This design comes from an exercise in tuning for small area and a short achievable clock period on the open sky130 flow, not from production work. Where RTL was checked, it was by simulation tests only, not by an equivalence proof against the original. The series may have gaps, and a smaller design here may also do less where the tests do not look. No functional check of the RTL was part of runs 3 to 9.

run_1/floorplan.png
Pins as bars on the die edge.
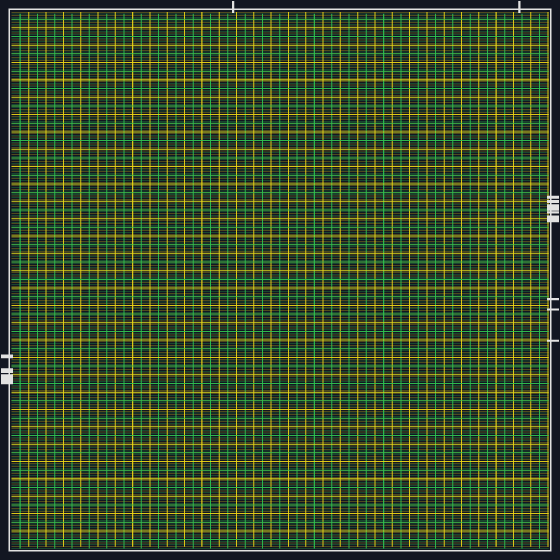
run_1/class_map.png
Fill, decap, tap and diode cells in gray.
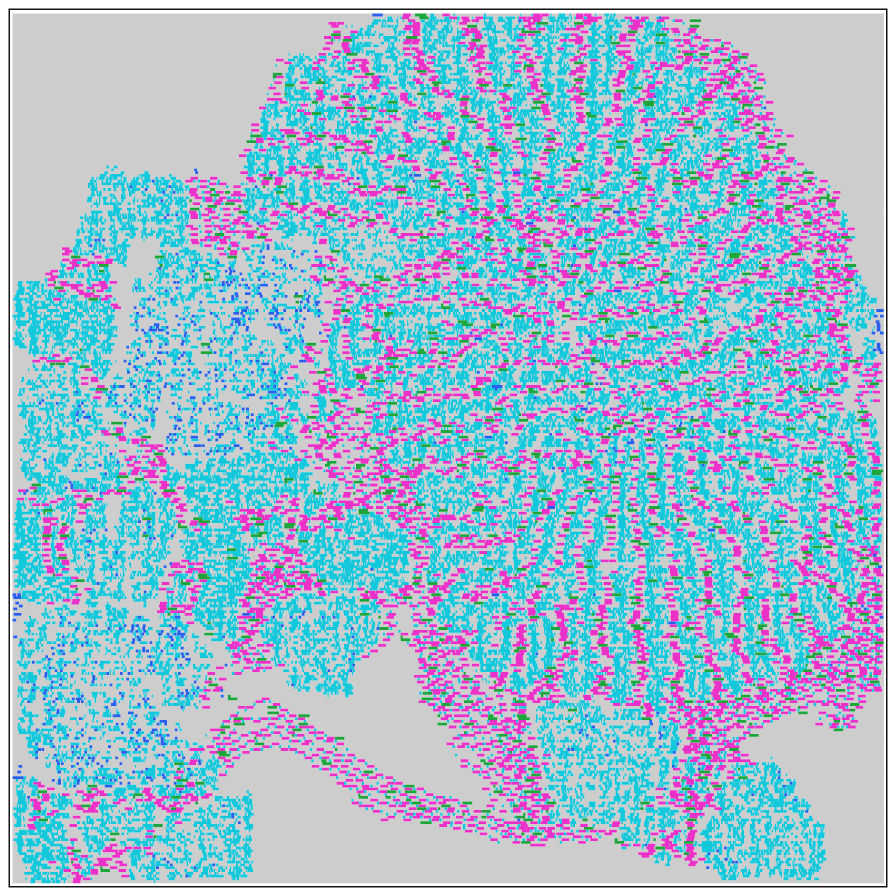
run_1/clock_wires.png
The bar under the picture is 200 µm long.
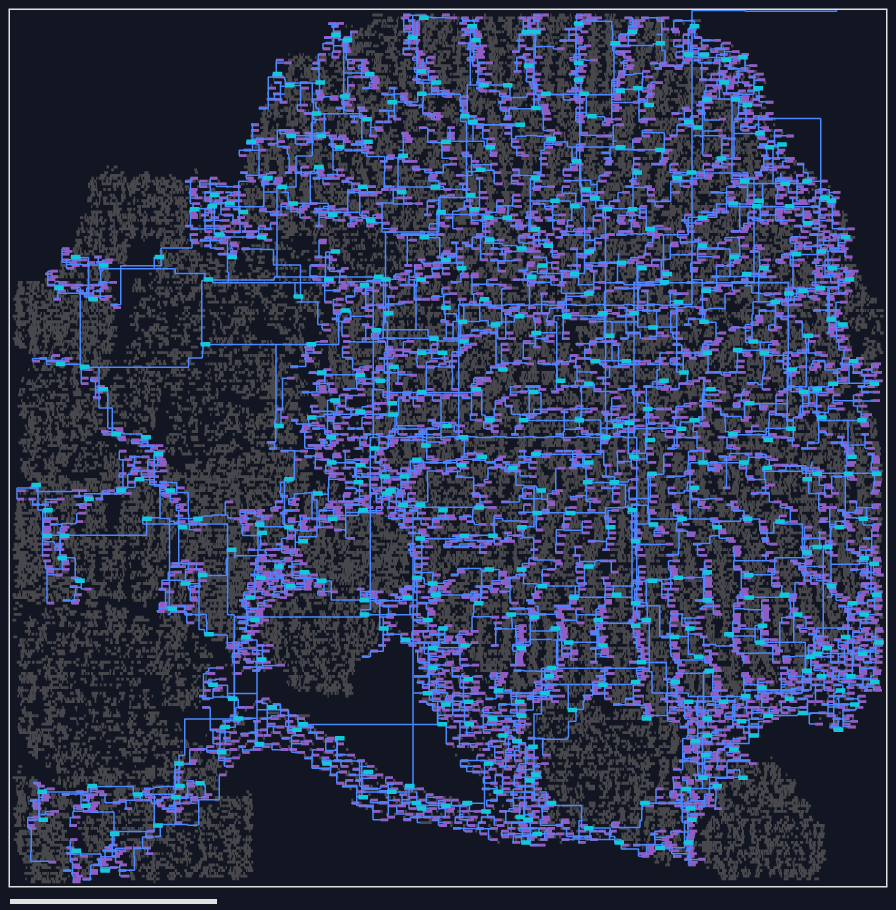
run_1/layers.png
The bar under the picture is 200 µm long. Only two layers are drawn.
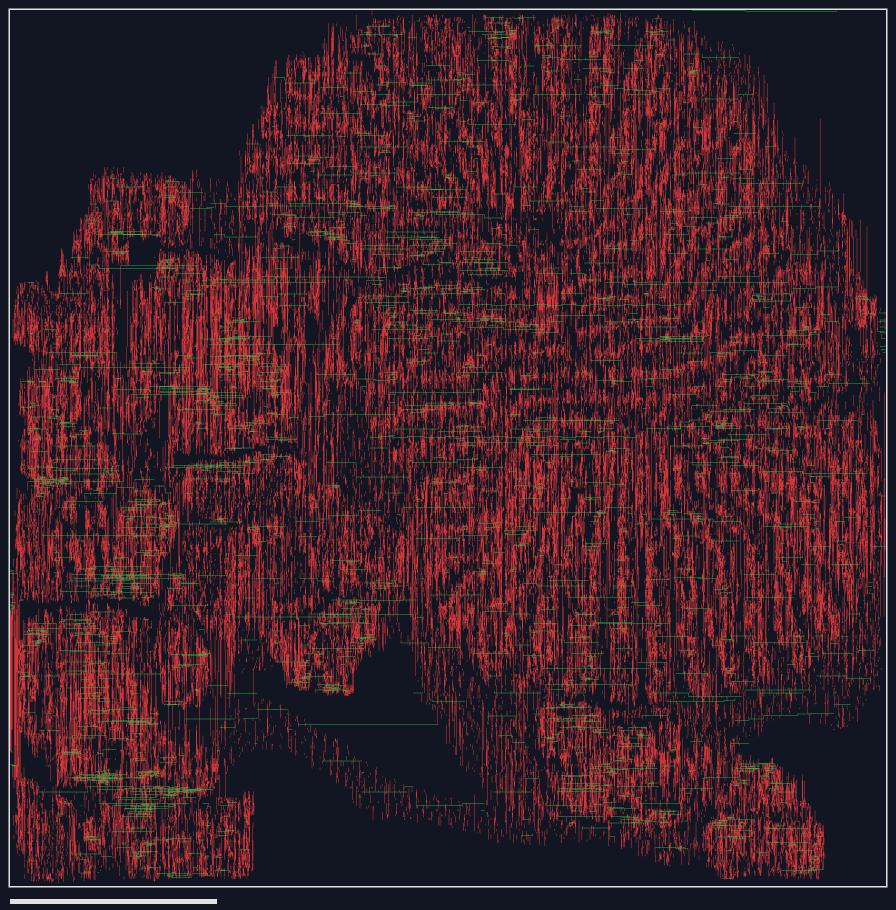
**flow/config.mk**
```make
export PLATFORM = sky130hd
export DESIGN_NAME = half_sigmoid
export DESIGN_NICKNAME = half_sigmoid
export VERILOG_FILES = /design/flow/design.v
export SDC_FILE = /design/flow/constraint.sdc
export NUM_CORES = 8
export LEC_CHECK = 0
export CAP_MARGIN = 20
export CORE_MARGIN = 2
export CORE_UTILIZATION = 40
export SLEW_MARGIN = 20
```
**flow/constraint.sdc**
```tcl
create_clock -name core_clock -period 9.5 [get_ports {clk}]
set_input_delay 1.9000 -clock core_clock [delete_from_list [all_inputs] [get_ports {clk}]]
set_output_delay 1.9000 -clock core_clock [all_outputs]
set_load 0.01 [all_outputs]
```
**flow/design.v**
```verilog
`timescale 1ns / 1ps
module delay
#
(
parameter DELAY = 1,
parameter WIDTH = 1
)
(
input rstn,
input clk,
input [WIDTH-1:0] a,
output [WIDTH-1:0] c
);
integer i;
reg [WIDTH-1:0] a_delay[DELAY];
assign c = a_delay[DELAY-1];
always @(posedge clk)
  if (!rstn)
    for (int i = 0; i < DELAY; i = i + 1)
      a_delay[i] <= 0;
  else
    begin
      a_delay[0] <= a;
      for (int i = 1; i < DELAY; i = i + 1)
        a_delay[i] <= a_delay[i-1];
    end
endmodule
`timescale 1ns / 1ps
module leading_zero_count
#
(
parameter WIDTH = 64
)
(
input [WIDTH-1:0] a,
output reg [$clog2(WIDTH):0] c
);
integer i;
always @(a)
  begin
    c = WIDTH;
    for (i = 0; i < WIDTH; i = i + 1)
      if (a[i]) c = WIDTH - 1 - i;
  end
endmodule
`timescale 1ns / 1ps
module integer_divide
#(
parameter WIDTH = 32
)
(
input rstn,
input clk,
input in_valid,
input [WIDTH-1:0] dividend,
input [WIDTH-1:0] divisor,
output out_valid,
output reg [WIDTH-1:0] quotient,
output reg [WIDTH-1:0] remainder
);
reg [2*WIDTH-1:0] dividend_copy[WIDTH+1];
reg [2*WIDTH-1:0] divisor_copy[WIDTH+1];
reg [WIDTH-1:0] result[WIDTH+1];
integer i;
always @(posedge clk)
  if (!rstn)
    for (i = 0; i < WIDTH+1; i = i + 1)
      begin
        dividend_copy[i] <= 0;
        divisor_copy[i] <= {WIDTH*2{1'b1}};
        result[i] <= 0;
      end
  else
    begin
      if (divisor != 0)
        begin
          dividend_copy[0] <= {{WIDTH{1'b0}},dividend};
          divisor_copy[0] <= {1'b0,divisor,{{WIDTH-1{1'b0}}}};
          result[0] <= 0;
        end
      else
        begin
          dividend_copy[0] <= 0;
          divisor_copy[0] <= {WIDTH*2{1'b1}};
          result[0] <= 0;
        end
      for (int i = 1; i < WIDTH+1; i = i + 1)
        begin
          if (dividend_copy[i-1] >= divisor_copy[i-1])
            begin
              dividend_copy[i] <= dividend_copy[i-1] - divisor_copy[i-1];
              result[i] <= result[i-1] | 1 << (WIDTH-i);
            end
          else
            begin
              dividend_copy[i] <= dividend_copy[i-1];
              result[i] <= result[i-1];
            end
          divisor_copy[i] <= {1'b0,divisor_copy[i-1][2*WIDTH-1:1]};
        end
    end
always @(posedge clk)
  if (!rstn)
    quotient <= 0;
  else
    quotient <= result[WIDTH];
 always @(posedge clk)
   if (!rstn)
     remainder <= 0;
   else
     remainder <= dividend_copy[WIDTH];  
delay #(.DELAY(WIDTH+2), .WIDTH(1))
     delay_outv
     (
     .rstn(rstn),
     .clk(clk),
     .a(in_valid),
     .c(out_valid)
     );      
endmodule
`timescale 1ns / 1ps
module half_add(
input rstn,
input clk,
input in_valid,
input [15:0] a,
input [15:0] b,
output reg out_valid,
output wire [15:0] c
);
localparam SUM_SHIFT = 24 - 12;
reg [15:0] c_int;
wire [23:0] sum;
wire a_zero;
wire b_zero;
wire expa_gt_expb;
wire expb_gt_expa;
wire mana_gt_manb;
wire manb_gt_mana;
wire a_gt_b;
wire [3:0] ashift;
wire [3:0] bshift;
wire minus;
wire extra_leading_zero_bit_for_exact_power_of_two;
wire [4:0] leading_zeros;
assign c = c_int;
assign a_zero = (a[14:10] == 5'b0) ? 1 : 0; 
assign b_zero = (b[14:10] == 5'b0) ? 1 : 0;     
assign expa_gt_expb = (a[14:10] > b[14:10]) ? 1 : 0;
assign expb_gt_expa = (b[14:10] > a[14:10]) ? 1 : 0;
assign mana_gt_manb = (a[9:0] > b[9:0]) ? 1 : 0;
assign manb_gt_mana = (b[9:0] > a[9:0]) ? 1 : 0;
assign a_gt_b = (expa_gt_expb | (!expb_gt_expa & mana_gt_manb));
assign ashift = expb_gt_expa ? 
                    (b[14:10] - a[14:10] < 11) ? b[14:10] - a[14:10] : 11
                    : 0;
assign bshift = expa_gt_expb ? 
                    (a[14:10] - b[14:10] < 11) ? a[14:10] - b[14:10] : 11                     
                    : 0;                    
assign minus = ((a[15] != b[15]) & (!a_zero & !b_zero));  
always @(posedge clk)
  out_valid <= in_valid;                    
always @(posedge clk)
  if (!rstn)
    c_int[15] <= 0;
  else
    c_int[15] <= (a[15] == b[15]) ? a[15] :
             expa_gt_expb ? a[15] :
             expb_gt_expa ? b[15] :
             mana_gt_manb ? a[15] : 
             manb_gt_mana ? b[15] : 0;
always @(posedge clk)
  if (!rstn)
    c_int[14:10] <= 0;
  else             
    c_int[14:10] <= (leading_zeros < 20) ?
                    expb_gt_expa ?
                    b[14:10] + (5'b1 - leading_zeros):
                    a[14:10] + (5'b1 - leading_zeros):
                    0;
always @(posedge clk)
  if (!rstn)
    c_int[9:0] <= 0;
  else
    c_int[9:0] <= (leading_zeros < 24) ?
                       (leading_zeros < 13) ?
                            sum >> (13 - leading_zeros):
                            sum << (leading_zeros - 13): 
                       0;
assign sum = (minus) ?
                (a_gt_b) ?
                    ({1'b1,a[9:0]} << (SUM_SHIFT - ashift)) - ({1'b1,b[9:0]} << (SUM_SHIFT - bshift)) :
                    ({1'b1,b[9:0]} << (SUM_SHIFT - bshift)) - ({1'b1,a[9:0]} << (SUM_SHIFT - ashift)) :
                (a_zero) ?
                    (b_zero) ?
                         0 :
                    ({1'b1,b[9:0]} << (SUM_SHIFT - bshift)) :
                (b_zero) ?
                    ({1'b1,a[9:0]} << (SUM_SHIFT - ashift)) :
                    ({1'b1,a[9:0]} << (SUM_SHIFT - ashift)) + ({1'b1,b[9:0]} << (SUM_SHIFT - bshift));            
leading_zero_count #(.WIDTH(24))
leading_zero_count1
(
.a(sum),
.c({extra_leading_zero_bit_for_exact_power_of_two,leading_zeros})
);
endmodule
`timescale 1ns / 1ps
module half_multiply(
input rstn,
input clk,
input in_valid,
input [15:0] a,
input [15:0] b,
output reg out_valid,
output reg [15:0] c
);
reg [21:0] temp;
reg sign;
reg [5:0] exp;
reg in_valid_d;
wire [5:0] exp_minus_E;
wire [5:0] exp_minus_F;
always @(posedge clk)
  in_valid_d <= in_valid;
always @(posedge clk)
  out_valid <= in_valid_d;
always @(posedge clk)
  if ((a == 0) | (b==0))
    temp <= 0;
  else
    temp <= {10'b1,a[9:0]} * {10'b1,b[9:0]};
always @(posedge clk)
  sign <= a[15] ^ b[15];
always @(posedge clk)
  if (!rstn)
    c[15] <= 0;
  else
    c[15] <= sign;
always @(posedge clk)
  exp <= {1'b0,a[14:10]} + {1'b0,b[14:10]};
assign exp_minus_E = exp - 6'h0E;
assign exp_minus_F = exp - 6'h0F;
always @(posedge clk)
  if (!rstn)
    c[14:10] <= 0;
  else
    if (temp[21])
      c[14:10] <= (exp < 5'he) ? 5'h0 : (exp > (6'b011111 + 6'h0E)) ? 5'b11111 : exp_minus_E[4:0]; 
    else
      if (temp == 0)
        c[14:10] <= 0;
      else
        c[14:10] <= (exp < 5'hf) ? 5'h0 : (exp > (6'b011111 + 6'h0F)) ? 5'b11111 : exp_minus_F[4:0];    
always @(posedge clk)
  if (!rstn)
    c[9:0] <= 0;
  else
    if (temp[21])
      c[9:0] <= (exp < 5'hE) ? 10'h0 : (exp > (6'b011111 + 6'h0E)) ? 10'h3FF : temp  >> 11;
    else
      c[9:0] <= (exp < 5'hF) ? 10'h0 : (exp > (6'b011111 + 6'h0F)) ? 10'h3FF : temp  >> 10;
endmodule
`timescale 1ns / 1ps
module half_divide(
input rstn,
input clk,
input in_valid,
input [15:0] a,
input [15:0] b,
output out_valid,
output [15:0] c
);
reg c_sign;
reg [4:0] c_exp;
wire [9:0] c_mantissa;
wire c_sign_d;
wire [4:0] c_exp_d;
wire [4:0] c_exp_corrected;
wire [21:0] quotient;
wire [4:0] leading_zeros;
wire extra_leading_zero_bit_for_exact_power_of_two;
wire [10:0] a_in;
wire [10:0] b_in;
wire a_zero;
wire b_zero;
assign a_zero = a[14:10] == 0;
assign b_zero = b[14:10] == 0;
assign a_in = (a_zero) ?
                0 :
                {1'b1,a[9:0]};
assign b_in = (b_zero) ?
                0 :
                {1'b1,b[9:0]};
assign c = {c_sign_d,c_exp_corrected,c_mantissa};          
assign c_mantissa = (leading_zeros == 22) ?
                        0 :
                        (leading_zeros == 10) ?
                        quotient >> 1 :
                        quotient << leading_zeros - 11;
assign c_exp_corrected = (leading_zeros == 22) ?
                        0 :
                        c_exp_d - (leading_zeros - 10);
always @(posedge clk)
  if (!rstn)
    c_sign <= 0;
  else
    c_sign <= a[15] ^ b[15];
always @(posedge clk)
      if (!rstn)
        c_exp <= 0;
      else
        c_exp <= (!a_zero & !b_zero) ?
            15 + a[14:10] - b[14:10] :
            0;  
integer_divide
#(
.WIDTH(22)
)
integer_divide1
(
.rstn(rstn),
.clk(clk),
.in_valid(in_valid),
.dividend({a_in,11'b0}),
.divisor({11'b0,b_in}),
.out_valid(out_valid),
.quotient(quotient),
.remainder()
);
leading_zero_count #(.WIDTH(22))
leading_zero_count1
(
.a(quotient),
.c({extra_leading_zero_bit_for_exact_power_of_two,leading_zeros})
);    
delay #(.DELAY(23), .WIDTH(1))
delay_sign1
(
.rstn(rstn),
.clk(clk),
.a(c_sign),
.c(c_sign_d)
); 
delay #(.DELAY(23), .WIDTH(5))
delay_exp1
(
.rstn(rstn),
.clk(clk),
.a(c_exp),
.c(c_exp_d)
);   
endmodule
`timescale 1ns / 1ps
module half_integer_part(
input rstn,
input clk,
input in_valid,
input [15:0] a,
output reg out_valid,
output reg [15:0] c
);
int half_bit_offset;
assign half_bit_offset = (a[14:10] > 13) ? 
                            10 - (a[14:10] - 14) :
                            10;  
always @(posedge clk)
  if (!rstn)
    out_valid <= 0;
  else
    out_valid <= in_valid;
always @(posedge clk)
  if (!rstn)
    c <= 0;
  else
    c <= (a[14:10] > 14) ?
            {a[15:10], ((a[9:0] >> (half_bit_offset + 1)) << (half_bit_offset + 1))} :
            0;
endmodule
`timescale 1ns / 1ps
module half_two_int_power(
input rstn,
input clk,
input in_valid,
input [15:0] a,
output reg out_valid,
output reg [15:0] c
);
wire [4:0] exp;
assign exp = (a[14:10] > 14) ?
                (a[15]) ?
                    15 - ({1'b1,a[9:0]} >> (11 - (a[14:10] - 14) )) :
                    15 + ({1'b1,a[9:0]} >> (11 - (a[14:10] - 14) )) :
                15;
 always @(posedge clk)
   if (!rstn)     
     out_valid <= 0;
   else
     out_valid <= in_valid;          
always @(posedge clk)
  if (!rstn)
    c <= 0;
  else
    c <= {1'b0, exp , 10'b0 };
endmodule
`timescale 1ns / 1ps
module half_pade_approximation_exp(
input rstn,
input clk,
input [15:0] fpart,
output [15:0] x
);
wire [15:0] fpart_sqr;
wire [15:0] fm_exp2_q[2];
wire [15:0] fm_exp2_p[3];
wire [15:0] px,px2,px3,px4,px5;
wire [15:0] qx,qx2,qx3;
wire [15:0] qx3_m_px5;
wire [15:0] px5_d_qx3_m_px5;
wire [15:0] px5_d_qx3_m_px5_m_2;
wire [15:0] px5_d1, qx3_d4;
wire [15:0] fpart_sqr_d1, fpart_sqr_d3;
wire [15:0] fpart_d8;
assign fm_exp2_q[0] = 16'h5b49;  
assign fm_exp2_q[1] = 16'h6c44;  
assign fm_exp2_p[0] = 16'h25e9;  
assign fm_exp2_p[1] = 16'h4d0c;  
assign fm_exp2_p[2] = 16'h65e9;  
half_multiply half_multiply1(
.rstn(rstn),
.clk(clk),
.in_valid(1'b1),
.a(fpart),
.b(fpart),
.out_valid(),
.c(fpart_sqr)
);      
half_multiply half_multiply2(
.rstn(rstn),
.clk(clk),
.in_valid(1'b1),
.a(fm_exp2_p[0]),
.b(fpart_sqr),
.out_valid(),
.c(px)
); 
half_add half_add1(
.rstn(rstn),
.clk(clk),
.in_valid(1'b1),
.a(px),
.b(fm_exp2_p[1]),
.out_valid(),
.c(px2)
);
half_add half_add2(
.rstn(rstn),
.clk(clk),
.in_valid(1'b1),
.a(fpart_sqr),
.b(fm_exp2_q[0]),
.out_valid(),
.c(qx)
);
delay #(.DELAY(1), .WIDTH(16))
delay_fpart_sqr1
(
.rstn(rstn),
.clk(clk),
.a(fpart_sqr),
.c(fpart_sqr_d1)
); 
delay #(.DELAY(3), .WIDTH(16))
delay_fpart_sqr3
(
.rstn(rstn),
.clk(clk),
.a(fpart_sqr),
.c(fpart_sqr_d3)
); 
half_multiply half_multiply3(
.rstn(rstn),
.clk(clk),
.in_valid(1'b1),
.a(px2),
.b(fpart_sqr_d3),
.out_valid(),
.c(px3)
); 
half_add half_add3(
.rstn(rstn),
.clk(clk),
.in_valid(1'b1),
.a(px3),
.b(fm_exp2_p[2]),
.out_valid(),
.c(px4)
);
half_multiply half_multiply4(
.rstn(rstn),
.clk(clk),
.in_valid(1'b1),
.a(qx),
.b(fpart_sqr_d1),
.out_valid(),
.c(qx2)
); 
half_add half_add4(
.rstn(rstn),
.clk(clk),
.in_valid(1'b1),
.a(qx2),
.b(fm_exp2_q[1]),
.out_valid(),
.c(qx3)
);
delay #(.DELAY(8), .WIDTH(16))
delay_fpart_8
(
.rstn(rstn),
.clk(clk),
.a(fpart),
.c(fpart_d8)
); 
half_multiply half_multiply5(
.rstn(rstn),
.clk(clk),
.in_valid(1'b1),
.a(px4),
.b(fpart_d8),
.out_valid(),
.c(px5)
); 
delay #(.DELAY(4), .WIDTH(16))
delay_qx3_d4
(
.rstn(rstn),
.clk(clk),
.a(qx3),
.c(qx3_d4)
); 
delay #(.DELAY(1), .WIDTH(16))
delay_px5_d1
(
.rstn(rstn),
.clk(clk),
.a(px5),
.c(px5_d1)
); 
half_add half_add5(
.rstn(rstn),
.clk(clk),
.in_valid(1'b1),
.a(qx3_d4),
.b({~px5[15],px5[14:0]}),
.out_valid(),
.c(qx3_m_px5)
);
half_divide half_divide1(
.rstn(rstn),
.clk(clk),
.a(px5_d1),
.b(qx3_m_px5),
.c(px5_d_qx3_m_px5)
);
half_multiply half_multiply6(
.rstn(rstn),
.clk(clk),
.in_valid(1'b1),
.a(16'h4000),   
.b(px5_d_qx3_m_px5),
.out_valid(),
.c(px5_d_qx3_m_px5_m_2)
); 
half_add half_add6(
.rstn(rstn),
.clk(clk),
.in_valid(1'b1),
.a(16'h3c00),  
.b(px5_d_qx3_m_px5_m_2),
.out_valid(),
.c(x)
);
endmodule
`timescale 1ns / 1ps
module half_fm_exp2(
input rstn,
input clk,
input in_valid,
input [15:0] a,
output out_valid,
output reg [15:0] c
);
reg [15:0] a_d;
reg [15:0] a_d2;
wire [15:0] ipart;
wire [15:0] fpart;
wire [15:0] epart;
wire [15:0] x;
wire [15:0] epart_d;
wire [15:0] pos_or_neg_one_half;
wire [15:0] a_plus_or_minus_one_half;    
wire out_valid_sa1; 
wire out_valid_ips;
wire out_valid_sa2;
wire out_valid_2ips;
assign pos_or_neg_one_half = (a[15]) ?
        16'hb800 :  
        16'h3800;   
always @(posedge clk)
  a_d <= a;                                                                                     
always @(posedge clk)
  a_d2 <= a_d;                    
half_add half_add1(
.rstn(rstn),
.clk(clk),
.in_valid(in_valid),
.a(a),
.b(pos_or_neg_one_half),
.out_valid(out_valid_sa1),
.c(a_plus_or_minus_one_half)
);
half_integer_part half_integer_part1(
.rstn(rstn),
.clk(clk),
.in_valid(out_valid_sa1),
.a(a_plus_or_minus_one_half),
.out_valid(out_valid_ips),
.c(ipart)
); 
half_add half_add2(
.rstn(rstn),
.clk(clk),
.in_valid(out_valid_ips),
.a(a_d2),
.b({~ipart[15],ipart[14:0]}),
.out_valid(out_valid_sa2),
.c(fpart)
);
half_two_int_power half_two_int_power1(
.rstn(rstn),
.clk(clk),
.in_valid(out_valid_ips),
.a(ipart),
.out_valid(out_valid_2ips),
.c(epart)
);
half_pade_approximation_exp half_pade_approximation_exp1(
.rstn(rstn),
.clk(clk),
.fpart(fpart),
.x(x)
);
delay #(.DELAY(38), .WIDTH(16))
delay_epart
(
.rstn(rstn),
.clk(clk),
.a(epart),
.c(epart_d)
); 
delay #(.DELAY(38), .WIDTH(1))
delay_outv
(
.rstn(rstn),
.clk(clk),
.a(out_valid_2ips),
.c(out_valid_epart_d)
); 
half_multiply half_multiply1(
.rstn(rstn),
.clk(clk),
.in_valid(out_valid_epart_d),
.a(epart_d),
.b(x),
.out_valid(out_valid),
.c(c)
);
endmodule
`timescale 1ns / 1ps
module half_exp(
input rstn,
input clk,
input in_valid,
input [15:0] a,
output out_valid,
output [15:0] c
);
wire out_valid_m1;
wire [15:0] a_x_log2e;
wire [15:0] a_in;
assign a_in = (a[15] == 1) ?
                 (a[14:10] > 17) ?
                    16'b1100100000000000 :  
                    a :
                 (a[14:10] > 17) ?
                    16'b0100100000000000 :  
                    a;
half_multiply half_multiply1(
.rstn(rstn),
.clk(clk),
.in_valid(in_valid),
.a(a_in),
.b(16'h3dc5),  
.out_valid(out_valid_m1),
.c(a_x_log2e)
); 
half_fm_exp2 half_fm_exp2_1(
.rstn(rstn),
.clk(clk),
.in_valid(out_valid_m1),
.a(a_x_log2e),
.out_valid(out_valid),
.c(c)
);
endmodule
`timescale 1ns / 1ps
module half_sigmoid(
input rstn,
input clk,
input in_valid,
input [15:0] a,
output out_valid,
output [15:0] c
);
wire [15:0] m_a;
wire [15:0] exp_m_a;
wire [15:0] exp_m_a_p1;
wire out_valid_exp;
wire out_valid_exp_m_ap1;
assign m_a = (a[14:10]==0) ?
                0:
                {{~a[15],a[14:0]}};
half_exp half_exp1(
.rstn(rstn),
.clk(clk),
.in_valid(in_valid),
.a(m_a),
.out_valid(out_valid_exp),
.c(exp_m_a)
);
half_add half_add(
.rstn(rstn),
.clk(clk),
.in_valid(out_valid_exp),
.a(exp_m_a),
.b(16'h3c00),  
.out_valid(out_valid_exp_m_ap1),
.c(exp_m_a_p1)
);
half_divide half_divide1(
.rstn(rstn),
.clk(clk),
.in_valid(out_valid_exp_m_ap1),
.a(16'h3c00),  
.b(exp_m_a_p1),
.out_valid(out_valid),
.c(c)
);
endmodule
```
**flow/run.sh**
```bash
#!/bin/bash
# synth_recipe.tcl (not shown) runs the flow's synth.tcl, then flattens the netlist and writes it again
# the make line also repeats each setting of config.mk as NAME=value (left out here)
make -C /OpenROAD-flow-scripts/flow DESIGN_CONFIG=/design/flow/config.mk WORK_HOME=/design/flow/orfs CLKGATE_MAP_FILE= SYNTH_SCRIPT=/design/flow/synth_recipe.tcl finish
```
==> impl_metrics.env, run 1 <==
export IMPL_outcome="timing/DRC/antenna clean"
export IMPL_htreeDepth=5
export IMPL_cts_tree="yes"
export IMPL_diodes=128
export IMPL_synth_xor_area_share_pct=5.704
export IMPL_nonClkBufAreaFrac_pct=2.210
export IMPL_postLayoutCellArea_um2=315700
export IMPL_synth_area_leaders="dfxtp_1 (30%), ha_1 (12%), mux2i_1 (5.3%)"
export IMPL_r2r_cells=40
export IMPL_cp_start_kind="flop"
export IMPL_ant_nets=0
export IMPL_fin_nets=37600
export IMPL_route_vias_total=239900
export IMPL_synth_warnings=32
export IMPL_coreArea_um2=707900
export IMPL_antenna_found_initial=37
export IMPL_seqCellArea_um2=84480
export IMPL_setup_ws_ps=487.1
export IMPL_die_h_um=846.7
export IMPL_fillers=69980
export IMPL_yosys_area_share_simple_pct=19.48
export IMPL_fmaxAchievable_ghz=0.1110
export IMPL_ctsResizeCount=0
export IMPL_grt_max_degree=205
export IMPL_dp_slack_ps=290.3
export IMPL_wl_met2_um=367100
export IMPL_whs_ps=316.1
export IMPL_cts_setup_buffers=0
export IMPL_cp_num_cells=40
export IMPL_max_cap_violations=0
export IMPL_synth_cells=34310
export IMPL_syn_to_final_growth_pct=11.14
export IMPL_final_max_slew_violation_count=0
export IMPL_async_reset_ff_share_pct=0
export IMPL_grt_ovfl_total=0
export IMPL_setup_worst_path_start="half_exp1.half_fm_exp2_1.half_integer_part1.c[10]$_SDFF_PN0_"
export IMPL_sh_seq_area_pct=26.76
export IMPL_routabilityCongestion=0.9388
export IMPL_cp_arrival_ps=9900
About floorplan.png:
VSS: in green. VDD: in yellow.
The core has 309 rows. 310 met1 rails follow the rows.

About class_map.png:
clock drivers and dummy loads: in green, cells 884, share of their area 5.6%. registers: in magenta, cells 4,220, share of their area 28%. remaining buffers and delay cells: in blue, cells 873, share of their area 2.3%. remaining logic cells: in cyan, cells 28,757, share of their area 64%.

About clock_wires.png:
clock-net drivers: in cyan, count 475. flip-flops: in purple, count 4,220. clock wires: in blue, length 57.5 mm.
There are 476 routed clock nets. Position of the flops: widely spread.

About layers.png:
M3: in green, wire length 30.9 mm. M2: in red, wire length 367 mm.

--- run 2 (changed files replaced; the others as in run 1) ---
==> flow/design.v <==
module recip_rom(input [9:0] m, output [9:0] r);
localparam [10239:0] TBL = 10240'h1004020080300c0401005014060180701c08020090240a0280b02c0c0300d0340e0380f03c1004011044120481304c14050150541605c1706018064190681a06c1b0701c0741d0781e07c1f08021084220882308c240902509426098270a0280a4290a82a0ac2b0b02c0b42d0b82f0bc300c0310c4320c8330d0340d4350d8360dc370e0390e43a0e83b0ec3c0f03d0f83e0fc3f10040104411084310c44110451144611c4712048124491284b12c4c1304d1384e13c4f14050144521485314c54154551585615c57160591645a1685b1705c1745d1785f17c60180611886218c631906519466198671a0681a4691a86b1ac6c1b06d1b86e1bc701c0711c4721cc731d0741d4761d8771e0781e4791e87b1ec7c1f47d1f87f1fc80200812088220c84210852188621c87220892248a22c8b2308d2348e23c8f240902449224893250942549625897260982649a2689b2709c2749e2789f280a0284a2288a3290a4294a6298a72a0a82a4aa2a8ab2b0ad2b4ae2bcaf2c0b12c4b22ccb32d0b52d4b62dcb82e0b92e8ba2ecbc2f0bd2f8bf2fcc0304c1308c330cc4314c6318c7320c8324ca32ccb330cd338ce33cd0340d1348d334cd4354d5358d7360d8364da36cdb370dd378de37ce0384e1388e3390e4394e639ce73a0e93a8ea3acec3b4ed3b8ef3c0f03c4f23ccf33d0f53d8f73dcf83e4fa3e8fb3f0fd3f4fe3fd004050140903411054150641d08421094290b4310c4350e43d104411144913451144551645d18465194691b4711d4751e47d204852248923491254992649d284a52a4ad2b4b12d4b92f4c1304c5324cd344d5364d9374e1394e93b4f13c4f53e4fd4050542509435114551947521495254a52d4c5354e53d5054151549535515555957561585655a56d5c5755e57d60581615896359165599675a1695a96b5ad6c5b56e5bd705c5725cd745d5765dd775e1795e97b5f17d5f97f60181609836118561987621886258a62d8c6358e63d906459264d946559665d986659a66d9c6759e67da0685a268da4695a669da86a5aa6adac6b5ae6bdb06c5b26cdb46d5b66ddb86e5ba6edbc6f5be6fdc0705c270dc4715c671dc9729cb731cd739cf741d1749d3751d5759d7761d976ddc775de77de0785e278de4795e67a1e97a9eb7b1ed7b9ef7c1f17c9f47d5f67ddf87e5fa7edfd7f9ff8020180a038120681e088260a82e0c83a0f8421184a138521685e188661a86e1d87a1f8822188a248962689e288a62b8b22d8ba2f8c6328ce348d6378e2398ea3c8f63e8fe4090a439124591e489264a92e4d93a4f9425294e54956579625996a5c9765e9826198a639966699e689aa6b9b26e9be709ca739d2759de789e67b9f27d9fe80a0683a1285a1e88a268ba328da3e90a4693a5295a5e98a669ba729da7ea0a8aa3a92a6a9ea9aaaabab6aeabeb1acab4ad6b6ae2b9aeebcafabfb02c2b0ec5b1ac8b26cab32cdb3ed0b4ad3b56d6b62d9b6adcb76dfb82e2b8ee5b9ae8ba6ebbb2eebbef1bcaf4bd6f7be2fabeefdbfb00c0703c1706c2309c2f0cc3b0fc4713c5316c5f19c6b1cc7b1fc8722c9325c9f29cab2ccb72fcc732cd336cdf39ceb3ccfb3fd0743d1346d2349d2f4dd3b50d4b53d5757d635ad735dd7f61d8f64d9b68da76bdb76fdc372dd375ddf79def7cdfb80e0b83e1787e278be338ee4392e5395e5f99e6f9de7ba0e8ba4e9ba7ea7abeb7afec7b3ed3b6ee3baef3bef03c1f0fc5f1fc9f2fcdf3fd1f4fd4f5bd8f6bdcf7be0f8be4f9be8fabecfbbf0fcbf4fdbf8febfcff800;
assign r = TBL[m*10 +: 10];
endmodule
module half_sigmoid(
input rstn,
input clk,
input in_valid,
input [15:0] a,
output out_valid,
output [15:0] c
);
localparam DROWS = 3;               
localparam DSTG  = (12 + DROWS - 1) / DROWS;
localparam LAT   = 7 + DSTG;        
reg [LAT:0] vpipe;
always @(posedge clk)
  if (!rstn) vpipe <= 0;
  else       vpipe <= {vpipe[LAT-1:0], in_valid};
assign out_valid = vpipe[LAT];
reg [15:0] a_r;
always @(posedge clk) a_r <= a;
wire        s_a = a_r[15];
wire [4:0]  E_a = a_r[14:10];
wire [10:0] N_a = {1'b1, a_r[9:0]};
wire [21:0] t_a = N_a * 11'd1477;
wire        t21 = t_a[21];
wire [10:0] ym_a = t21 ? t_a[21:11] : t_a[20:10];
wire [4:0]  ey_a = E_a + {4'b0, t21};
reg  [2:0]  code_a;
always @* begin
  if (E_a >= 5'd18)      code_a = s_a ? 3'd5 : 3'd4;
  else if (E_a <= 5'd4)  code_a = (!s_a && E_a == 5'd1 && a_r[9:1] == 9'd0) ? 3'd7 : 3'd6;
  else                   code_a = 3'd0;
end
reg [10:0] ym_1; reg [4:0] ey_1; reg sy_1; reg [2:0] code_1;
always @(posedge clk) begin
  ym_1 <= ym_a; ey_1 <= ey_a; sy_1 <= ~s_a; code_1 <= code_a;
end
wire        big_b = ey_1 >= 5'd14;
wire [2:0]  ysh_b = ey_1[2:0] - 3'd6;           
wire [14:0] Y_b   = {4'b0, ym_1} << ysh_b;
wire [3:0]  ip_b  = Y_b[14:11] + {3'b0, Y_b[10]};
wire [10:0] Fa_b  = Y_b[10] ? (11'd0 - Y_b[10:0]) : Y_b[10:0];
wire        Fz_b  = (Y_b[10:0] == 11'd0);
reg  [3:0]  lz_b;
integer ib;
always @* begin
  lz_b = 4'd11;
  for (ib = 0; ib < 11; ib = ib + 1)
    if (Fa_b[ib]) lz_b = 4'd10 - ib[3:0];
end
wire [10:0] Fn_b = Fa_b << lz_b;
wire [10:0] fm_b = big_b ? Fn_b : ym_1;
wire [4:0]  fe_b = big_b ? (5'd14 - {1'b0, lz_b}) : ey_1;
wire        fs_b = big_b ? (sy_1 ^ Y_b[10]) : sy_1;
wire        fz_b = big_b & Fz_b;
wire [4:0]  ipv_b = big_b ? (sy_1 ? (5'd0 - {1'b0, ip_b}) : {1'b0, ip_b}) : 5'd0;
reg [10:0] fm_2; reg [4:0] fe_2; reg fs_2, fz_2; reg [4:0] ipv_2; reg [2:0] code_2;
always @(posedge clk) begin
  fm_2 <= fm_b; fe_2 <= fe_b; fs_2 <= fs_b; fz_2 <= fz_b; ipv_2 <= ipv_b; code_2 <= code_1;
end
wire [14:0] fmag_c = {fe_2, fm_2[9:0]};
wire [2:0] j_c = (fmag_c >= 15'h3320) + (fmag_c >= 15'h350a) + (fmag_c >= 15'h362c) +
                 (fmag_c >= 15'h3720) + (fmag_c >= 15'h37f7);
wire [3:0] k_c = (fmag_c >= 15'h3032) + (fmag_c >= 15'h31ee) + (fmag_c >= 15'h3343) +
                 (fmag_c >= 15'h3432) + (fmag_c >= 15'h34b0) + (fmag_c >= 15'h3523) +
                 (fmag_c >= 15'h358c) + (fmag_c >= 15'h35ee) + (fmag_c >= 15'h364a) +
                 (fmag_c >= 15'h36a1) + (fmag_c >= 15'h36f4) + (fmag_c >= 15'h3743) +
                 (fmag_c >= 15'h378f) + (fmag_c >= 15'h37d8);
wire [21:0] tp_c = fm_2 * (11'd1513 + {8'b0, j_c});
wire        tp21 = tp_c[21];
wire [10:0] mp_c = tp21 ? tp_c[21:11] : tp_c[20:10];
wire [4:0]  ep_c = fe_2 + 5'd10 + {4'b0, tp21};
reg [10:0] mp_3; reg [4:0] ep_3; reg [3:0] k_3; reg fs_3, fz_3; reg [4:0] ipv_3; reg [2:0] code_3;
always @(posedge clk) begin
  mp_3 <= mp_c; ep_3 <= ep_c; k_3 <= k_c; fs_3 <= fs_2; fz_3 <= fz_2; ipv_3 <= ipv_2; code_3 <= code_2;
end
wire [4:0]  epe_d = (ep_3 < 5'd16) ? 5'd16 : ep_3;
wire [3:0]  sh_d  = 5'd25 - epe_d;               
wire [10:0] pint_d = mp_3 >> sh_d;
wire [10:0] msk_d  = ~(11'h7ff << sh_d);
wire        stk_d  = |(mp_3 & msk_d);
wire [12:0] q3_d   = {(11'd1092 + {7'b0, k_3}), 2'b00};
wire [12:0] n_d    = fs_3 ? (q3_d + {2'b0, pint_d}) : (q3_d - {2'b0, pint_d} - {12'b0, stk_d});
wire        e27_d  = n_d[12];
wire [10:0] Mq_d   = e27_d ? n_d[12:2] : n_d[11:1];
reg [10:0] drem [0:DSTG];
reg [10:0] dden [0:DSTG];
reg [11:0] dq   [0:DSTG];
reg [4:0]  dep  [0:DSTG];
reg        de27 [0:DSTG];
reg        dfs  [0:DSTG];
reg        dfz  [0:DSTG];
reg [4:0]  dipv [0:DSTG];
reg [2:0]  dcode[0:DSTG];
always @(posedge clk) begin
  drem[0] <= mp_3; dden[0] <= Mq_d; dq[0] <= 12'd0; dep[0] <= ep_3; de27[0] <= e27_d;
  dfs[0] <= fs_3; dfz[0] <= fz_3; dipv[0] <= ipv_3; dcode[0] <= code_3;
end
genvar gs;
generate for (gs = 0; gs < DSTG; gs = gs + 1) begin : dstage
  reg [10:0] rem_o; reg [11:0] q_o;
  reg [11:0] r2; reg [12:0] df;
  integer rr, bit_i;
  always @* begin
    rem_o = drem[gs]; q_o = dq[gs];
    for (rr = 0; rr < DROWS; rr = rr + 1) begin
      bit_i = 11 - (gs*DROWS + rr);
      if (bit_i >= 0) begin
        if (bit_i == 11) r2 = {1'b0, rem_o};
        else             r2 = {rem_o, 1'b0};
        df = {1'b0, r2} - {2'b0, dden[gs]};
        if (!df[12]) begin q_o[bit_i] = 1'b1; rem_o = df[10:0]; end
        else         begin q_o[bit_i] = 1'b0; rem_o = r2[10:0]; end
      end
    end
  end
  always @(posedge clk) begin
    drem[gs+1] <= rem_o; dq[gs+1] <= q_o; dden[gs+1] <= dden[gs];
    dep[gs+1] <= dep[gs]; de27[gs+1] <= de27[gs]; dfs[gs+1] <= dfs[gs];
    dfz[gs+1] <= dfz[gs]; dipv[gs+1] <= dipv[gs]; dcode[gs+1] <= dcode[gs];
  end
end endgenerate
wire [11:0] q12_f = dq[DSTG];
wire [4:0]  ep_f  = dep[DSTG];
wire        bq_f  = q12_f[11];
wire [10:0] dm_f  = bq_f ? q12_f[11:1] : q12_f[10:0];
wire [4:0]  ed_f  = ep_f - 5'd11 - {4'b0, de27[DSTG]} - {4'b0, ~bq_f};
wire [3:0]  sr_f  = 5'd14 - ed_f;                
wire [3:0]  k2_f  = 5'd13 - ed_f;                
wire [10:0] dpos_f = dm_f >> sr_f;
wire [10:0] dneg_f = dm_f >> k2_f;
wire        dstk_f = |(dm_f & ~(11'h7ff << k2_f));
wire [11:0] X_f = dfz[DSTG] ? 12'd2048 :
                  (!dfs[DSTG] ? (12'd2048 + {dpos_f, 1'b0}) :
                                (12'd2048 - {1'b0, dneg_f} - {11'b0, dstk_f}));
reg [11:0] X_6; reg [4:0] ipv_6; reg [2:0] code_6;
always @(posedge clk) begin
  X_6 <= X_f; ipv_6 <= dipv[DSTG]; code_6 <= dcode[DSTG];
end
wire        ipneg_g = ipv_6[4];
wire        ipz_g   = (ipv_6 == 5'd0);
wire [4:0]  nsh_g   = 5'd1 - ipv_6;              
wire [11:0] Xs_g    = X_6 >> nsh_g;
wire [3:0]  psh_g   = 4'd12 - ipv_6[3:0];        
wire [13:0] S_g     = {1'b0, X_6, 1'b0} + (14'd1 << psh_g);
reg  [9:0]  p1m_g; reg [4:0] ep1_g;
always @* begin
  if (ipneg_g || ipz_g) begin
    if (ipz_g && X_6[11]) begin p1m_g = {1'b0, X_6[10:2]}; ep1_g = 5'd16; end
    else                  begin p1m_g = Xs_g[9:0];         ep1_g = 5'd15; end
  end else begin
    if (S_g[13])      begin p1m_g = S_g[12:3]; ep1_g = ipv_6 + 5'd16; end
    else if (S_g[12]) begin p1m_g = S_g[11:2]; ep1_g = ipv_6 + 5'd15; end
    else              begin p1m_g = S_g[10:1]; ep1_g = ipv_6 + 5'd14; end
  end
end
reg [9:0] p1m_7; reg [4:0] ep1_7; reg [2:0] code_7;
always @(posedge clk) begin
  p1m_7 <= p1m_g; ep1_7 <= ep1_g; code_7 <= code_6;
end
wire [9:0] rcp_h;
recip_rom u_rom(.m(p1m_7), .r(rcp_h));
wire [4:0] ce_h = (p1m_7 == 10'd0) ? (5'd30 - ep1_7) : (5'd29 - ep1_7);
reg [15:0] c_h;
always @* begin
  case (code_7)
    3'd4:    c_h = 16'h3c00;
    3'd5:    c_h = 16'h0d81;
    3'd6:    c_h = 16'h3800;
    3'd7:    c_h = 16'hf801;
    default: c_h = {1'b0, ce_h, rcp_h};
  endcase
end
reg [15:0] c_r;
always @(posedge clk) c_r <= c_h;
assign c = c_r;
endmodule
run_2/class_map.png
Fill, decap, tap and diode cells in gray.
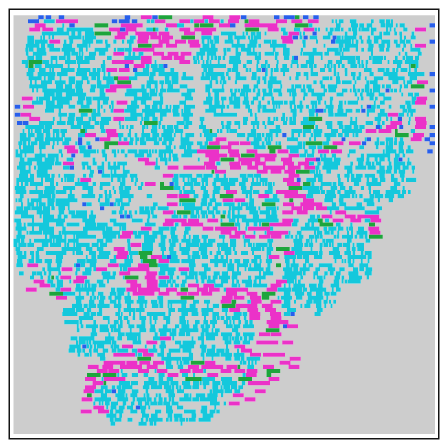
registers: in magenta, cells 351, share of their area 21%. remaining buffers and delay cells: in blue, cells 79, share of their area 2.0%. remaining logic cells: in cyan, cells 3,382, share of their area 72%. clock drivers and dummy loads: in green, cells 80, share of their area 4.6%.

run_2/placed.png
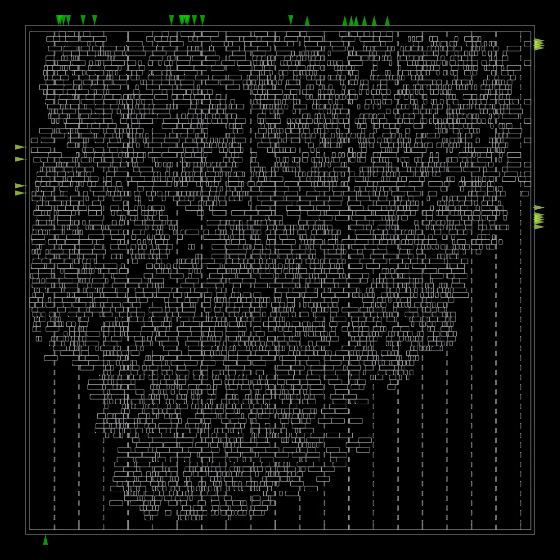
Fill cells: 7,857
fin cells: 4,942
core box area: 79,000 µm²

==> impl_metrics.env, run 2 <==
export IMPL_synth_edf_count=0
export IMPL_top_layer_used="met4"
export IMPL_layout_area_top_class="multi-input gates"
export IMPL_critPathCapture="ep_3[4]$_DFF_P_"
export IMPL_reg_top3="dden (44), drem (44), dq (30)"
export IMPL_seq_cells=351
export IMPL_io_pins=36
export IMPL_rsz0062_at_grt="no"
export IMPL_postLayoutCellArea_um2=34650
export IMPL_drt_total_wl_um=84830
export IMPL_ctsLongestPathBuffers=3
export IMPL_syn_avg_cell_area_um2=8.133
export IMPL_syn_to_final_growth_pct=8.667
export IMPL_synth_xor_area_share_pct=3.817
export IMPL_grt_ovfl_total=0
export IMPL_seqCellArea_um2=7041
export IMPL_grt_max_degree=82
export IMPL_synth_fa_ha_area_share_pct=21.93
export IMPL_first_iter_violations=2555
export IMPL_fmaxAchievable_ghz=0.1130
export IMPL_dp_slack_ps=548.1
export IMPL_cts_setup_buffers=0
export IMPL_synth_compound_area_share_pct=22.02
export IMPL_final_max_slew_violation_count=0
export IMPL_route_vias_total=27720
export IMPL_hold_depth=0
export IMPL_setup_worst_path_start="fm_2[6]$_DFF_P_"
export IMPL_vias_per_cell=5.610
export IMPL_met2_usage_pct=32.04
export IMPL_die_h_um=286.4
export IMPL_cp_num_buf_inv=10
export IMPL_cts_reportedPaths_clkPinSlew_ps=60
export IMPL_setup_ws_ps=651.9
export IMPL_num_rows=103
export IMPL_post_route_cells_drive_above_1_share_pct=7.605
export IMPL_use_met1_pct=28.96
export IMPL_wirelength_met1_um=39520
export IMPL_diodes=0
export IMPL_r2r_cells=39
export IMPL_sh_seq_area_pct=20.32
export IMPL_ctsResizeCount=0
export IMPL_nonClkBufAreaFrac_pct=1.964
export IMPL_max_cap_violations=0
export IMPL_final_cell_mix="ha_1 (395), inv_1 (362), dfxtp_1 (346)"
export IMPL_cts_inserted_buffers=44
export IMPL_ant_nets=0
export IMPL_clock_latency_ps=590
export IMPL_critical_path_max_stage_delay_ps=670
export IMPL_cp_start_kind="flop"
export IMPL_fin_setup_tns_ps=0
export IMPL_wl_met2_um=37120
export IMPL_synth_warnings=10
export IMPL_gr_usage_all_layers_pct=20.56
export IMPL_async_reset_ff_share_pct=0
export IMPL_cts_sinks=351
export IMPL_path_delay_family="adder cells"
export IMPL_whs_ps=309.4
export IMPL_yosys_area_share_simple_pct=15.28
export IMPL_multi_input_area_um2=22710
export IMPL_antenna_found_initial=0
export IMPL_synth_top_family_by_area="compound AO/OA/AOI/OAI gates"
export IMPL_dieArea_um2=82000
export IMPL_firstDrtPassIters=8
export IMPL_dp_cells=4862
export IMPL_end_kind="flop"
export IMPL_cts_tree="yes"
export IMPL_initial_core_util_pct=40.37
export IMPL_nWellTaps=1050
export IMPL_htreeDepth=2
export IMPL_outcome="timing/DRC/antenna clean"
export IMPL_ys_types=97
export IMPL_post_synth_top_area_fraction_pct=22.03
export IMPL_synth_cells=3921
export IMPL_fin_crit_sh_pct=93.14
export IMPL_nClkBuffers=50
export IMPL_hold_viol=0
export IMPL_ys_seq_area_share_pct=22.03
export IMPL_cp_required_ps=10000
export IMPL_cp_num_cells=39
export IMPL_routabilityCongestion=0.9475
export IMPL_fin_nets=4374
export IMPL_cp_arrival_ps=9350
export IMPL_buffers=79
export IMPL_synth_area_mux_share_pct=8.094
export IMPL_finalSetupViolCount=0
export IMPL_clock_skew_ps=24.17
export IMPL_synth_area_leaders="dfxtp_1 (22%), ha_1 (15%), fa_1 (6.4%)"
export IMPL_r2r_slack_ps=650
export IMPL_wl_met3_um=5829
export IMPL_multi_input_area_share_pct=65.53
run_2/clock_wires.png
The bar under the picture is 100 µm long.
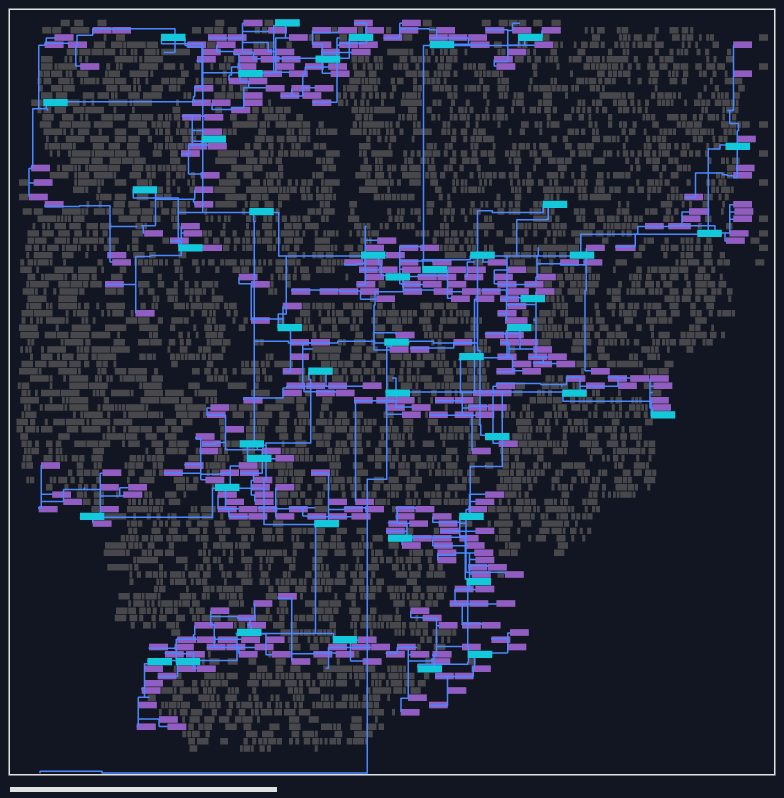
clock wires: in blue, length 5,000 µm. clock-net drivers: in cyan, count 44. flip-flops: in purple, count 351.
There are 45 routed clock nets.

## Run 3: files that changed since run 2, shown whole
==> flow/design.v <==
module recip_rom(input [9:0] m, output [9:0] r);
localparam [10239:0] TBL = 10240'h1004020080300c0401005014060180701c08020090240a0280b02c0c0300d0340e0380f03c1004011044120481304c14050150541605c1706018064190681a06c1b0701c0741d0781e07c1f08021084220882308c240902509426098270a0280a4290a82a0ac2b0b02c0b42d0b82f0bc300c0310c4320c8330d0340d4350d8360dc370e0390e43a0e83b0ec3c0f03d0f83e0fc3f10040104411084310c44110451144611c4712048124491284b12c4c1304d1384e13c4f14050144521485314c54154551585615c57160591645a1685b1705c1745d1785f17c60180611886218c631906519466198671a0681a4691a86b1ac6c1b06d1b86e1bc701c0711c4721cc731d0741d4761d8771e0781e4791e87b1ec7c1f47d1f87f1fc80200812088220c84210852188621c87220892248a22c8b2308d2348e23c8f240902449224893250942549625897260982649a2689b2709c2749e2789f280a0284a2288a3290a4294a6298a72a0a82a4aa2a8ab2b0ad2b4ae2bcaf2c0b12c4b22ccb32d0b52d4b62dcb82e0b92e8ba2ecbc2f0bd2f8bf2fcc0304c1308c330cc4314c6318c7320c8324ca32ccb330cd338ce33cd0340d1348d334cd4354d5358d7360d8364da36cdb370dd378de37ce0384e1388e3390e4394e639ce73a0e93a8ea3acec3b4ed3b8ef3c0f03c4f23ccf33d0f53d8f73dcf83e4fa3e8fb3f0fd3f4fe3fd004050140903411054150641d08421094290b4310c4350e43d104411144913451144551645d18465194691b4711d4751e47d204852248923491254992649d284a52a4ad2b4b12d4b92f4c1304c5324cd344d5364d9374e1394e93b4f13c4f53e4fd4050542509435114551947521495254a52d4c5354e53d5054151549535515555957561585655a56d5c5755e57d60581615896359165599675a1695a96b5ad6c5b56e5bd705c5725cd745d5765dd775e1795e97b5f17d5f97f60181609836118561987621886258a62d8c6358e63d906459264d946559665d986659a66d9c6759e67da0685a268da4695a669da86a5aa6adac6b5ae6bdb06c5b26cdb46d5b66ddb86e5ba6edbc6f5be6fdc0705c270dc4715c671dc9729cb731cd739cf741d1749d3751d5759d7761d976ddc775de77de0785e278de4795e67a1e97a9eb7b1ed7b9ef7c1f17c9f47d5f67ddf87e5fa7edfd7f9ff8020180a038120681e088260a82e0c83a0f8421184a138521685e188661a86e1d87a1f8822188a248962689e288a62b8b22d8ba2f8c6328ce348d6378e2398ea3c8f63e8fe4090a439124591e489264a92e4d93a4f9425294e54956579625996a5c9765e9826198a639966699e689aa6b9b26e9be709ca739d2759de789e67b9f27d9fe80a0683a1285a1e88a268ba328da3e90a4693a5295a5e98a669ba729da7ea0a8aa3a92a6a9ea9aaaabab6aeabeb1acab4ad6b6ae2b9aeebcafabfb02c2b0ec5b1ac8b26cab32cdb3ed0b4ad3b56d6b62d9b6adcb76dfb82e2b8ee5b9ae8ba6ebbb2eebbef1bcaf4bd6f7be2fabeefdbfb00c0703c1706c2309c2f0cc3b0fc4713c5316c5f19c6b1cc7b1fc8722c9325c9f29cab2ccb72fcc732cd336cdf39ceb3ccfb3fd0743d1346d2349d2f4dd3b50d4b53d5757d635ad735dd7f61d8f64d9b68da76bdb76fdc372dd375ddf79def7cdfb80e0b83e1787e278be338ee4392e5395e5f99e6f9de7ba0e8ba4e9ba7ea7abeb7afec7b3ed3b6ee3baef3bef03c1f0fc5f1fc9f2fcdf3fd1f4fd4f5bd8f6bdcf7be0f8be4f9be8fabecfbbf0fcbf4fdbf8febfcff800;
assign r = TBL[m*10 +: 10];
endmodule
module half_sigmoid(
input rstn,
input clk,
input in_valid,
input [15:0] a,
output out_valid,
output [15:0] c
);
localparam DROWS = 2;                           
localparam DSTG  = (12 + DROWS - 1) / DROWS;    
localparam LAT   = 8 + DSTG;                    
reg [LAT:0] vpipe;
always @(posedge clk)
  if (!rstn) vpipe <= 0;
  else       vpipe <= {vpipe[LAT-1:0], in_valid};
assign out_valid = vpipe[LAT];
wire [4:0] E_i   = a[14:10];
wire       clp_i = (E_i > 5'd17);
reg  [9:0] M_0; reg [4:0] E_0; reg s_0, sp_0;
always @(posedge clk) begin
  M_0  <= clp_i ? 10'd0 : a[9:0];
  E_0  <= clp_i ? 5'd18 : E_i;
  s_0  <= a[15];
  sp_0 <= (a[15:1] == 15'h0200);
end
wire        ez_a = (E_0 == 5'd0);
wire [21:0] N_a  = {11'b0, 1'b1, M_0};
wire [21:0] t_a  = (N_a << 10) + (N_a << 9) - (N_a << 6) + (N_a << 2) + N_a;
wire        t21  = t_a[21];
wire [10:0] ym_a = ez_a ? 11'd0 : (t21 ? t_a[21:11] : t_a[20:10]);
reg [10:0] ym_1; reg [4:0] E_1; reg t21_1, sy_1, sp_1;
always @(posedge clk) begin
  ym_1 <= ym_a; E_1 <= E_0; t21_1 <= t21 & ~ez_a; sy_1 <= ~s_0; sp_1 <= sp_0;
end
wire [4:0]  ey_b  = E_1 + {4'b0, t21_1};
wire        big_b = ey_b >= 5'd14;                 
wire [2:0]  ysh_b = ey_b[2:0] - 3'd6;              
wire [14:0] Y_b   = {4'b0, ym_1} << ysh_b;         
wire [3:0]  ip_b  = Y_b[14:11] + {3'b0, Y_b[10]};
wire [10:0] Fa_b  = Y_b[10] ? (11'd0 - Y_b[10:0]) : Y_b[10:0];
reg  [3:0]  lz_b;
integer ib;
always @* begin
  lz_b = 4'd11;
  for (ib = 0; ib < 11; ib = ib + 1)
    if (Fa_b[ib]) lz_b = 4'd10 - ib[3:0];
end
wire [10:0] Fn_b  = Fa_b << lz_b;
wire [10:0] fm_b  = big_b ? Fn_b : ym_1;
wire [4:0]  fe_b  = big_b ? (5'd14 - {1'b0, lz_b}) : ey_b;
wire        fs_b  = sy_1 ^ (big_b & Y_b[10]);
wire [4:0]  ipv_b = big_b ? (sy_1 ? (5'd0 - {1'b0, ip_b}) : {1'b0, ip_b}) : 5'd0;
reg [10:0] fm_2; reg [4:0] fe_2; reg fs_2, sp_2; reg [4:0] ipv_2;
always @(posedge clk) begin
  fm_2 <= fm_b; fe_2 <= fe_b; fs_2 <= fs_b; ipv_2 <= ipv_b; sp_2 <= sp_1;
end
wire [14:0] fmag_c = {fe_2, fm_2[9:0]};
wire u1 = fmag_c >= 15'h3320, u2 = fmag_c >= 15'h350a, u3 = fmag_c >= 15'h362c,
     u4 = fmag_c >= 15'h3720, u5 = fmag_c >= 15'h37f7;
wire [2:0] j_c = {u4, u2 & ~u4, (u1 & ~u2) | (u3 & ~u4) | u5};
wire v1  = fmag_c >= 15'h3032, v2  = fmag_c >= 15'h31ee, v3  = fmag_c >= 15'h3343,
     v4  = fmag_c >= 15'h3432, v5  = fmag_c >= 15'h34b0, v6  = fmag_c >= 15'h3523,
     v7  = fmag_c >= 15'h358c, v8  = fmag_c >= 15'h35ee, v9  = fmag_c >= 15'h364a,
     v10 = fmag_c >= 15'h36a1, v11 = fmag_c >= 15'h36f4, v12 = fmag_c >= 15'h3743,
     v13 = fmag_c >= 15'h378f, v14 = fmag_c >= 15'h37d8;
wire [3:0] k_c = {v8, (v4 & ~v8) | v12,
                  (v2 & ~v4) | (v6 & ~v8) | (v10 & ~v12) | v14,
                  (v1 & ~v2) | (v3 & ~v4) | (v5 & ~v6) | (v7 & ~v8) |
                  (v9 & ~v10) | (v11 & ~v12) | (v13 & ~v14)};
wire [21:0] F_c  = {11'b0, fm_2};
wire [21:0] tA_c = (F_c << 10) + (F_c << 9) - (F_c << 5) + (F_c << 3) + F_c;
reg [21:0] tA_3; reg [10:0] fm_3; reg [2:0] j_3; reg [3:0] k_3; reg [4:0] fe_3;
reg fs_3, sp_3; reg [4:0] ipv_3;
always @(posedge clk) begin
  tA_3 <= tA_c; fm_3 <= fm_2; j_3 <= j_c; k_3 <= k_c; fe_3 <= fe_2;
  fs_3 <= fs_2; ipv_3 <= ipv_2; sp_3 <= sp_2;
end
wire [21:0] F_d  = {11'b0, fm_3};
wire [21:0] tp_d = tA_3 + (j_3[0] ? F_d : 22'd0) + (j_3[1] ? (F_d << 1) : 22'd0) +
                          (j_3[2] ? (F_d << 2) : 22'd0);
wire        tp21 = tp_d[21];
wire [10:0] mp_d = tp21 ? tp_d[21:11] : tp_d[20:10];
wire [4:0]  ep_d = fe_3 + 5'd10 + {4'b0, tp21};
reg [10:0] mp_4; reg [4:0] ep_4; reg [3:0] k_4; reg fs_4, sp_4; reg [4:0] ipv_4;
always @(posedge clk) begin
  mp_4 <= mp_d; ep_4 <= ep_d; k_4 <= k_3; fs_4 <= fs_3; ipv_4 <= ipv_3; sp_4 <= sp_3;
end
wire [4:0]  epe_e  = (ep_4 < 5'd16) ? 5'd16 : ep_4;
wire [3:0]  sh_e   = 5'd25 - epe_e;                
wire [10:0] pint_e = mp_4 >> sh_e;
wire [10:0] msk_e  = ~(11'h7ff << sh_e);
wire        stk_e  = |(mp_4 & msk_e);
wire [12:0] q3_e   = {(11'd1092 + {7'b0, k_4}), 2'b00};
wire [12:0] n_e    = fs_4 ? (q3_e + {2'b0, pint_e}) : (q3_e + {2'b11, ~pint_e} + {12'b0, ~stk_e});
wire        e27_e  = n_e[12];
wire [10:0] Mq_e   = e27_e ? n_e[12:2] : n_e[11:1];
wire [4:0]  edb_e  = ep_4 - 5'd11 - {4'b0, e27_e};
reg [10:0] drem [0:DSTG];
reg [10:0] dden [0:DSTG];
reg [11:0] dq   [0:DSTG];
reg [4:0]  dedb [0:DSTG];
reg        dfs  [0:DSTG];
reg        dsp  [0:DSTG];
reg [4:0]  dipv [0:DSTG];
always @(posedge clk) begin
  drem[0] <= mp_4; dden[0] <= Mq_e; dq[0] <= 12'd0; dedb[0] <= edb_e;
  dfs[0] <= fs_4; dsp[0] <= sp_4; dipv[0] <= ipv_4;
end
genvar gs;
generate for (gs = 0; gs < DSTG; gs = gs + 1) begin : dstage
  reg [10:0] rem_o; reg [11:0] q_o;
  reg [11:0] r2; reg [12:0] df;
  integer rr, bit_i;
  always @* begin
    rem_o = drem[gs]; q_o = dq[gs];
    for (rr = 0; rr < DROWS; rr = rr + 1) begin
      bit_i = 11 - (gs*DROWS + rr);
      if (bit_i >= 0) begin
        if (bit_i == 11) r2 = {1'b0, rem_o};
        else             r2 = {rem_o, 1'b0};
        df = {1'b0, r2} - {2'b0, dden[gs]};
        if (!df[12]) begin q_o[bit_i] = 1'b1; rem_o = df[10:0]; end
        else         begin q_o[bit_i] = 1'b0; rem_o = r2[10:0]; end
      end
    end
  end
  always @(posedge clk) begin
    drem[gs+1] <= rem_o; dq[gs+1] <= q_o; dden[gs+1] <= dden[gs];
    dedb[gs+1] <= dedb[gs]; dfs[gs+1] <= dfs[gs]; dsp[gs+1] <= dsp[gs]; dipv[gs+1] <= dipv[gs];
  end
end endgenerate
wire [11:0] q12_f = dq[DSTG];
wire        bq_f  = q12_f[11];
wire [10:0] dm_f  = bq_f ? q12_f[11:1] : q12_f[10:0];
wire [4:0]  ed_f  = dedb[DSTG] - {4'b0, ~bq_f};
wire [3:0]  sr_f  = 5'd14 - ed_f;                  
wire [3:0]  k2_f  = 5'd13 - ed_f;                  
wire [10:0] dpos_f = dm_f >> sr_f;
wire [10:0] dneg_f = dm_f >> k2_f;
wire        dstk_f = |(dm_f & ~(11'h7ff << k2_f));
wire [11:0] X_f = !dfs[DSTG] ? (12'd2048 + {dpos_f, 1'b0}) :
                               (12'd2048 - {1'b0, dneg_f} - {11'b0, dstk_f});
reg [11:0] X_6; reg [4:0] ipv_6; reg sp_6;
always @(posedge clk) begin
  X_6 <= X_f; ipv_6 <= dipv[DSTG]; sp_6 <= dsp[DSTG];
end
wire        ipneg_g = ipv_6[4];
wire        ipz_g   = (ipv_6 == 5'd0);
wire [4:0]  nsh_g   = 5'd1 - ipv_6;                
wire [11:0] Xs_g    = X_6 >> nsh_g;
wire [3:0]  psh_g   = 4'd12 - ipv_6[3:0];          
wire [13:0] S_g     = {1'b0, X_6, 1'b0} + (14'd1 << psh_g);
reg  [9:0]  p1m_g; reg [4:0] ep1_g;
always @* begin
  if (ipneg_g || ipz_g) begin
    if (ipz_g && X_6[11]) begin p1m_g = {1'b0, X_6[10:2]}; ep1_g = 5'd16; end
    else                  begin p1m_g = Xs_g[9:0];         ep1_g = 5'd15; end
  end else begin
    if (S_g[13])      begin p1m_g = S_g[12:3]; ep1_g = ipv_6 + 5'd16; end
    else if (S_g[12]) begin p1m_g = S_g[11:2]; ep1_g = ipv_6 + 5'd15; end
    else              begin p1m_g = S_g[10:1]; ep1_g = ipv_6 + 5'd14; end
  end
end
reg [9:0] p1m_7; reg [4:0] ep1_7; reg sp_7;
always @(posedge clk) begin
  p1m_7 <= p1m_g; ep1_7 <= ep1_g; sp_7 <= sp_6;
end
wire [9:0] rcp_h;
recip_rom u_rom(.m(p1m_7), .r(rcp_h));
wire [4:0] ce_h = (p1m_7 == 10'd0) ? (5'd30 - ep1_7) : (5'd29 - ep1_7);
reg [15:0] c_r;
always @(posedge clk) c_r <= sp_7 ? 16'hf801 : {1'b0, ce_h, rcp_h};
assign c = c_r;
endmodule
==> flow/config.mk <==
export PLATFORM = sky130hd
export DESIGN_NAME = half_sigmoid
export DESIGN_NICKNAME = half_sigmoid
export VERILOG_FILES = /design/flow/design.v
export SDC_FILE = /design/flow/constraint.sdc
export NUM_CORES = 8
export LEC_CHECK = 0
export ABC_AREA = 1
export CAP_MARGIN = 20
export CORE_MARGIN = 2
export CORE_UTILIZATION = 40
export SLEW_MARGIN = 20
run_3/floorplan.png
Pins as bars on the die edge.
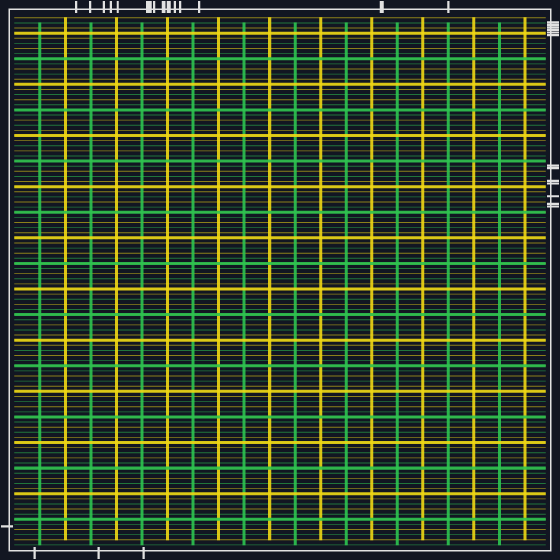
VDD: in yellow. VSS: in green.
20 straps on met4. 20 straps on met5. 36 signal pins sit on the boundary. 104 met1 rails follow the rows. The core has 103 rows.

run_3/layers.png
The bar under the picture is 100 µm long. Only two layers are drawn.
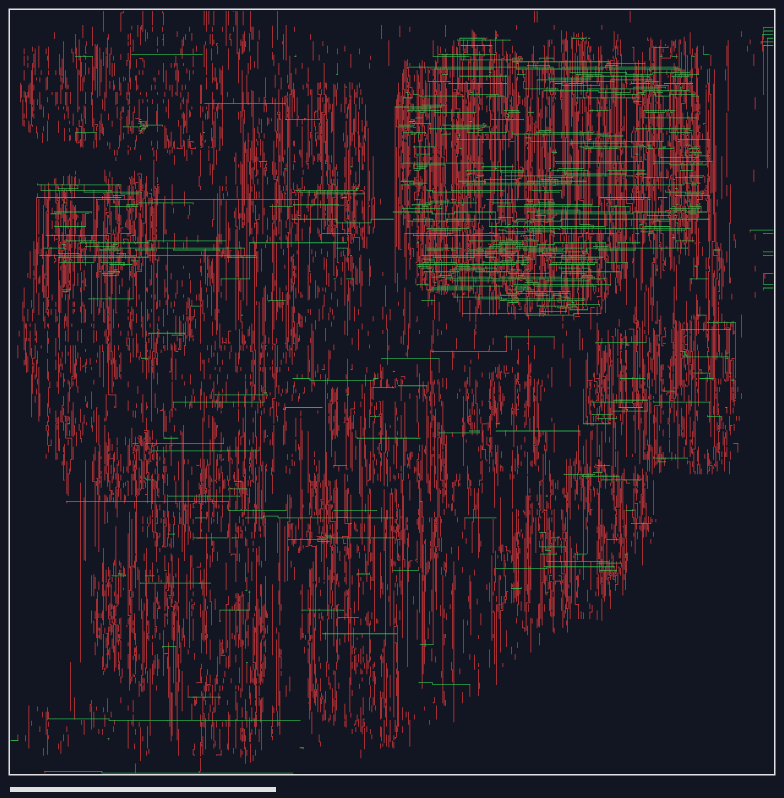
M3: in green, wire length 6,530 µm. M2: in red, wire length 40.7 mm.

==> impl_metrics.env, run 3 <==
export IMPL_outcome="timing/DRC/antenna clean"
export IMPL_nonClkBufAreaFrac_pct=1.548
export IMPL_gr_usage_all_layers_pct=22.14
export IMPL_coreArea_um2=79130
export IMPL_clock_latency_ps=620
export IMPL_first_iter_violations=2548
export IMPL_use_met1_pct=30.55
export IMPL_cts_inserted_buffers=51
export IMPL_fillers=8150
export IMPL_setup_ws_ps=3893
export IMPL_clock_skew_ps=23.00
export IMPL_synth_area_mux_share_pct=0.09372
export IMPL_synth_warnings=8
export IMPL_ys_seq_area_share_pct=28.24
export IMPL_setup_worst_path_start="dq[6][11]$_DFF_P_"
export IMPL_multi_input_area_um2=19870
export IMPL_finalSetupViolCount=0
export IMPL_reg_top3="dden (66), drem (66), dq (42)"
export IMPL_syn_to_final_growth_pct=9.981
export IMPL_layout_area_top_class="multi-input gates"
export IMPL_whs_ps=307.0
export IMPL_hold_depth=0
export IMPL_cts_sinks=452
export IMPL_synth_fa_ha_area_share_pct=17.62
export IMPL_top_layer_used="met4"
export IMPL_diodes=1
export IMPL_dp_cells=5484
export IMPL_die_h_um=287.0
export IMPL_cp_arrival_ps=6140
export IMPL_firstDrtPassIters=6
export IMPL_r2r_cells=27
export IMPL_vias_per_cell=5.281
export IMPL_drt_total_wl_um=92560
export IMPL_cts_setup_buffers=0
export IMPL_grt_ovfl_total=0
export IMPL_cp_start_kind="flop"
export IMPL_fin_setup_tns_ps=0
export IMPL_postLayoutCellArea_um2=35240
export IMPL_end_kind="flop"
export IMPL_buffers=61
export IMPL_sh_seq_area_pct=25.68
export IMPL_synth_xor_area_share_pct=4.752
export IMPL_synth_cells=4490
export IMPL_ys_types=67
export IMPL_nClkBuffers=65
export IMPL_yosys_area_share_simple_pct=20.95
export IMPL_final_cells=5581
export IMPL_route_vias_total=29480
export IMPL_synth_edf_count=0
export IMPL_max_cap_violations=0
export IMPL_synth_top_family_by_area="simple AND/OR/NAND/NOR gates"
export IMPL_fin_nets=4920
export IMPL_num_rows=103
export IMPL_async_reset_ff_share_pct=0
export IMPL_dp_slack_ps=3920
export IMPL_fin_crit_sh_pct=59.02
export IMPL_wirelength_met1_um=42560
export IMPL_htreeDepth=2
export IMPL_critical_path_max_stage_delay_ps=540
export IMPL_initial_core_util_pct=40.49
export IMPL_rsz0062_at_grt="no"
export IMPL_seq_cells=452
export IMPL_cts_tree="yes"
export IMPL_final_cell_mix="nand2_1 (900), inv_1 (676), dfxtp_1 (451)"
export IMPL_ctsResizeCount=0
export IMPL_post_route_cells_drive_above_1_share_pct=4.525
export IMPL_synth_area_leaders="dfxtp_1 (28%), ha_1 (14%), nand2_1 (11%)"
export IMPL_r2r_slack_ps=3890
export IMPL_routabilityCongestion=0.9801
export IMPL_cts_reportedPaths_clkPinSlew_ps=70
export IMPL_dieArea_um2=82390
export IMPL_nWellTaps=1050
export IMPL_wl_met2_um=40690
export IMPL_antenna_found_initial=0
export IMPL_drc=0
export IMPL_seqCellArea_um2=9050
export IMPL_path_delay_family="adder cells"
export IMPL_final_max_slew_violation_count=0
export IMPL_ant_nets=0
export IMPL_met2_usage_pct=34.89
export IMPL_hold_viol=0
export IMPL_grt_max_degree=55
export IMPL_cp_num_buf_inv=7
export IMPL_ctsLongestPathBuffers=3
export IMPL_syn_avg_cell_area_um2=7.136
run_3/class_map.png
Fill, decap, tap and diode cells in gray.
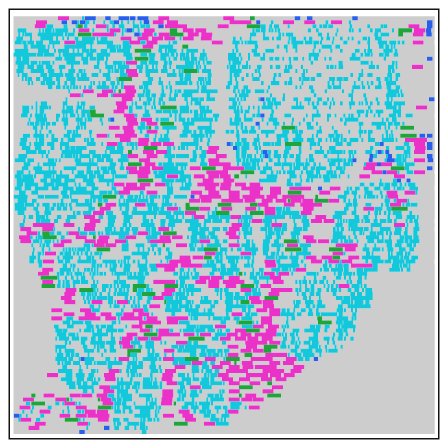
clock drivers and dummy loads: in green, cells 96, share of their area 5.4%. remaining logic cells: in cyan, cells 3,921, share of their area 66%. registers: in magenta, cells 452, share of their area 27%. remaining buffers and delay cells: in blue, cells 61, share of their area 1.6%.

==> run 4, diff against run 3 <==
--- a/flow/design.v
+++ b/flow/design.v
@@ -73,10 +73,10 @@
                   (v9 & ~v10) | (v11 & ~v12) | (v13 & ~v14)};
 wire [21:0] F_c  = {11'b0, fm_2};
 wire [21:0] tA_c = (F_c << 10) + (F_c << 9) - (F_c << 5) + (F_c << 3) + F_c;
-reg [21:0] tA_3; reg [10:0] fm_3; reg [2:0] j_3; reg [3:0] k_3; reg [4:0] fe_3;
+reg [21:0] tA_3; reg [10:0] fm_3; reg [2:0] j_3; reg [3:0] k_3; reg [4:0] fe10_3;
 reg fs_3, sp_3; reg [4:0] ipv_3;
 always @(posedge clk) begin
-  tA_3 <= tA_c; fm_3 <= fm_2; j_3 <= j_c; k_3 <= k_c; fe_3 <= fe_2;
+  tA_3 <= tA_c; fm_3 <= fm_2; j_3 <= j_c; k_3 <= k_c; fe10_3 <= fe_2 + 5'd10;
   fs_3 <= fs_2; ipv_3 <= ipv_2; sp_3 <= sp_2;
 end
 wire [21:0] F_d  = {11'b0, fm_3};
@@ -84,11 +84,11 @@
                           (j_3[2] ? (F_d << 2) : 22'd0);
 wire        tp21 = tp_d[21];
 wire [10:0] mp_d = tp21 ? tp_d[21:11] : tp_d[20:10];
-wire [4:0]  ep_d = fe_3 + 5'd10 + {4'b0, tp21};
-reg [10:0] mp_4; reg [4:0] ep_4; reg [3:0] k_4; reg fs_4, sp_4; reg [4:0] ipv_4;
+reg [10:0] mp_4; reg [4:0] fe10_4; reg tp21_4; reg [3:0] k_4; reg fs_4, sp_4; reg [4:0] ipv_4;
 always @(posedge clk) begin
-  mp_4 <= mp_d; ep_4 <= ep_d; k_4 <= k_3; fs_4 <= fs_3; ipv_4 <= ipv_3; sp_4 <= sp_3;
+  mp_4 <= mp_d; fe10_4 <= fe10_3; tp21_4 <= tp21; k_4 <= k_3; fs_4 <= fs_3; ipv_4 <= ipv_3; sp_4 <= sp_3;
 end
+wire [4:0]  ep_4   = fe10_4 + {4'b0, tp21_4};
 wire [4:0]  epe_e  = (ep_4 < 5'd16) ? 5'd16 : ep_4;
 wire [3:0]  sh_e   = 5'd25 - epe_e;                
 wire [10:0] pint_e = mp_4 >> sh_e;
@@ -98,16 +98,16 @@
 wire [12:0] n_e    = fs_4 ? (q3_e + {2'b0, pint_e}) : (q3_e + {2'b11, ~pint_e} + {12'b0, ~stk_e});
 wire        e27_e  = n_e[12];
 wire [10:0] Mq_e   = e27_e ? n_e[12:2] : n_e[11:1];
-wire [4:0]  edb_e  = ep_4 - 5'd11 - {4'b0, e27_e};
+wire [3:0]  S_e    = 5'd25 - ep_4 + {4'b0, e27_e};
 reg [10:0] drem [0:DSTG];
 reg [10:0] dden [0:DSTG];
 reg [11:0] dq   [0:DSTG];
-reg [4:0]  dedb [0:DSTG];
+reg [3:0]  dS   [0:DSTG];
 reg        dfs  [0:DSTG];
 reg        dsp  [0:DSTG];
 reg [4:0]  dipv [0:DSTG];
 always @(posedge clk) begin
-  drem[0] <= mp_4; dden[0] <= Mq_e; dq[0] <= 12'd0; dedb[0] <= edb_e;
+  drem[0] <= mp_4; dden[0] <= Mq_e; dq[0] <= 12'd0; dS[0] <= S_e;
   dfs[0] <= fs_4; dsp[0] <= sp_4; dipv[0] <= ipv_4;
 end
 genvar gs;
@@ -130,20 +130,17 @@
   end
   always @(posedge clk) begin
     drem[gs+1] <= rem_o; dq[gs+1] <= q_o; dden[gs+1] <= dden[gs];
-    dedb[gs+1] <= dedb[gs]; dfs[gs+1] <= dfs[gs]; dsp[gs+1] <= dsp[gs]; dipv[gs+1] <= dipv[gs];
+    dS[gs+1] <= dS[gs]; dfs[gs+1] <= dfs[gs]; dsp[gs+1] <= dsp[gs]; dipv[gs+1] <= dipv[gs];
   end
 end endgenerate
 wire [11:0] q12_f = dq[DSTG];
 wire        bq_f  = q12_f[11];
-wire [10:0] dm_f  = bq_f ? q12_f[11:1] : q12_f[10:0];
-wire [4:0]  ed_f  = dedb[DSTG] - {4'b0, ~bq_f};
-wire [3:0]  sr_f  = 5'd14 - ed_f;                  
-wire [3:0]  k2_f  = 5'd13 - ed_f;                  
-wire [10:0] dpos_f = dm_f >> sr_f;
-wire [10:0] dneg_f = dm_f >> k2_f;
-wire        dstk_f = |(dm_f & ~(11'h7ff << k2_f));
-wire [11:0] X_f = !dfs[DSTG] ? (12'd2048 + {dpos_f, 1'b0}) :
-                               (12'd2048 - {1'b0, dneg_f} - {11'b0, dstk_f});
+wire [3:0]  S_f   = dS[DSTG];                      
+wire [10:0] Qs_f  = q12_f >> S_f;
+wire [11:0] low_f = q12_f & ~(12'hfff << S_f);
+wire        dstk_f = |{low_f[11:1], low_f[0] & ~bq_f};
+wire [11:0] X_f = !dfs[DSTG] ? (12'd2048 + {1'b0, Qs_f[10:1], 1'b0}) :
+                               (12'd2048 - {1'b0, Qs_f} - {11'b0, dstk_f});
 reg [11:0] X_6; reg [4:0] ipv_6; reg sp_6;
 always @(posedge clk) begin
   X_6 <= X_f; ipv_6 <= dipv[DSTG]; sp_6 <= dsp[DSTG];
--- a/flow/config.mk
+++ b/flow/config.mk
@@ -9,4 +9,5 @@
 export CAP_MARGIN = 20
 export CORE_MARGIN = 2
 export CORE_UTILIZATION = 40
+export SETUP_SLACK_MARGIN = 5
 export SLEW_MARGIN = 20
run_4/clock_wires.png
The bar under the picture is 100 µm long.
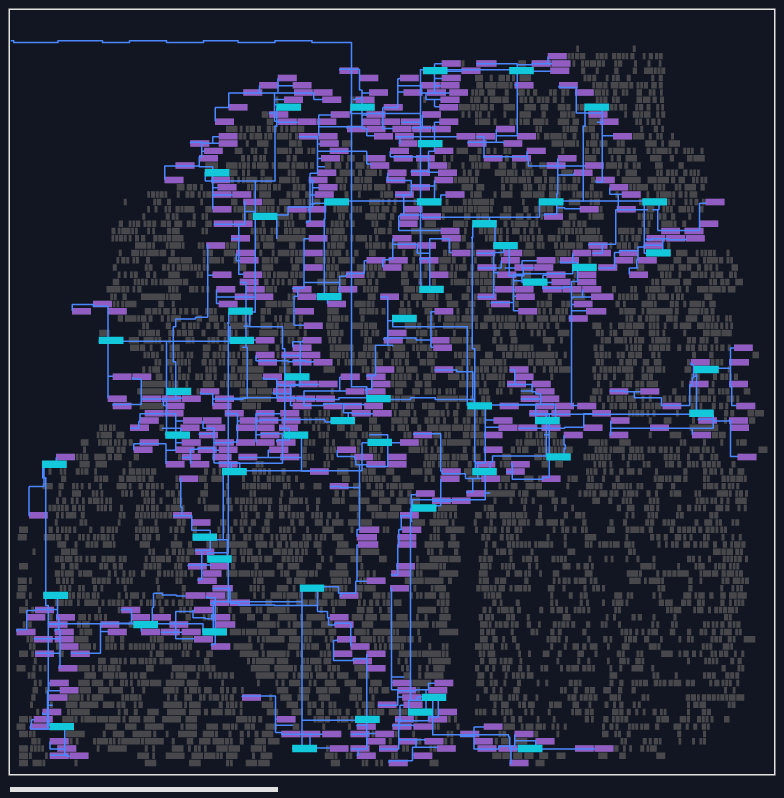
clock wires: in blue, length 5,980 µm. flip-flops: in purple, count 453. clock-net drivers: in cyan, count 51.
There are 52 routed clock nets.

run_4/floorplan.png
Pins as bars on the die edge.
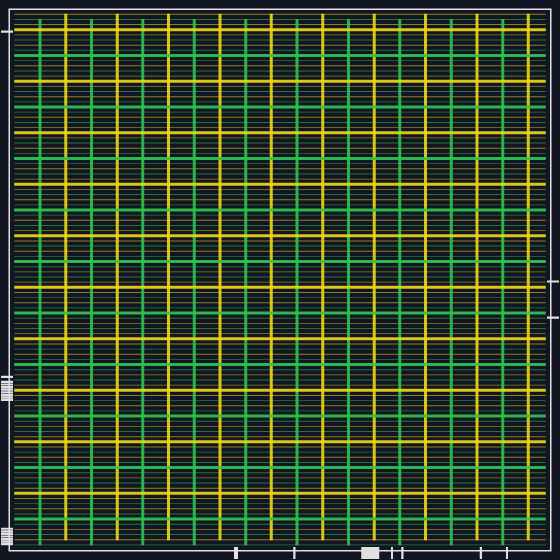
VSS: in green. VDD: in yellow.
The core has 103 rows. 36 signal pins sit on the boundary. 104 met1 rails follow the rows. 20 straps on met4.

==> impl_metrics.env, run 4 <==
export IMPL_dp_cells=5405
export IMPL_wl_met2_um=42940
export IMPL_synth_area_leaders="dfxtp_1 (29%), ha_1 (14%), nand2_1 (11%)"
export IMPL_grt_max_degree=58
export IMPL_synth_fa_ha_area_share_pct=17.54
export IMPL_clock_skew_ps=15.49
export IMPL_nonClkBufAreaFrac_pct=2.079
export IMPL_synth_compound_area_share_pct=17.13
export IMPL_gr_usage_all_layers_pct=22.54
export IMPL_cp_num_cells=15
export IMPL_sh_seq_area_pct=25.64
export IMPL_critPathCapture="tA_3[21]$_DFF_P_"
export IMPL_fmaxAchievable_ghz=0.2356
export IMPL_layout_area_top_class="multi-input gates"
export IMPL_coreArea_um2=78610
export IMPL_seqCellArea_um2=9087
export IMPL_nWellTaps=1050
export IMPL_synth_xor_area_share_pct=4.896
export IMPL_drt_total_wl_um=94520
export IMPL_drc=0
export IMPL_seq_cells=453
export IMPL_wl_met3_um=6279
export IMPL_ys_seq_area_share_pct=28.68
export IMPL_synth_area_mux_share_pct=0.2216
export IMPL_cts_inserted_buffers=51
export IMPL_hold_depth=0
export IMPL_reg_top3="dden (66), drem (66), dq (42)"
export IMPL_vias_per_cell=5.309
export IMPL_multi_input_area_share_pct=56.35
export IMPL_route_vias_total=29410
export IMPL_grt_ovfl_total=0
export IMPL_initial_core_util_pct=40.22
export IMPL_syn_avg_cell_area_um2=7.163
export IMPL_ctsResizeCount=27
export IMPL_ant_nets=0
export IMPL_ctsLongestPathBuffers=3
export IMPL_use_met1_pct=29.07
export IMPL_routabilityCongestion=1.028
export IMPL_fin_setup_tns_ps=0
export IMPL_final_cells=5540
export IMPL_async_reset_ff_share_pct=0
export IMPL_r2r_slack_ps=5260
export IMPL_final_max_slew_violation_count=0
export IMPL_path_delay_family="adder cells"
export IMPL_top_layer_used="met4"
export IMPL_cts_reportedPaths_clkPinSlew_ps=60
export IMPL_firstDrtPassIters=6
export IMPL_final_cell_mix="nand2_1 (939), inv_1 (599), dfxtp_1 (440)"
export IMPL_critical_path_max_stage_delay_ps=660
export IMPL_outcome="timing/DRC/antenna clean"
export IMPL_cp_start_kind="flop"
export IMPL_post_synth_top_area_fraction_pct=28.68
export IMPL_num_rows=103
export IMPL_cp_required_ps=9970
export IMPL_dp_slack_ps=4350
export IMPL_diodes=1
export IMPL_antenna_found_initial=0
export IMPL_io_pins=36
export IMPL_syn_to_final_growth_pct=12.10
export IMPL_yosys_area_share_simple_pct=22.30
export IMPL_fin_crit_sh_pct=44.68
export IMPL_finalSetupViolCount=0
export IMPL_end_kind="flop"
export IMPL_post_route_cells_drive_above_1_share_pct=6.950
export IMPL_r2r_cells=15
export IMPL_synth_top_family_by_area="simple AND/OR/NAND/NOR gates"
export IMPL_fillers=8030
export IMPL_setup_ws_ps=5256
run_4/layers.png
The bar under the picture is 100 µm long. Only two layers are drawn.
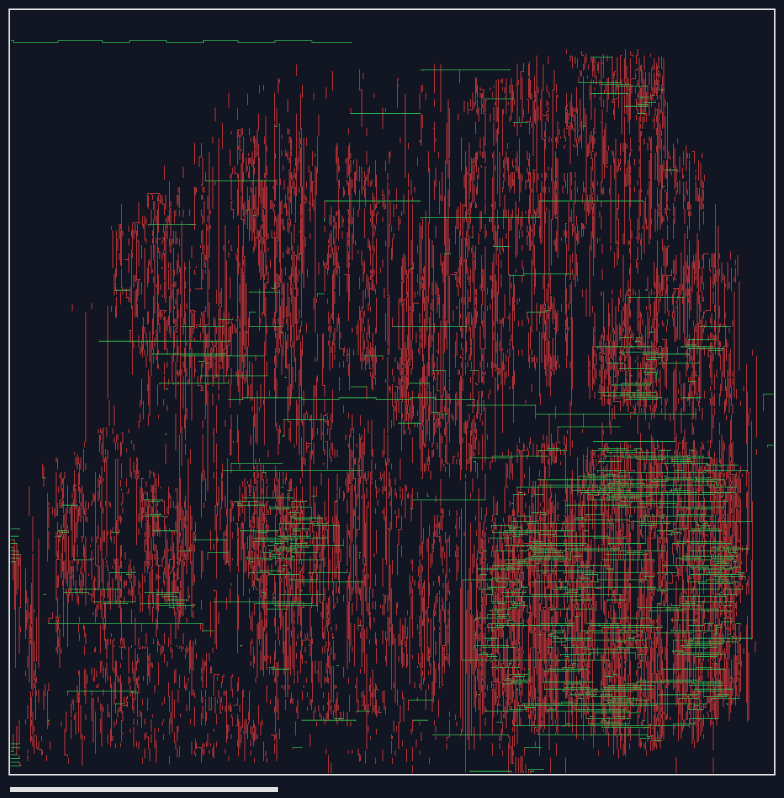
M3: in green, wire length 6,280 µm. M2: in red, wire length 42.9 mm.

==> run 5, diff against run 4 <==
--- a/flow/config.mk
+++ b/flow/config.mk
@@ -5,7 +5,8 @@
 export SDC_FILE = /design/flow/constraint.sdc
 export NUM_CORES = 8
 export LEC_CHECK = 0
-export ABC_AREA = 1
+export ABC_AREA = 0
+export ABC_CLOCK_PERIOD_IN_PS = 4000
 export CAP_MARGIN = 20
 export CORE_MARGIN = 2
 export CORE_UTILIZATION = 40
run_5/clock_wires.png
The bar under the picture is 100 µm long.
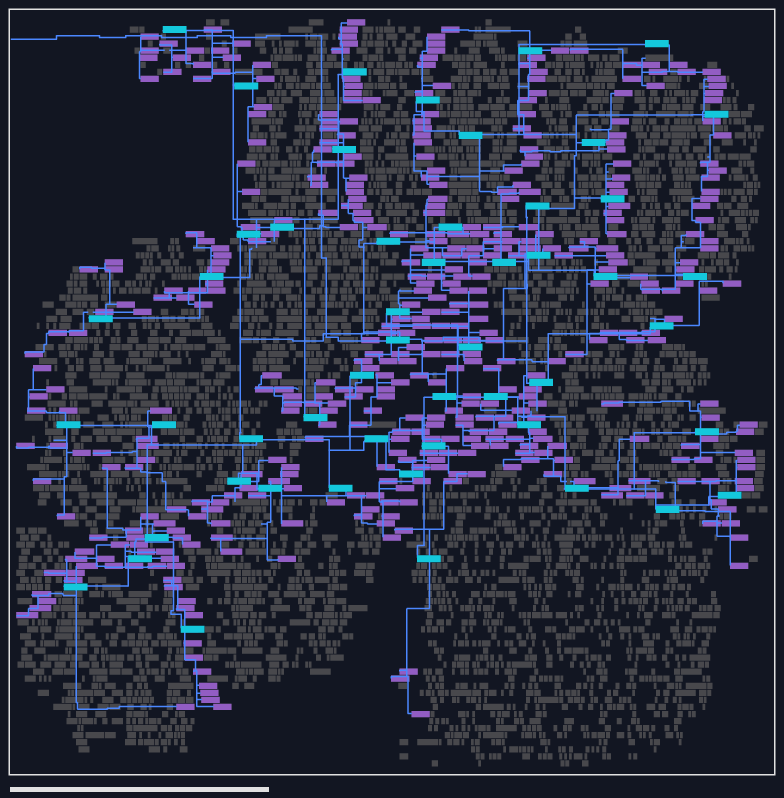
clock-net drivers: in cyan, count 51. clock wires: in blue, length 6,120 µm. flip-flops: in purple, count 453.
There are 52 routed clock nets.

run_5/floorplan.png
Pins as bars on the die edge.
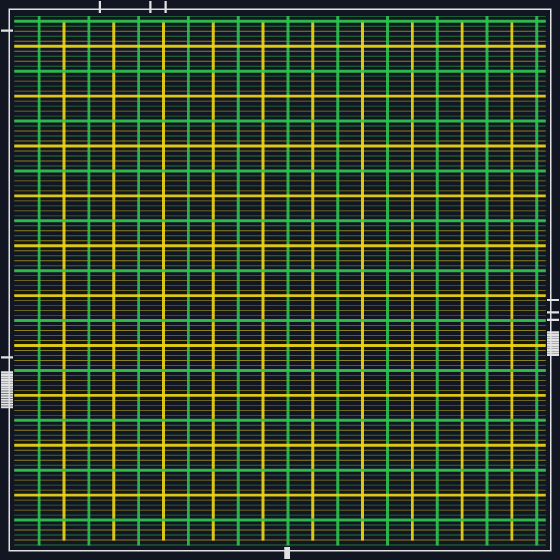
VSS: in green. VDD: in yellow.
107 met1 rails follow the rows. 21 straps on met5. 36 signal pins sit on the boundary.

==> impl_metrics.env, run 5 <==
export IMPL_setup_ws_ps=4641
export IMPL_yosys_area_share_simple_pct=16.30
export IMPL_cts_tree="yes"
export IMPL_grt_ovfl_total=0
export IMPL_num_rows=106
export IMPL_fin_crit_sh_pct=51.15
export IMPL_synth_warnings=8
export IMPL_grt_max_degree=88
export IMPL_r2r_cells=26
export IMPL_fin_nets=4672
export IMPL_fillers=7983
export IMPL_diodes=0
export IMPL_multi_input_area_share_pct=60.08
export IMPL_dp_slack_ps=3852
export IMPL_final_max_slew_violation_count=0
export IMPL_end_kind="flop"
export IMPL_final_cells=5370
export IMPL_synth_fa_ha_area_share_pct=16.55
export IMPL_synth_ff_type="dfxtp_1"
export IMPL_nonClkBufAreaFrac_pct=5.652
export IMPL_antenna_found_initial=3
export IMPL_synth_xor_area_share_pct=3.737
export IMPL_ys_seq_area_share_pct=26.87
export IMPL_syn_avg_cell_area_um2=8.180
export IMPL_ys_types=113
export IMPL_firstDrtPassIters=7
export IMPL_cts_inserted_buffers=51
export IMPL_wl_met3_um=6378
export IMPL_critPathCapture="dS[0][3]$_DFF_P_"
export IMPL_initial_core_util_pct=40.40
export IMPL_cp_arrival_ps=5330
export IMPL_cts_reportedPaths_clkPinSlew_ps=70
export IMPL_routabilityCongestion=0.9595
export IMPL_clock_skew_ps=20.35
export IMPL_outcome="timing/DRC/antenna clean"
export IMPL_relSlewSlack_pct=32.80
export IMPL_ant_nets=0
export IMPL_cp_start_kind="flop"
export IMPL_ctsLongestPathBuffers=3
export IMPL_post_synth_top_area_fraction_pct=26.87
export IMPL_final_cell_mix="dfxtp_1 (400), nor2_1 (353), nand2_1 (352)"
export IMPL_r2r_slack_ps=4640
export IMPL_setup_worst_path_start="tp21_4$_DFF_P_"
export IMPL_wl_met2_um=43650
export IMPL_nClkBuffers=65
export IMPL_vias_per_cell=5.725
export IMPL_rsz0062_at_grt="yes"
export IMPL_dieArea_um2=86720
export IMPL_wirelength_met1_um=41270
export IMPL_seqCellArea_um2=9203
export IMPL_htreeDepth=2
export IMPL_synth_area_mux_share_pct=7.295
export IMPL_coreArea_um2=83560
export IMPL_use_met1_pct=27.89
export IMPL_synth_cells=4126
export IMPL_met2_usage_pct=34.31
export IMPL_synth_edf_count=0
export IMPL_post_route_util_pct=47.95
export IMPL_cp_required_ps=9970
export IMPL_syn_to_final_growth_pct=18.71
export IMPL_top_layer_used="met5"
export IMPL_ctsResizeCount=157
export IMPL_finalSetupViolCount=0
export IMPL_async_reset_ff_share_pct=0
export IMPL_sh_seq_area_pct=22.97
export IMPL_max_cap_violations=0
export IMPL_buffers=272
export IMPL_hold_viol=0
export IMPL_hold_depth=0
export IMPL_first_iter_violations=2907
export IMPL_dp_hpwl_um=64130
export IMPL_critical_path_max_stage_delay_ps=450
export IMPL_postLayoutCellArea_um2=40070
export IMPL_io_pins=36
export IMPL_die_h_um=294.5
export IMPL_whs_ps=307.3
export IMPL_synth_top_family_by_area="compound AO/OA/AOI/OAI gates"
export IMPL_cp_num_cells=26
export IMPL_nWellTaps=1080
export IMPL_layout_area_top_class="multi-input gates"
export IMPL_multi_input_area_um2=24070
export IMPL_fin_setup_tns_ps=0
export IMPL_seq_cells=453
export IMPL_gr_usage_all_layers_pct=20.86
export IMPL_drc=0
export IMPL_drt_total_wl_um=94190
export IMPL_clock_latency_ps=600
export IMPL_synth_compound_area_share_pct=22.85
export IMPL_reg_top3="dden (66), drem (66), dq (42)"
export IMPL_cts_sinks=453
export IMPL_dp_cells=5059
export IMPL_fmaxAchievable_ghz=0.2058
export IMPL_post_route_cells_drive_above_1_share_pct=18.41
export IMPL_synth_area_leaders="dfxtp_1 (27%), ha_1 (13%), o21ai_0 (4.4%)"
export IMPL_route_vias_total=30740
export IMPL_path_delay_family="compound AO/OA/AOI/OAI gates"
run_5/layers.png
The bar under the picture is 100 µm long. Only two layers are drawn.
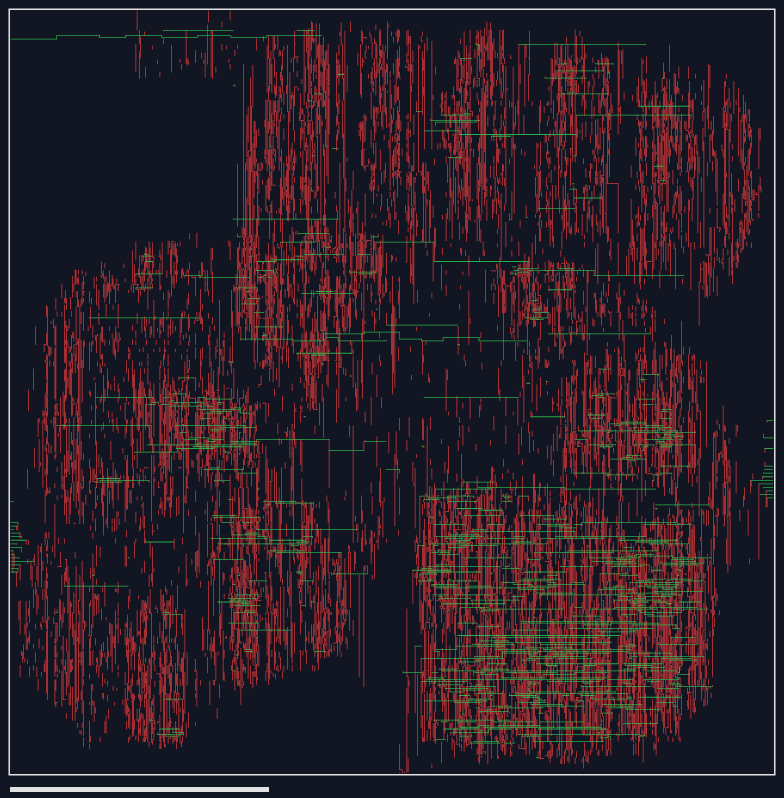
M3: in green, wire length 6,380 µm. M2: in red, wire length 43.6 mm.

==> run 6, diff against run 5 <==
==> flow/flow/run.sh (new file) <==
#!/bin/bash
# standard layout, logged
bash standard.sh > standard.log 2>&1
==> flow/standard.sh (new file) <==
#!/bin/bash
# synth_recipe.tcl (not shown) runs the flow's synth.tcl, then flattens the netlist and writes it again
# the make line also repeats each setting of config.mk as NAME=value (left out here)
make -C /OpenROAD-flow-scripts/flow DESIGN_CONFIG=/design/flow/config.mk WORK_HOME=/design/flow/orfs CLKGATE_MAP_FILE= SYNTH_SCRIPT=/design/flow/synth_recipe.tcl "${@:-finish}"
--- a/flow/config.mk
+++ b/flow/config.mk
@@ -5,8 +5,7 @@
 export SDC_FILE = /design/flow/constraint.sdc
 export NUM_CORES = 8
 export LEC_CHECK = 0
-export ABC_AREA = 0
-export ABC_CLOCK_PERIOD_IN_PS = 4000
+export ABC_AREA = 1
 export CAP_MARGIN = 20
 export CORE_MARGIN = 2
 export CORE_UTILIZATION = 40
removed: flow/run.sh
run_6/placed.png
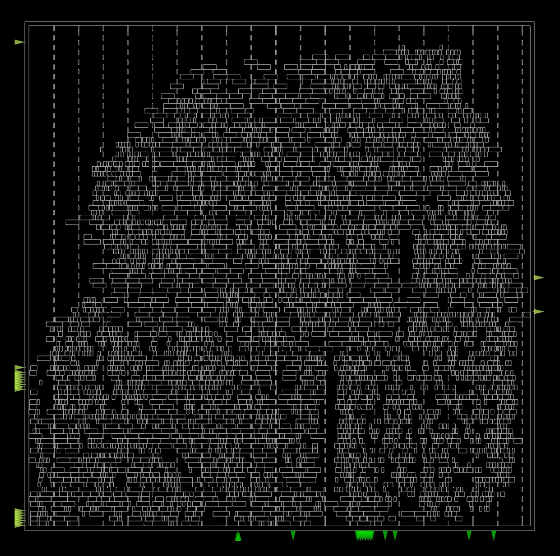
fin cells: 5,540
Tapcells: 1,050
num sequential: 453

==> impl_metrics.env, run 6 <==
export IMPL_end_kind="flop"
export IMPL_drc=0
export IMPL_critical_path_max_stage_delay_ps=660
export IMPL_top_layer_used="met4"
export IMPL_path_delay_family="adder cells"
export IMPL_outcome="timing/DRC/antenna clean"
export IMPL_hold_viol=0
export IMPL_synth_ff_type="dfxtp_1"
export IMPL_ys_seq_area_share_pct=28.68
export IMPL_multi_input_area_um2=19970
export IMPL_yosys_area_share_simple_pct=22.30
export IMPL_syn_avg_cell_area_um2=7.163
export IMPL_nClkBuffers=66
export IMPL_cp_required_ps=9970
export IMPL_synth_area_leaders="dfxtp_1 (29%), ha_1 (14%), nand2_1 (11%)"
export IMPL_wirelength_met1_um=41180
export IMPL_seqCellArea_um2=9087
export IMPL_clock_skew_ps=15.49
export IMPL_max_cap_violations=0
export IMPL_route_vias_total=29410
export IMPL_firstDrtPassIters=6
export IMPL_buffers=86
export IMPL_r2r_slack_ps=5260
export IMPL_coreArea_um2=78610
export IMPL_r2r_cells=15
export IMPL_cts_reportedPaths_clkPinSlew_ps=60
export IMPL_cp_start_kind="flop"
export IMPL_fmaxAchievable_ghz=0.2356
export IMPL_vias_per_cell=5.309
export IMPL_dieArea_um2=81300
export IMPL_multi_input_area_share_pct=56.35
export IMPL_cp_num_cells=15
export IMPL_ant_nets=0
export IMPL_cts_tree="yes"
export IMPL_grt_max_degree=58
export IMPL_finalSetupViolCount=0
export IMPL_met2_usage_pct=37.61
export IMPL_io_pins=36
export IMPL_setup_worst_path_start="fm_2[6]$_DFF_P_"
export IMPL_layout_area_top_class="multi-input gates"
export IMPL_reg_top3="dden (66), drem (66), dq (42)"
export IMPL_use_met1_pct=29.07
export IMPL_routabilityCongestion=1.028
export IMPL_async_reset_ff_share_pct=0
export IMPL_fin_setup_tns_ps=0
export IMPL_synth_fa_ha_area_share_pct=17.54
export IMPL_synth_top_family_by_area="simple AND/OR/NAND/NOR gates"
export IMPL_synth_warnings=8
export IMPL_post_synth_top_area_fraction_pct=28.68
export IMPL_setup_ws_ps=5256
export IMPL_fin_nets=4872
export IMPL_fillers=8030
export IMPL_diodes=1
export IMPL_synth_xor_area_share_pct=4.896
export IMPL_dp_slack_ps=4350
export IMPL_cts_sinks=453
export IMPL_post_route_util_pct=45.08
export IMPL_synth_cells=4414
export IMPL_synth_edf_count=0
export IMPL_synth_compound_area_share_pct=17.13
export IMPL_clock_latency_ps=610
export IMPL_relSlewSlack_pct=29.87
run_6/class_map.png
Fill, decap, tap and diode cells in gray.
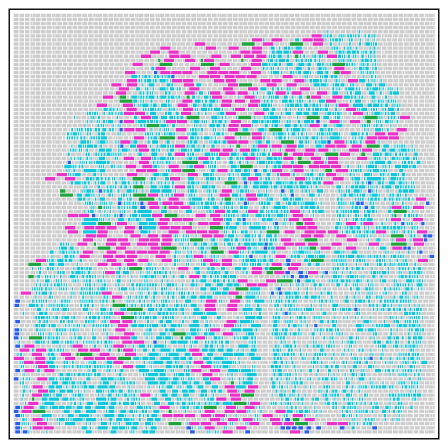
registers: in magenta, cells 453, share of their area 27%. remaining buffers and delay cells: in blue, cells 86, share of their area 2.2%. remaining logic cells: in cyan, cells 3,855, share of their area 66%. clock drivers and dummy loads: in green, cells 95, share of their area 5.3%.

==> run 7, diff against run 6 <==
==> flow/flow/run.sh (replaced) <==
#!/bin/bash
# standard layout, with timing repair aimed at a 3.5 ns period (setup margin 6 ns at 9.5 ns)
bash standard.sh finish SETUP_SLACK_MARGIN=6 > standard.log 2>&1
run_7/placed.png
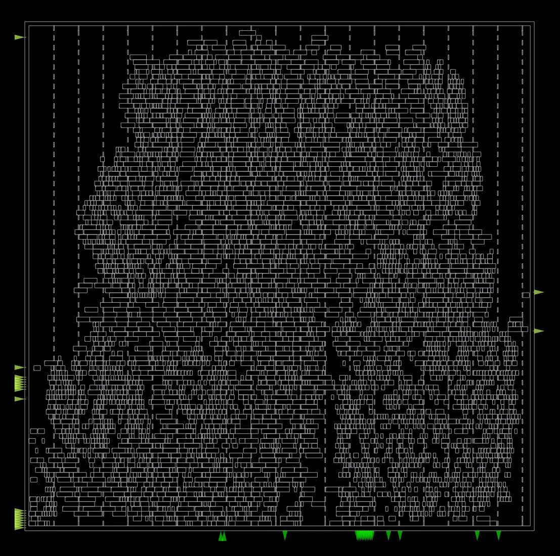
Fill cells: 7,305
core box area: 78,610 µm²
utilization after layout: 52.70%

run_7/class_map.png
Fill, decap, tap and diode cells in gray.
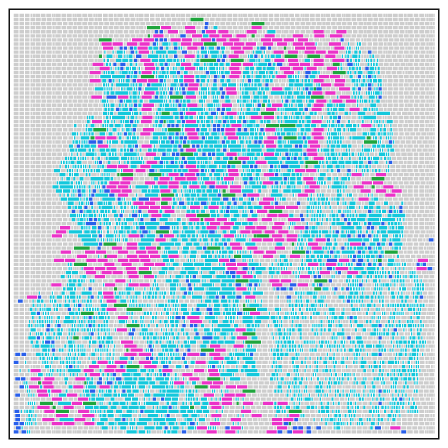
registers: in magenta, cells 453, share of their area 23%. clock drivers and dummy loads: in green, cells 93, share of their area 4.3%. remaining logic cells: in cyan, cells 3,870, share of their area 64%. remaining buffers and delay cells: in blue, cells 400, share of their area 8.3%.

==> impl_metrics.env, run 7 <==
export IMPL_nonClkBufAreaFrac_pct=8.064
export IMPL_cts_sinks=453
export IMPL_wl_met3_um=7413
export IMPL_cts_inserted_buffers=52
export IMPL_setup_ws_ps=5565
export IMPL_dp_cells=5400
export IMPL_critPathCapture="dS[0][2]$_DFF_P_"
export IMPL_cp_start_kind="flop"
export IMPL_hold_depth=0
export IMPL_ys_types=71
export IMPL_critical_path_max_stage_delay_ps=330
export IMPL_multi_input_area_share_pct=55.79
export IMPL_outcome="timing/DRC/antenna clean"
export IMPL_diodes=1
export IMPL_routabilityCongestion=1.011
export IMPL_drt_total_wl_um=101800
export IMPL_synth_ff_type="dfxtp_1"
export IMPL_cp_arrival_ps=4430
export IMPL_cp_num_cells=28
export IMPL_grt_ovfl_total=0
export IMPL_clock_skew_ps=26.94
export IMPL_cp_required_ps=9990
export IMPL_cts_reportedPaths_clkPinSlew_ps=60
export IMPL_cts_tree="yes"
export IMPL_max_cap_violations=0
export IMPL_io_pins=36
export IMPL_multi_input_area_um2=23110
export IMPL_wl_met2_um=47710
export IMPL_synth_cells=4414
export IMPL_seq_cells=453
export IMPL_synth_xor_area_share_pct=4.896
export IMPL_synth_edf_count=0
export IMPL_ctsResizeCount=416
export IMPL_nClkBuffers=65
export IMPL_path_delay_family="adder cells"
export IMPL_die_h_um=285.1
export IMPL_synth_area_mux_share_pct=0.2216
export IMPL_end_kind="flop"
export IMPL_htreeDepth=2
export IMPL_fin_crit_sh_pct=41.42
export IMPL_reg_top3="dden (66), drem (66), dq (42)"
export IMPL_ys_seq_area_share_pct=28.68
export IMPL_dp_hpwl_um=67460
export IMPL_synth_fa_ha_area_share_pct=17.54
export IMPL_async_reset_ff_share_pct=0
export IMPL_route_vias_total=31610
export IMPL_final_cells=5867
export IMPL_first_iter_violations=2840
export IMPL_fin_nets=5202
export IMPL_grt_max_degree=72
export IMPL_layout_area_top_class="multi-input gates"
run_7/layers.png
The bar under the picture is 100 µm long. Only two layers are drawn.
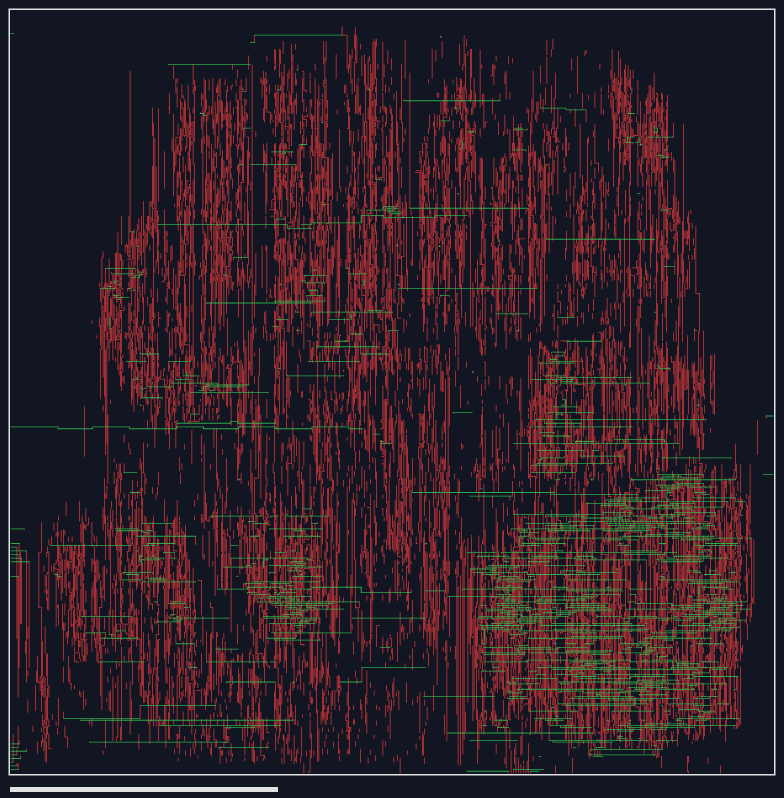
M3: in green, wire length 7,410 µm. M2: in red, wire length 47.7 mm.

==> run 8, diff against run 7 <==
==> flow/flow/run.sh (replaced) <==
#!/bin/bash
# Standard ORFS layout, except that after the standard synthesis the
# combinational logic between the registers is re-mapped by ABC for area
# (flip-flops, their names and cell types are kept as synthesis made them).
set -euo pipefail
RES=$PWD/orfs/results/$FLOW_PLATFORM/half_sigmoid/base
YOSYS=$FLOW_HOME/../tools/install/yosys/bin/yosys
bash standard.sh synth > synth.log 2>&1
cp $RES/1_2_yosys.v $RES/1_2_yosys_std.v
LIB=$FLOW_HOME/platforms/$FLOW_PLATFORM/lib/sky130_fd_sc_hd__tt_025C_1v80.lib \
IN=$RES/1_2_yosys_std.v OUT=$RES/1_2_yosys.v TOP=$FLOW_TOP \
  $YOSYS -c flow/remap.tcl > remap.log 2>&1
bash standard.sh > standard.log 2>&1
==> flow/flow/remap.tcl (new file) <==
yosys -import
set lib $::env(LIB)
set dont {}
foreach c {probe_p_8 probec_p_8} { lappend dont -dont_use sky130_fd_sc_hd__$c }
lappend dont -dont_use {sky130_fd_sc_hd__lpflow_*} -dont_use {sky130_fd_sc_hd__fill_*}
read_liberty -ignore_miss_func $lib
read_verilog $::env(IN)
hierarchy -top $::env(TOP)
set seq {}
foreach m [split [string trim [tee -q -s result.string select -list-mod =A:liberty_cell]] "\n"] { }
# keep flip-flops and tie cells as cells
foreach c [split [exec grep -o {sky130_fd_sc_hd__\(df\|conb\|dl\|sdf\|ed\)[a-z0-9_]*} $::env(IN) | sort -u] "\n"] {
  if {$c ne ""} { setattr -mod -set keep_hierarchy 1 $c; lappend seq $c }
}
flatten
opt_clean
abc -liberty $lib {*}$dont -script "+strash;dch,-f;map,-a;topo"
opt_clean -purge
foreach c $seq { blackbox $c }
hierarchy -top $::env(TOP)
hilomap -singleton -hicell sky130_fd_sc_hd__conb_1 HI -locell sky130_fd_sc_hd__conb_1 LO
splitnets
opt_clean -purge
tee -o $::env(OUT).stat stat -liberty $lib
write_verilog -noattr -noexpr -nohex -nodec $::env(OUT)
run_8/clock_wires.png
The bar under the picture is 100 µm long.
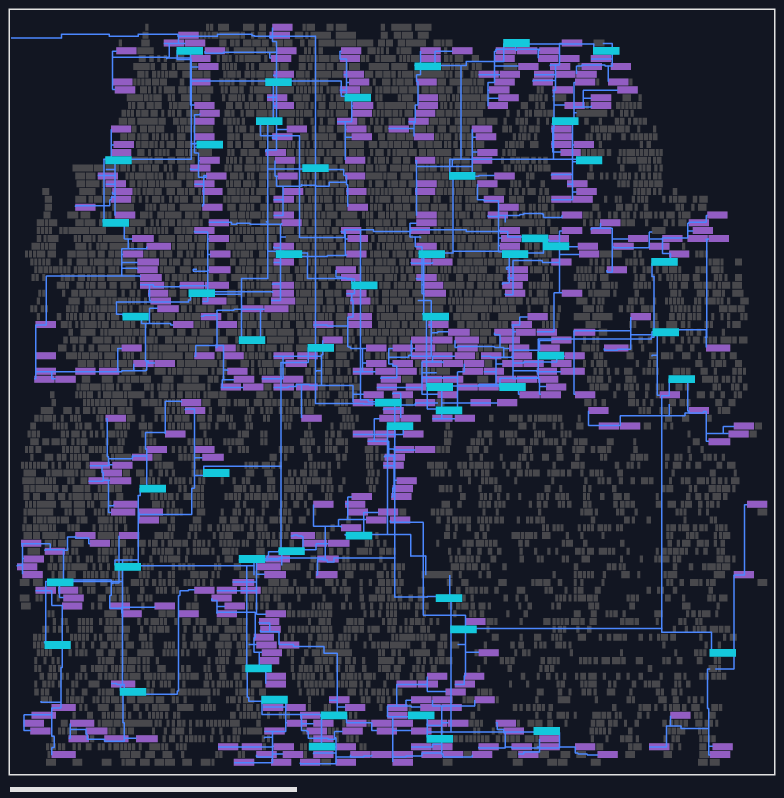
clock-net drivers: in cyan, count 53. flip-flops: in purple, count 453. clock wires: in blue, length 6,220 µm.
There are 54 routed clock nets. Position of the flops: widely spread.

run_8/class_map.png
Fill, decap, tap and diode cells in gray.
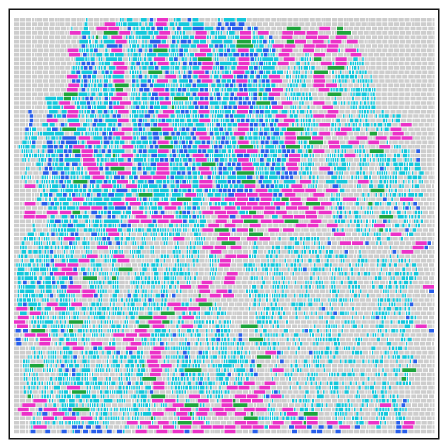
clock drivers and dummy loads: in green, cells 97, share of their area 5.1%. remaining logic cells: in cyan, cells 3,929, share of their area 58%. registers: in magenta, cells 453, share of their area 25%. remaining buffers and delay cells: in blue, cells 536, share of their area 12%.

==> impl_metrics.env, run 8 <==
export IMPL_outcome="timing/DRC/antenna clean"
export IMPL_nWellTaps=873
export IMPL_nonClkBufAreaFrac_pct=11.67
export IMPL_seqCellArea_um2=9195
export IMPL_cts_inserted_buffers=53
export IMPL_critical_path_max_stage_delay_ps=370
export IMPL_nClkBuffers=71
export IMPL_syn_avg_cell_area_um2=6.273
export IMPL_cts_reportedPaths_clkPinSlew_ps=60
export IMPL_antenna_found_initial=3
export IMPL_critPathCapture="drem[1][8]$_DFF_P_"
export IMPL_ctsLongestPathBuffers=3
export IMPL_buffers=536
export IMPL_top_layer_used="met4"
export IMPL_hold_depth=0
export IMPL_synth_cells=4370
export IMPL_clock_latency_ps=650
export IMPL_cp_required_ps=10050
export IMPL_htreeDepth=2
export IMPL_cts_tree="yes"
export IMPL_dieArea_um2=70640
export IMPL_use_met1_pct=33.70
export IMPL_grt_max_degree=41
export IMPL_met2_usage_pct=42.77
export IMPL_io_pins=36
export IMPL_fin_crit_sh_pct=53.90
export IMPL_num_rows=95
export IMPL_post_route_cells_drive_above_1_share_pct=24.95
export IMPL_final_max_slew_violation_count=0
export IMPL_gr_usage_all_layers_pct=26.05
export IMPL_fillers=6194
export IMPL_r2r_cells=35
export IMPL_finalSetupViolCount=0
export IMPL_post_route_util_pct=56.20
export IMPL_cp_start_kind="flop"
export IMPL_clock_skew_ps=43.85
export IMPL_routabilityCongestion=1.010
export IMPL_relSlewSlack_pct=41.68
export IMPL_diodes=0
export IMPL_layout_area_top_class="multi-input gates"
export IMPL_max_cap_violations=0
export IMPL_wl_met2_um=45150
export IMPL_hold_viol=0
export IMPL_ant_nets=0
export IMPL_sh_seq_area_pct=24.23
export IMPL_cp_num_buf_inv=4
export IMPL_fin_nets=4992
export IMPL_whs_ps=302.0
export IMPL_postLayoutCellArea_um2=37950
run_8/floorplan.png
Pins as bars on the die edge.
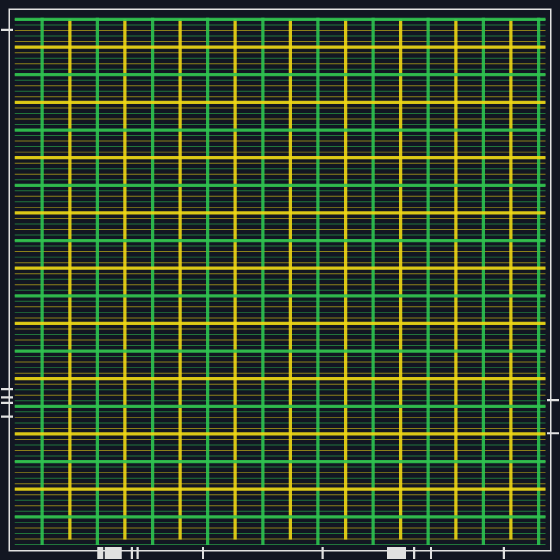
VDD: in yellow. VSS: in green.
The core has 95 rows. 19 straps on met5. 96 met1 rails follow the rows. 36 signal pins sit on the boundary. 19 straps on met4.

==> run 9, diff against run 8 <==
--- a/flow/flow/remap.tcl
+++ b/flow/flow/remap.tcl
@@ -14,7 +14,7 @@
 }
 flatten
 opt_clean
-abc -liberty $lib {*}$dont -script "+strash;dch,-f;map,-a;topo"
+abc -liberty $lib {*}$dont -script "+strash;dch,-f;map,-B,0.9;topo"
 opt_clean -purge
 foreach c $seq { blackbox $c }
 hierarchy -top $::env(TOP)
run_9/placed.png
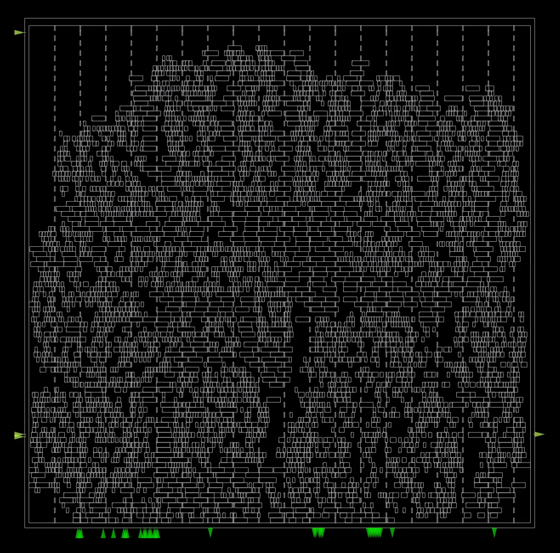
Tapcells: 959
Seq/total area: 27.35%
fin cells: 6,082
# rows: 99

run_9/class_map.png
Fill, decap, tap and diode cells in gray.
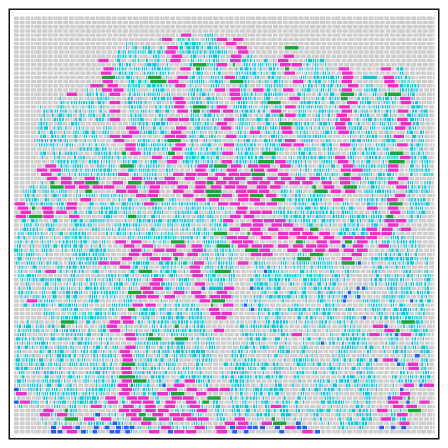
clock drivers and dummy loads: in green, cells 91, share of their area 5.5%. remaining buffers and delay cells: in blue, cells 61, share of their area 1.7%. remaining logic cells: in cyan, cells 4,517, share of their area 64%. registers: in magenta, cells 453, share of their area 28%.

==> impl_metrics.env, run 9 <==
export IMPL_post_route_cells_drive_above_1_share_pct=3.495
export IMPL_rsz0062_at_grt="no"
export IMPL_final_cell_mix="nand2_1 (1,666), clkinv_1 (725), nor2_1 (546)"
export IMPL_r2r_cells=10
export IMPL_cts_inserted_buffers=49
export IMPL_drc=0
export IMPL_wl_met2_um=39330
export IMPL_relSlewSlack_pct=33.48
export IMPL_grt_ovfl_total=0
export IMPL_ant_nets=0
export IMPL_dp_hpwl_um=68040
export IMPL_post_route_util_pct=45.38
export IMPL_syn_avg_cell_area_um2=5.953
export IMPL_cp_num_cells=10
export IMPL_reg_top3="dden (66), drem (66), dq (42)"
export IMPL_fillers=7876
export IMPL_r2r_slack_ps=5290
export IMPL_use_met1_pct=29.64
export IMPL_outcome="timing/DRC/antenna clean"
export IMPL_antenna_found_initial=1
export IMPL_dp_cells=5990
export IMPL_firstDrtPassIters=6
export IMPL_fmaxAchievable_ghz=0.2376
export IMPL_synth_cells=4971
export IMPL_htreeDepth=2
export IMPL_ctsResizeCount=1
export IMPL_critical_path_max_stage_delay_ps=700
export IMPL_cts_tree="yes"
export IMPL_gr_usage_all_layers_pct=23.24
export IMPL_first_iter_violations=2496
export IMPL_drt_total_wl_um=89180
export IMPL_diodes=1
export IMPL_syn_to_final_growth_pct=12.08
export IMPL_top_layer_used="met4"
export IMPL_dp_slack_ps=4992
export IMPL_grt_max_degree=42
export IMPL_cp_arrival_ps=4710
export IMPL_whs_ps=310.3
export IMPL_wl_met3_um=6953
export IMPL_cts_reportedPaths_clkPinSlew_ps=70
export IMPL_cts_sinks=453
export IMPL_critPathCapture="c_r[2]$_SDFF_PP0_"
export IMPL_buffers=61
export IMPL_postLayoutCellArea_um2=33170
export IMPL_multi_input_area_um2=17830
export IMPL_final_max_slew_violation_count=0
run_9/layers.png
The bar under the picture is 100 µm long. Only two layers are drawn.
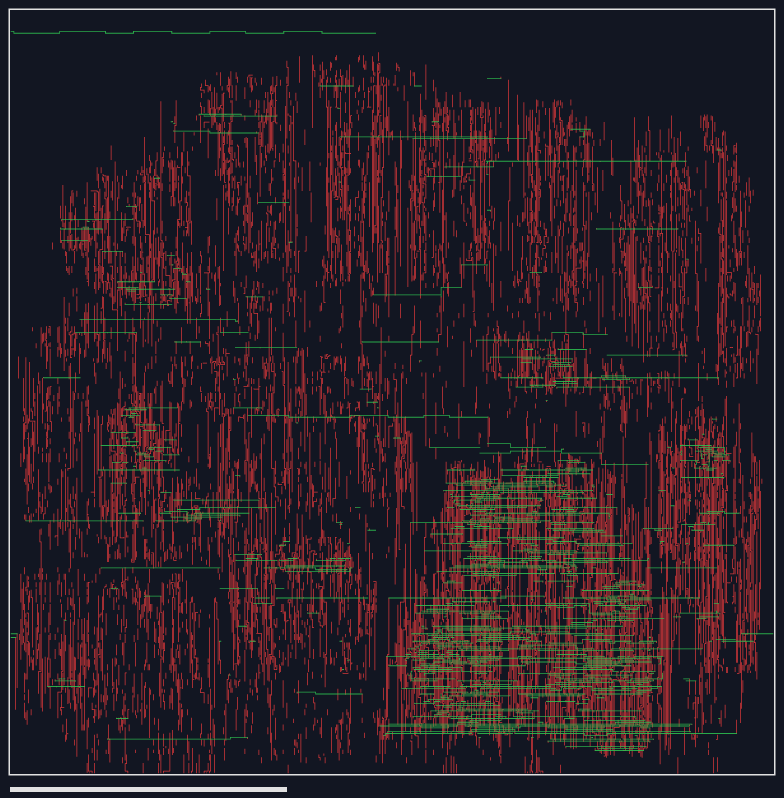
M3: in green, wire length 6,950 µm. M2: in red, wire length 39.3 mm.


## Gallery

Cell outlines without signal wires.
shot_01.png
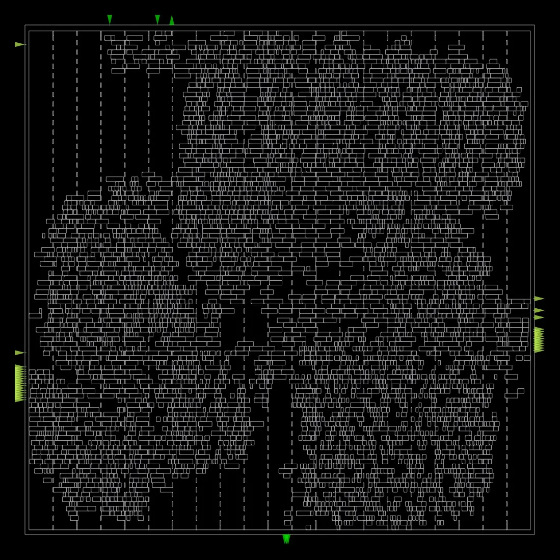
shot_02.png
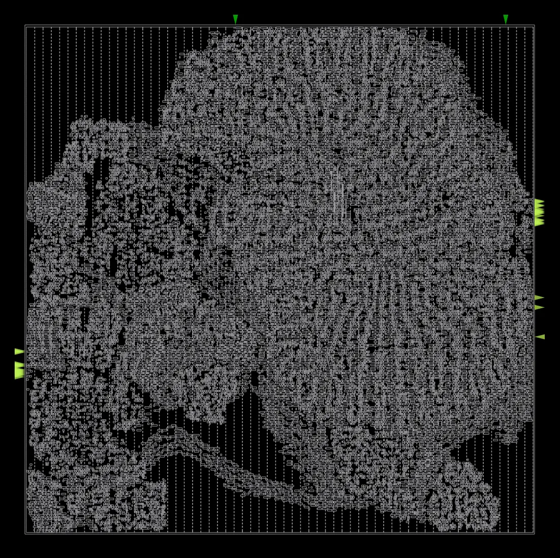
shot_03.png
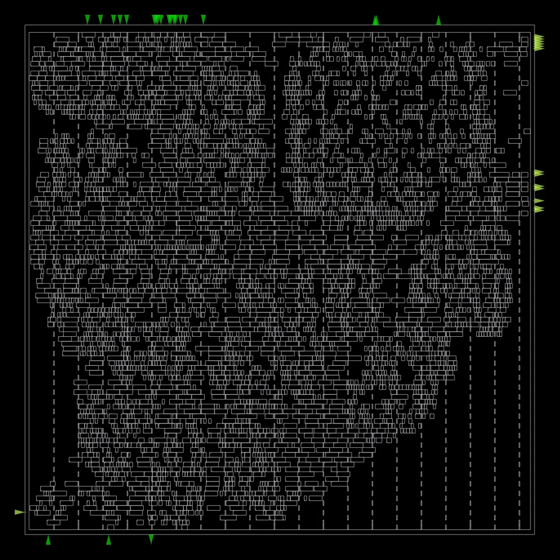
shot_04.png
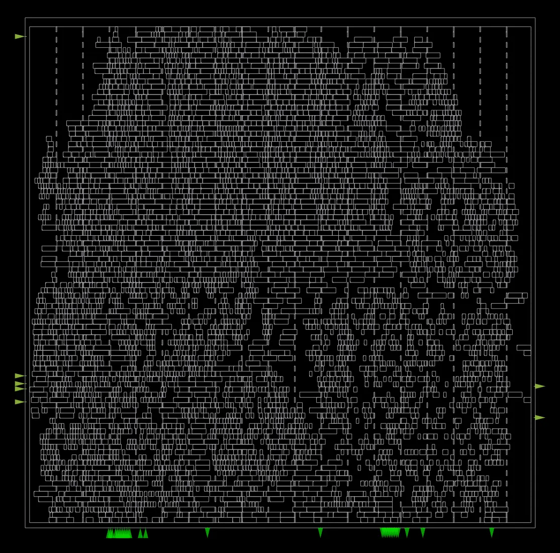
The one with the most sequential cells is shot_02.png.
| from | picture |
|---|---|
| run 3 | shot_03.png |
| run 8 | shot_04.png |
| run 5 | shot_01.png |
| run 1 | shot_02.png |


==> layout pictures side by side <==
Routed clock nets over the placement.
The bar under the picture is 100 µm long.
picture 1
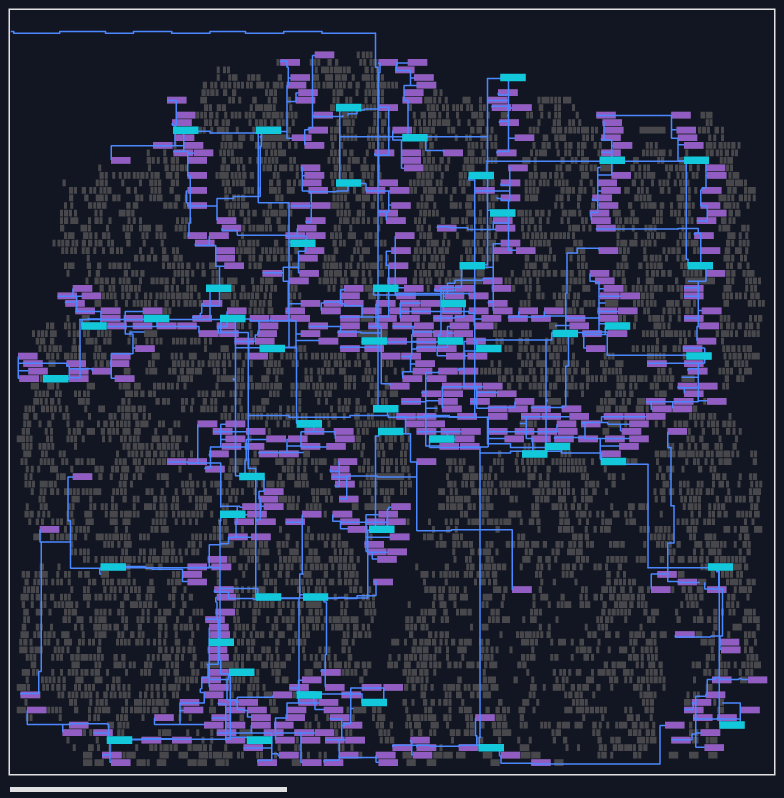
picture 2
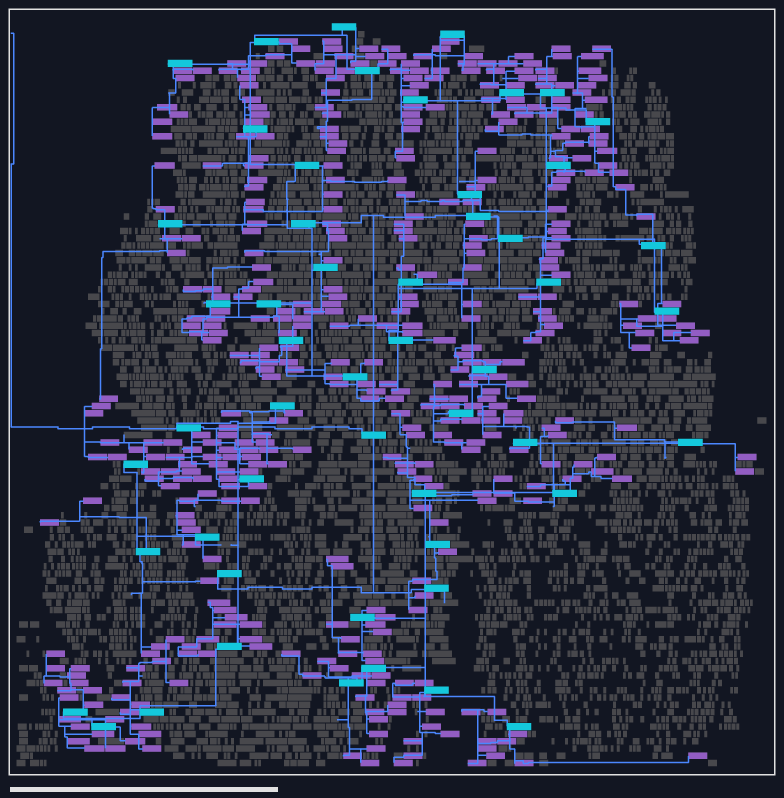
picture 3
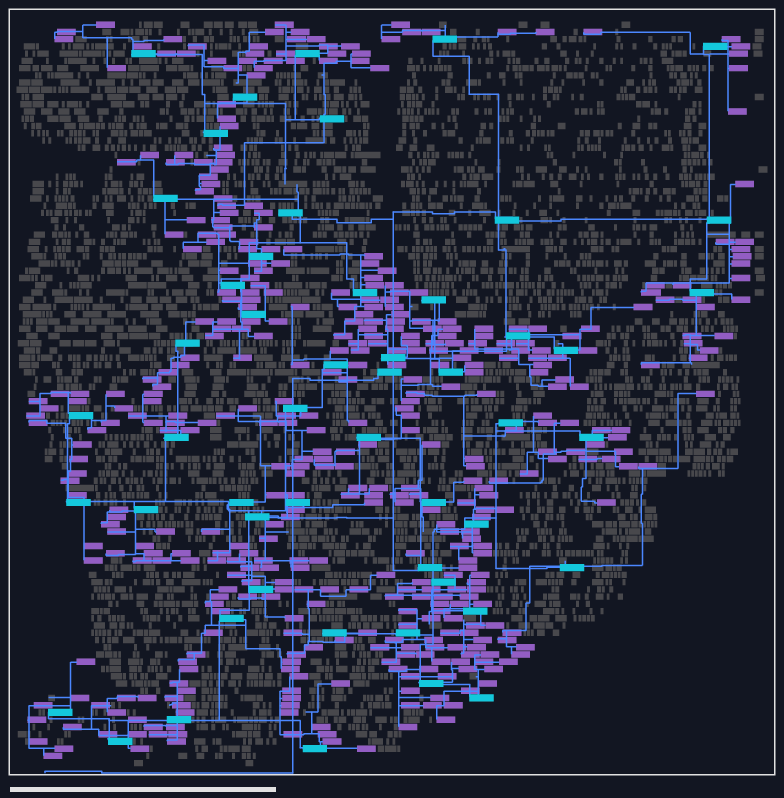
picture 1: run 9
picture 2: run 7
picture 3: run 3

re-timing with driven ports:
In the flow no input, the clock included, has a driving cell. The finished layouts below were timed again as built, in two steps.
Step 1 sets driving cells, clkbuf_16 on the clock port and buf_2 on the other inputs (assumed; they add their load-dependent delay and slew).
Step 2 moves the port delays by t, midway between the first and last clock arrival at a register: inputs arrive t later, outputs are due t later. That takes back most of the time a late clock gives input paths.
a / b / c = ideal ports / drivers / drivers and shift; a / b = the first two.
| run | t (ns) | setup slack, ns | hold slack, ns |
|---|---|---|---|
| run 1 | 1.194 | 0.487 / 0.487 / 0.487 | 0.316 / 0.316 / 0.316 |
| run 2 | 0.637 | 0.652 / 0.652 / 0.652 | 0.309 / 0.309 / 0.309 |
| run 3 | 0.665 | 3.893 / 3.893 / 3.893 | 0.307 / 0.307 / 0.307 |
| run 4 | 0.668 | 5.256 / 5.256 / 5.256 | 0.314 / 0.314 / 0.314 |
| run 5 | 0.658 | 4.641 / 4.641 / 4.641 | 0.307 / 0.307 / 0.307 |
| run 6 | 0.668 | 5.256 / 5.256 / 5.256 | 0.314 / 0.314 / 0.314 |
| run 7 | 0.673 | 5.565 / 5.565 / 5.565 | 0.311 / 0.311 / 0.311 |
| run 8 | 0.688 | 4.379 / 4.379 / 4.379 | 0.302 / 0.302 / 0.302 |
| run 9 | 0.665 | 5.292 / 5.292 / 5.292 | 0.310 / 0.310 / 0.310 |
After both steps every run listed still meets setup and hold.
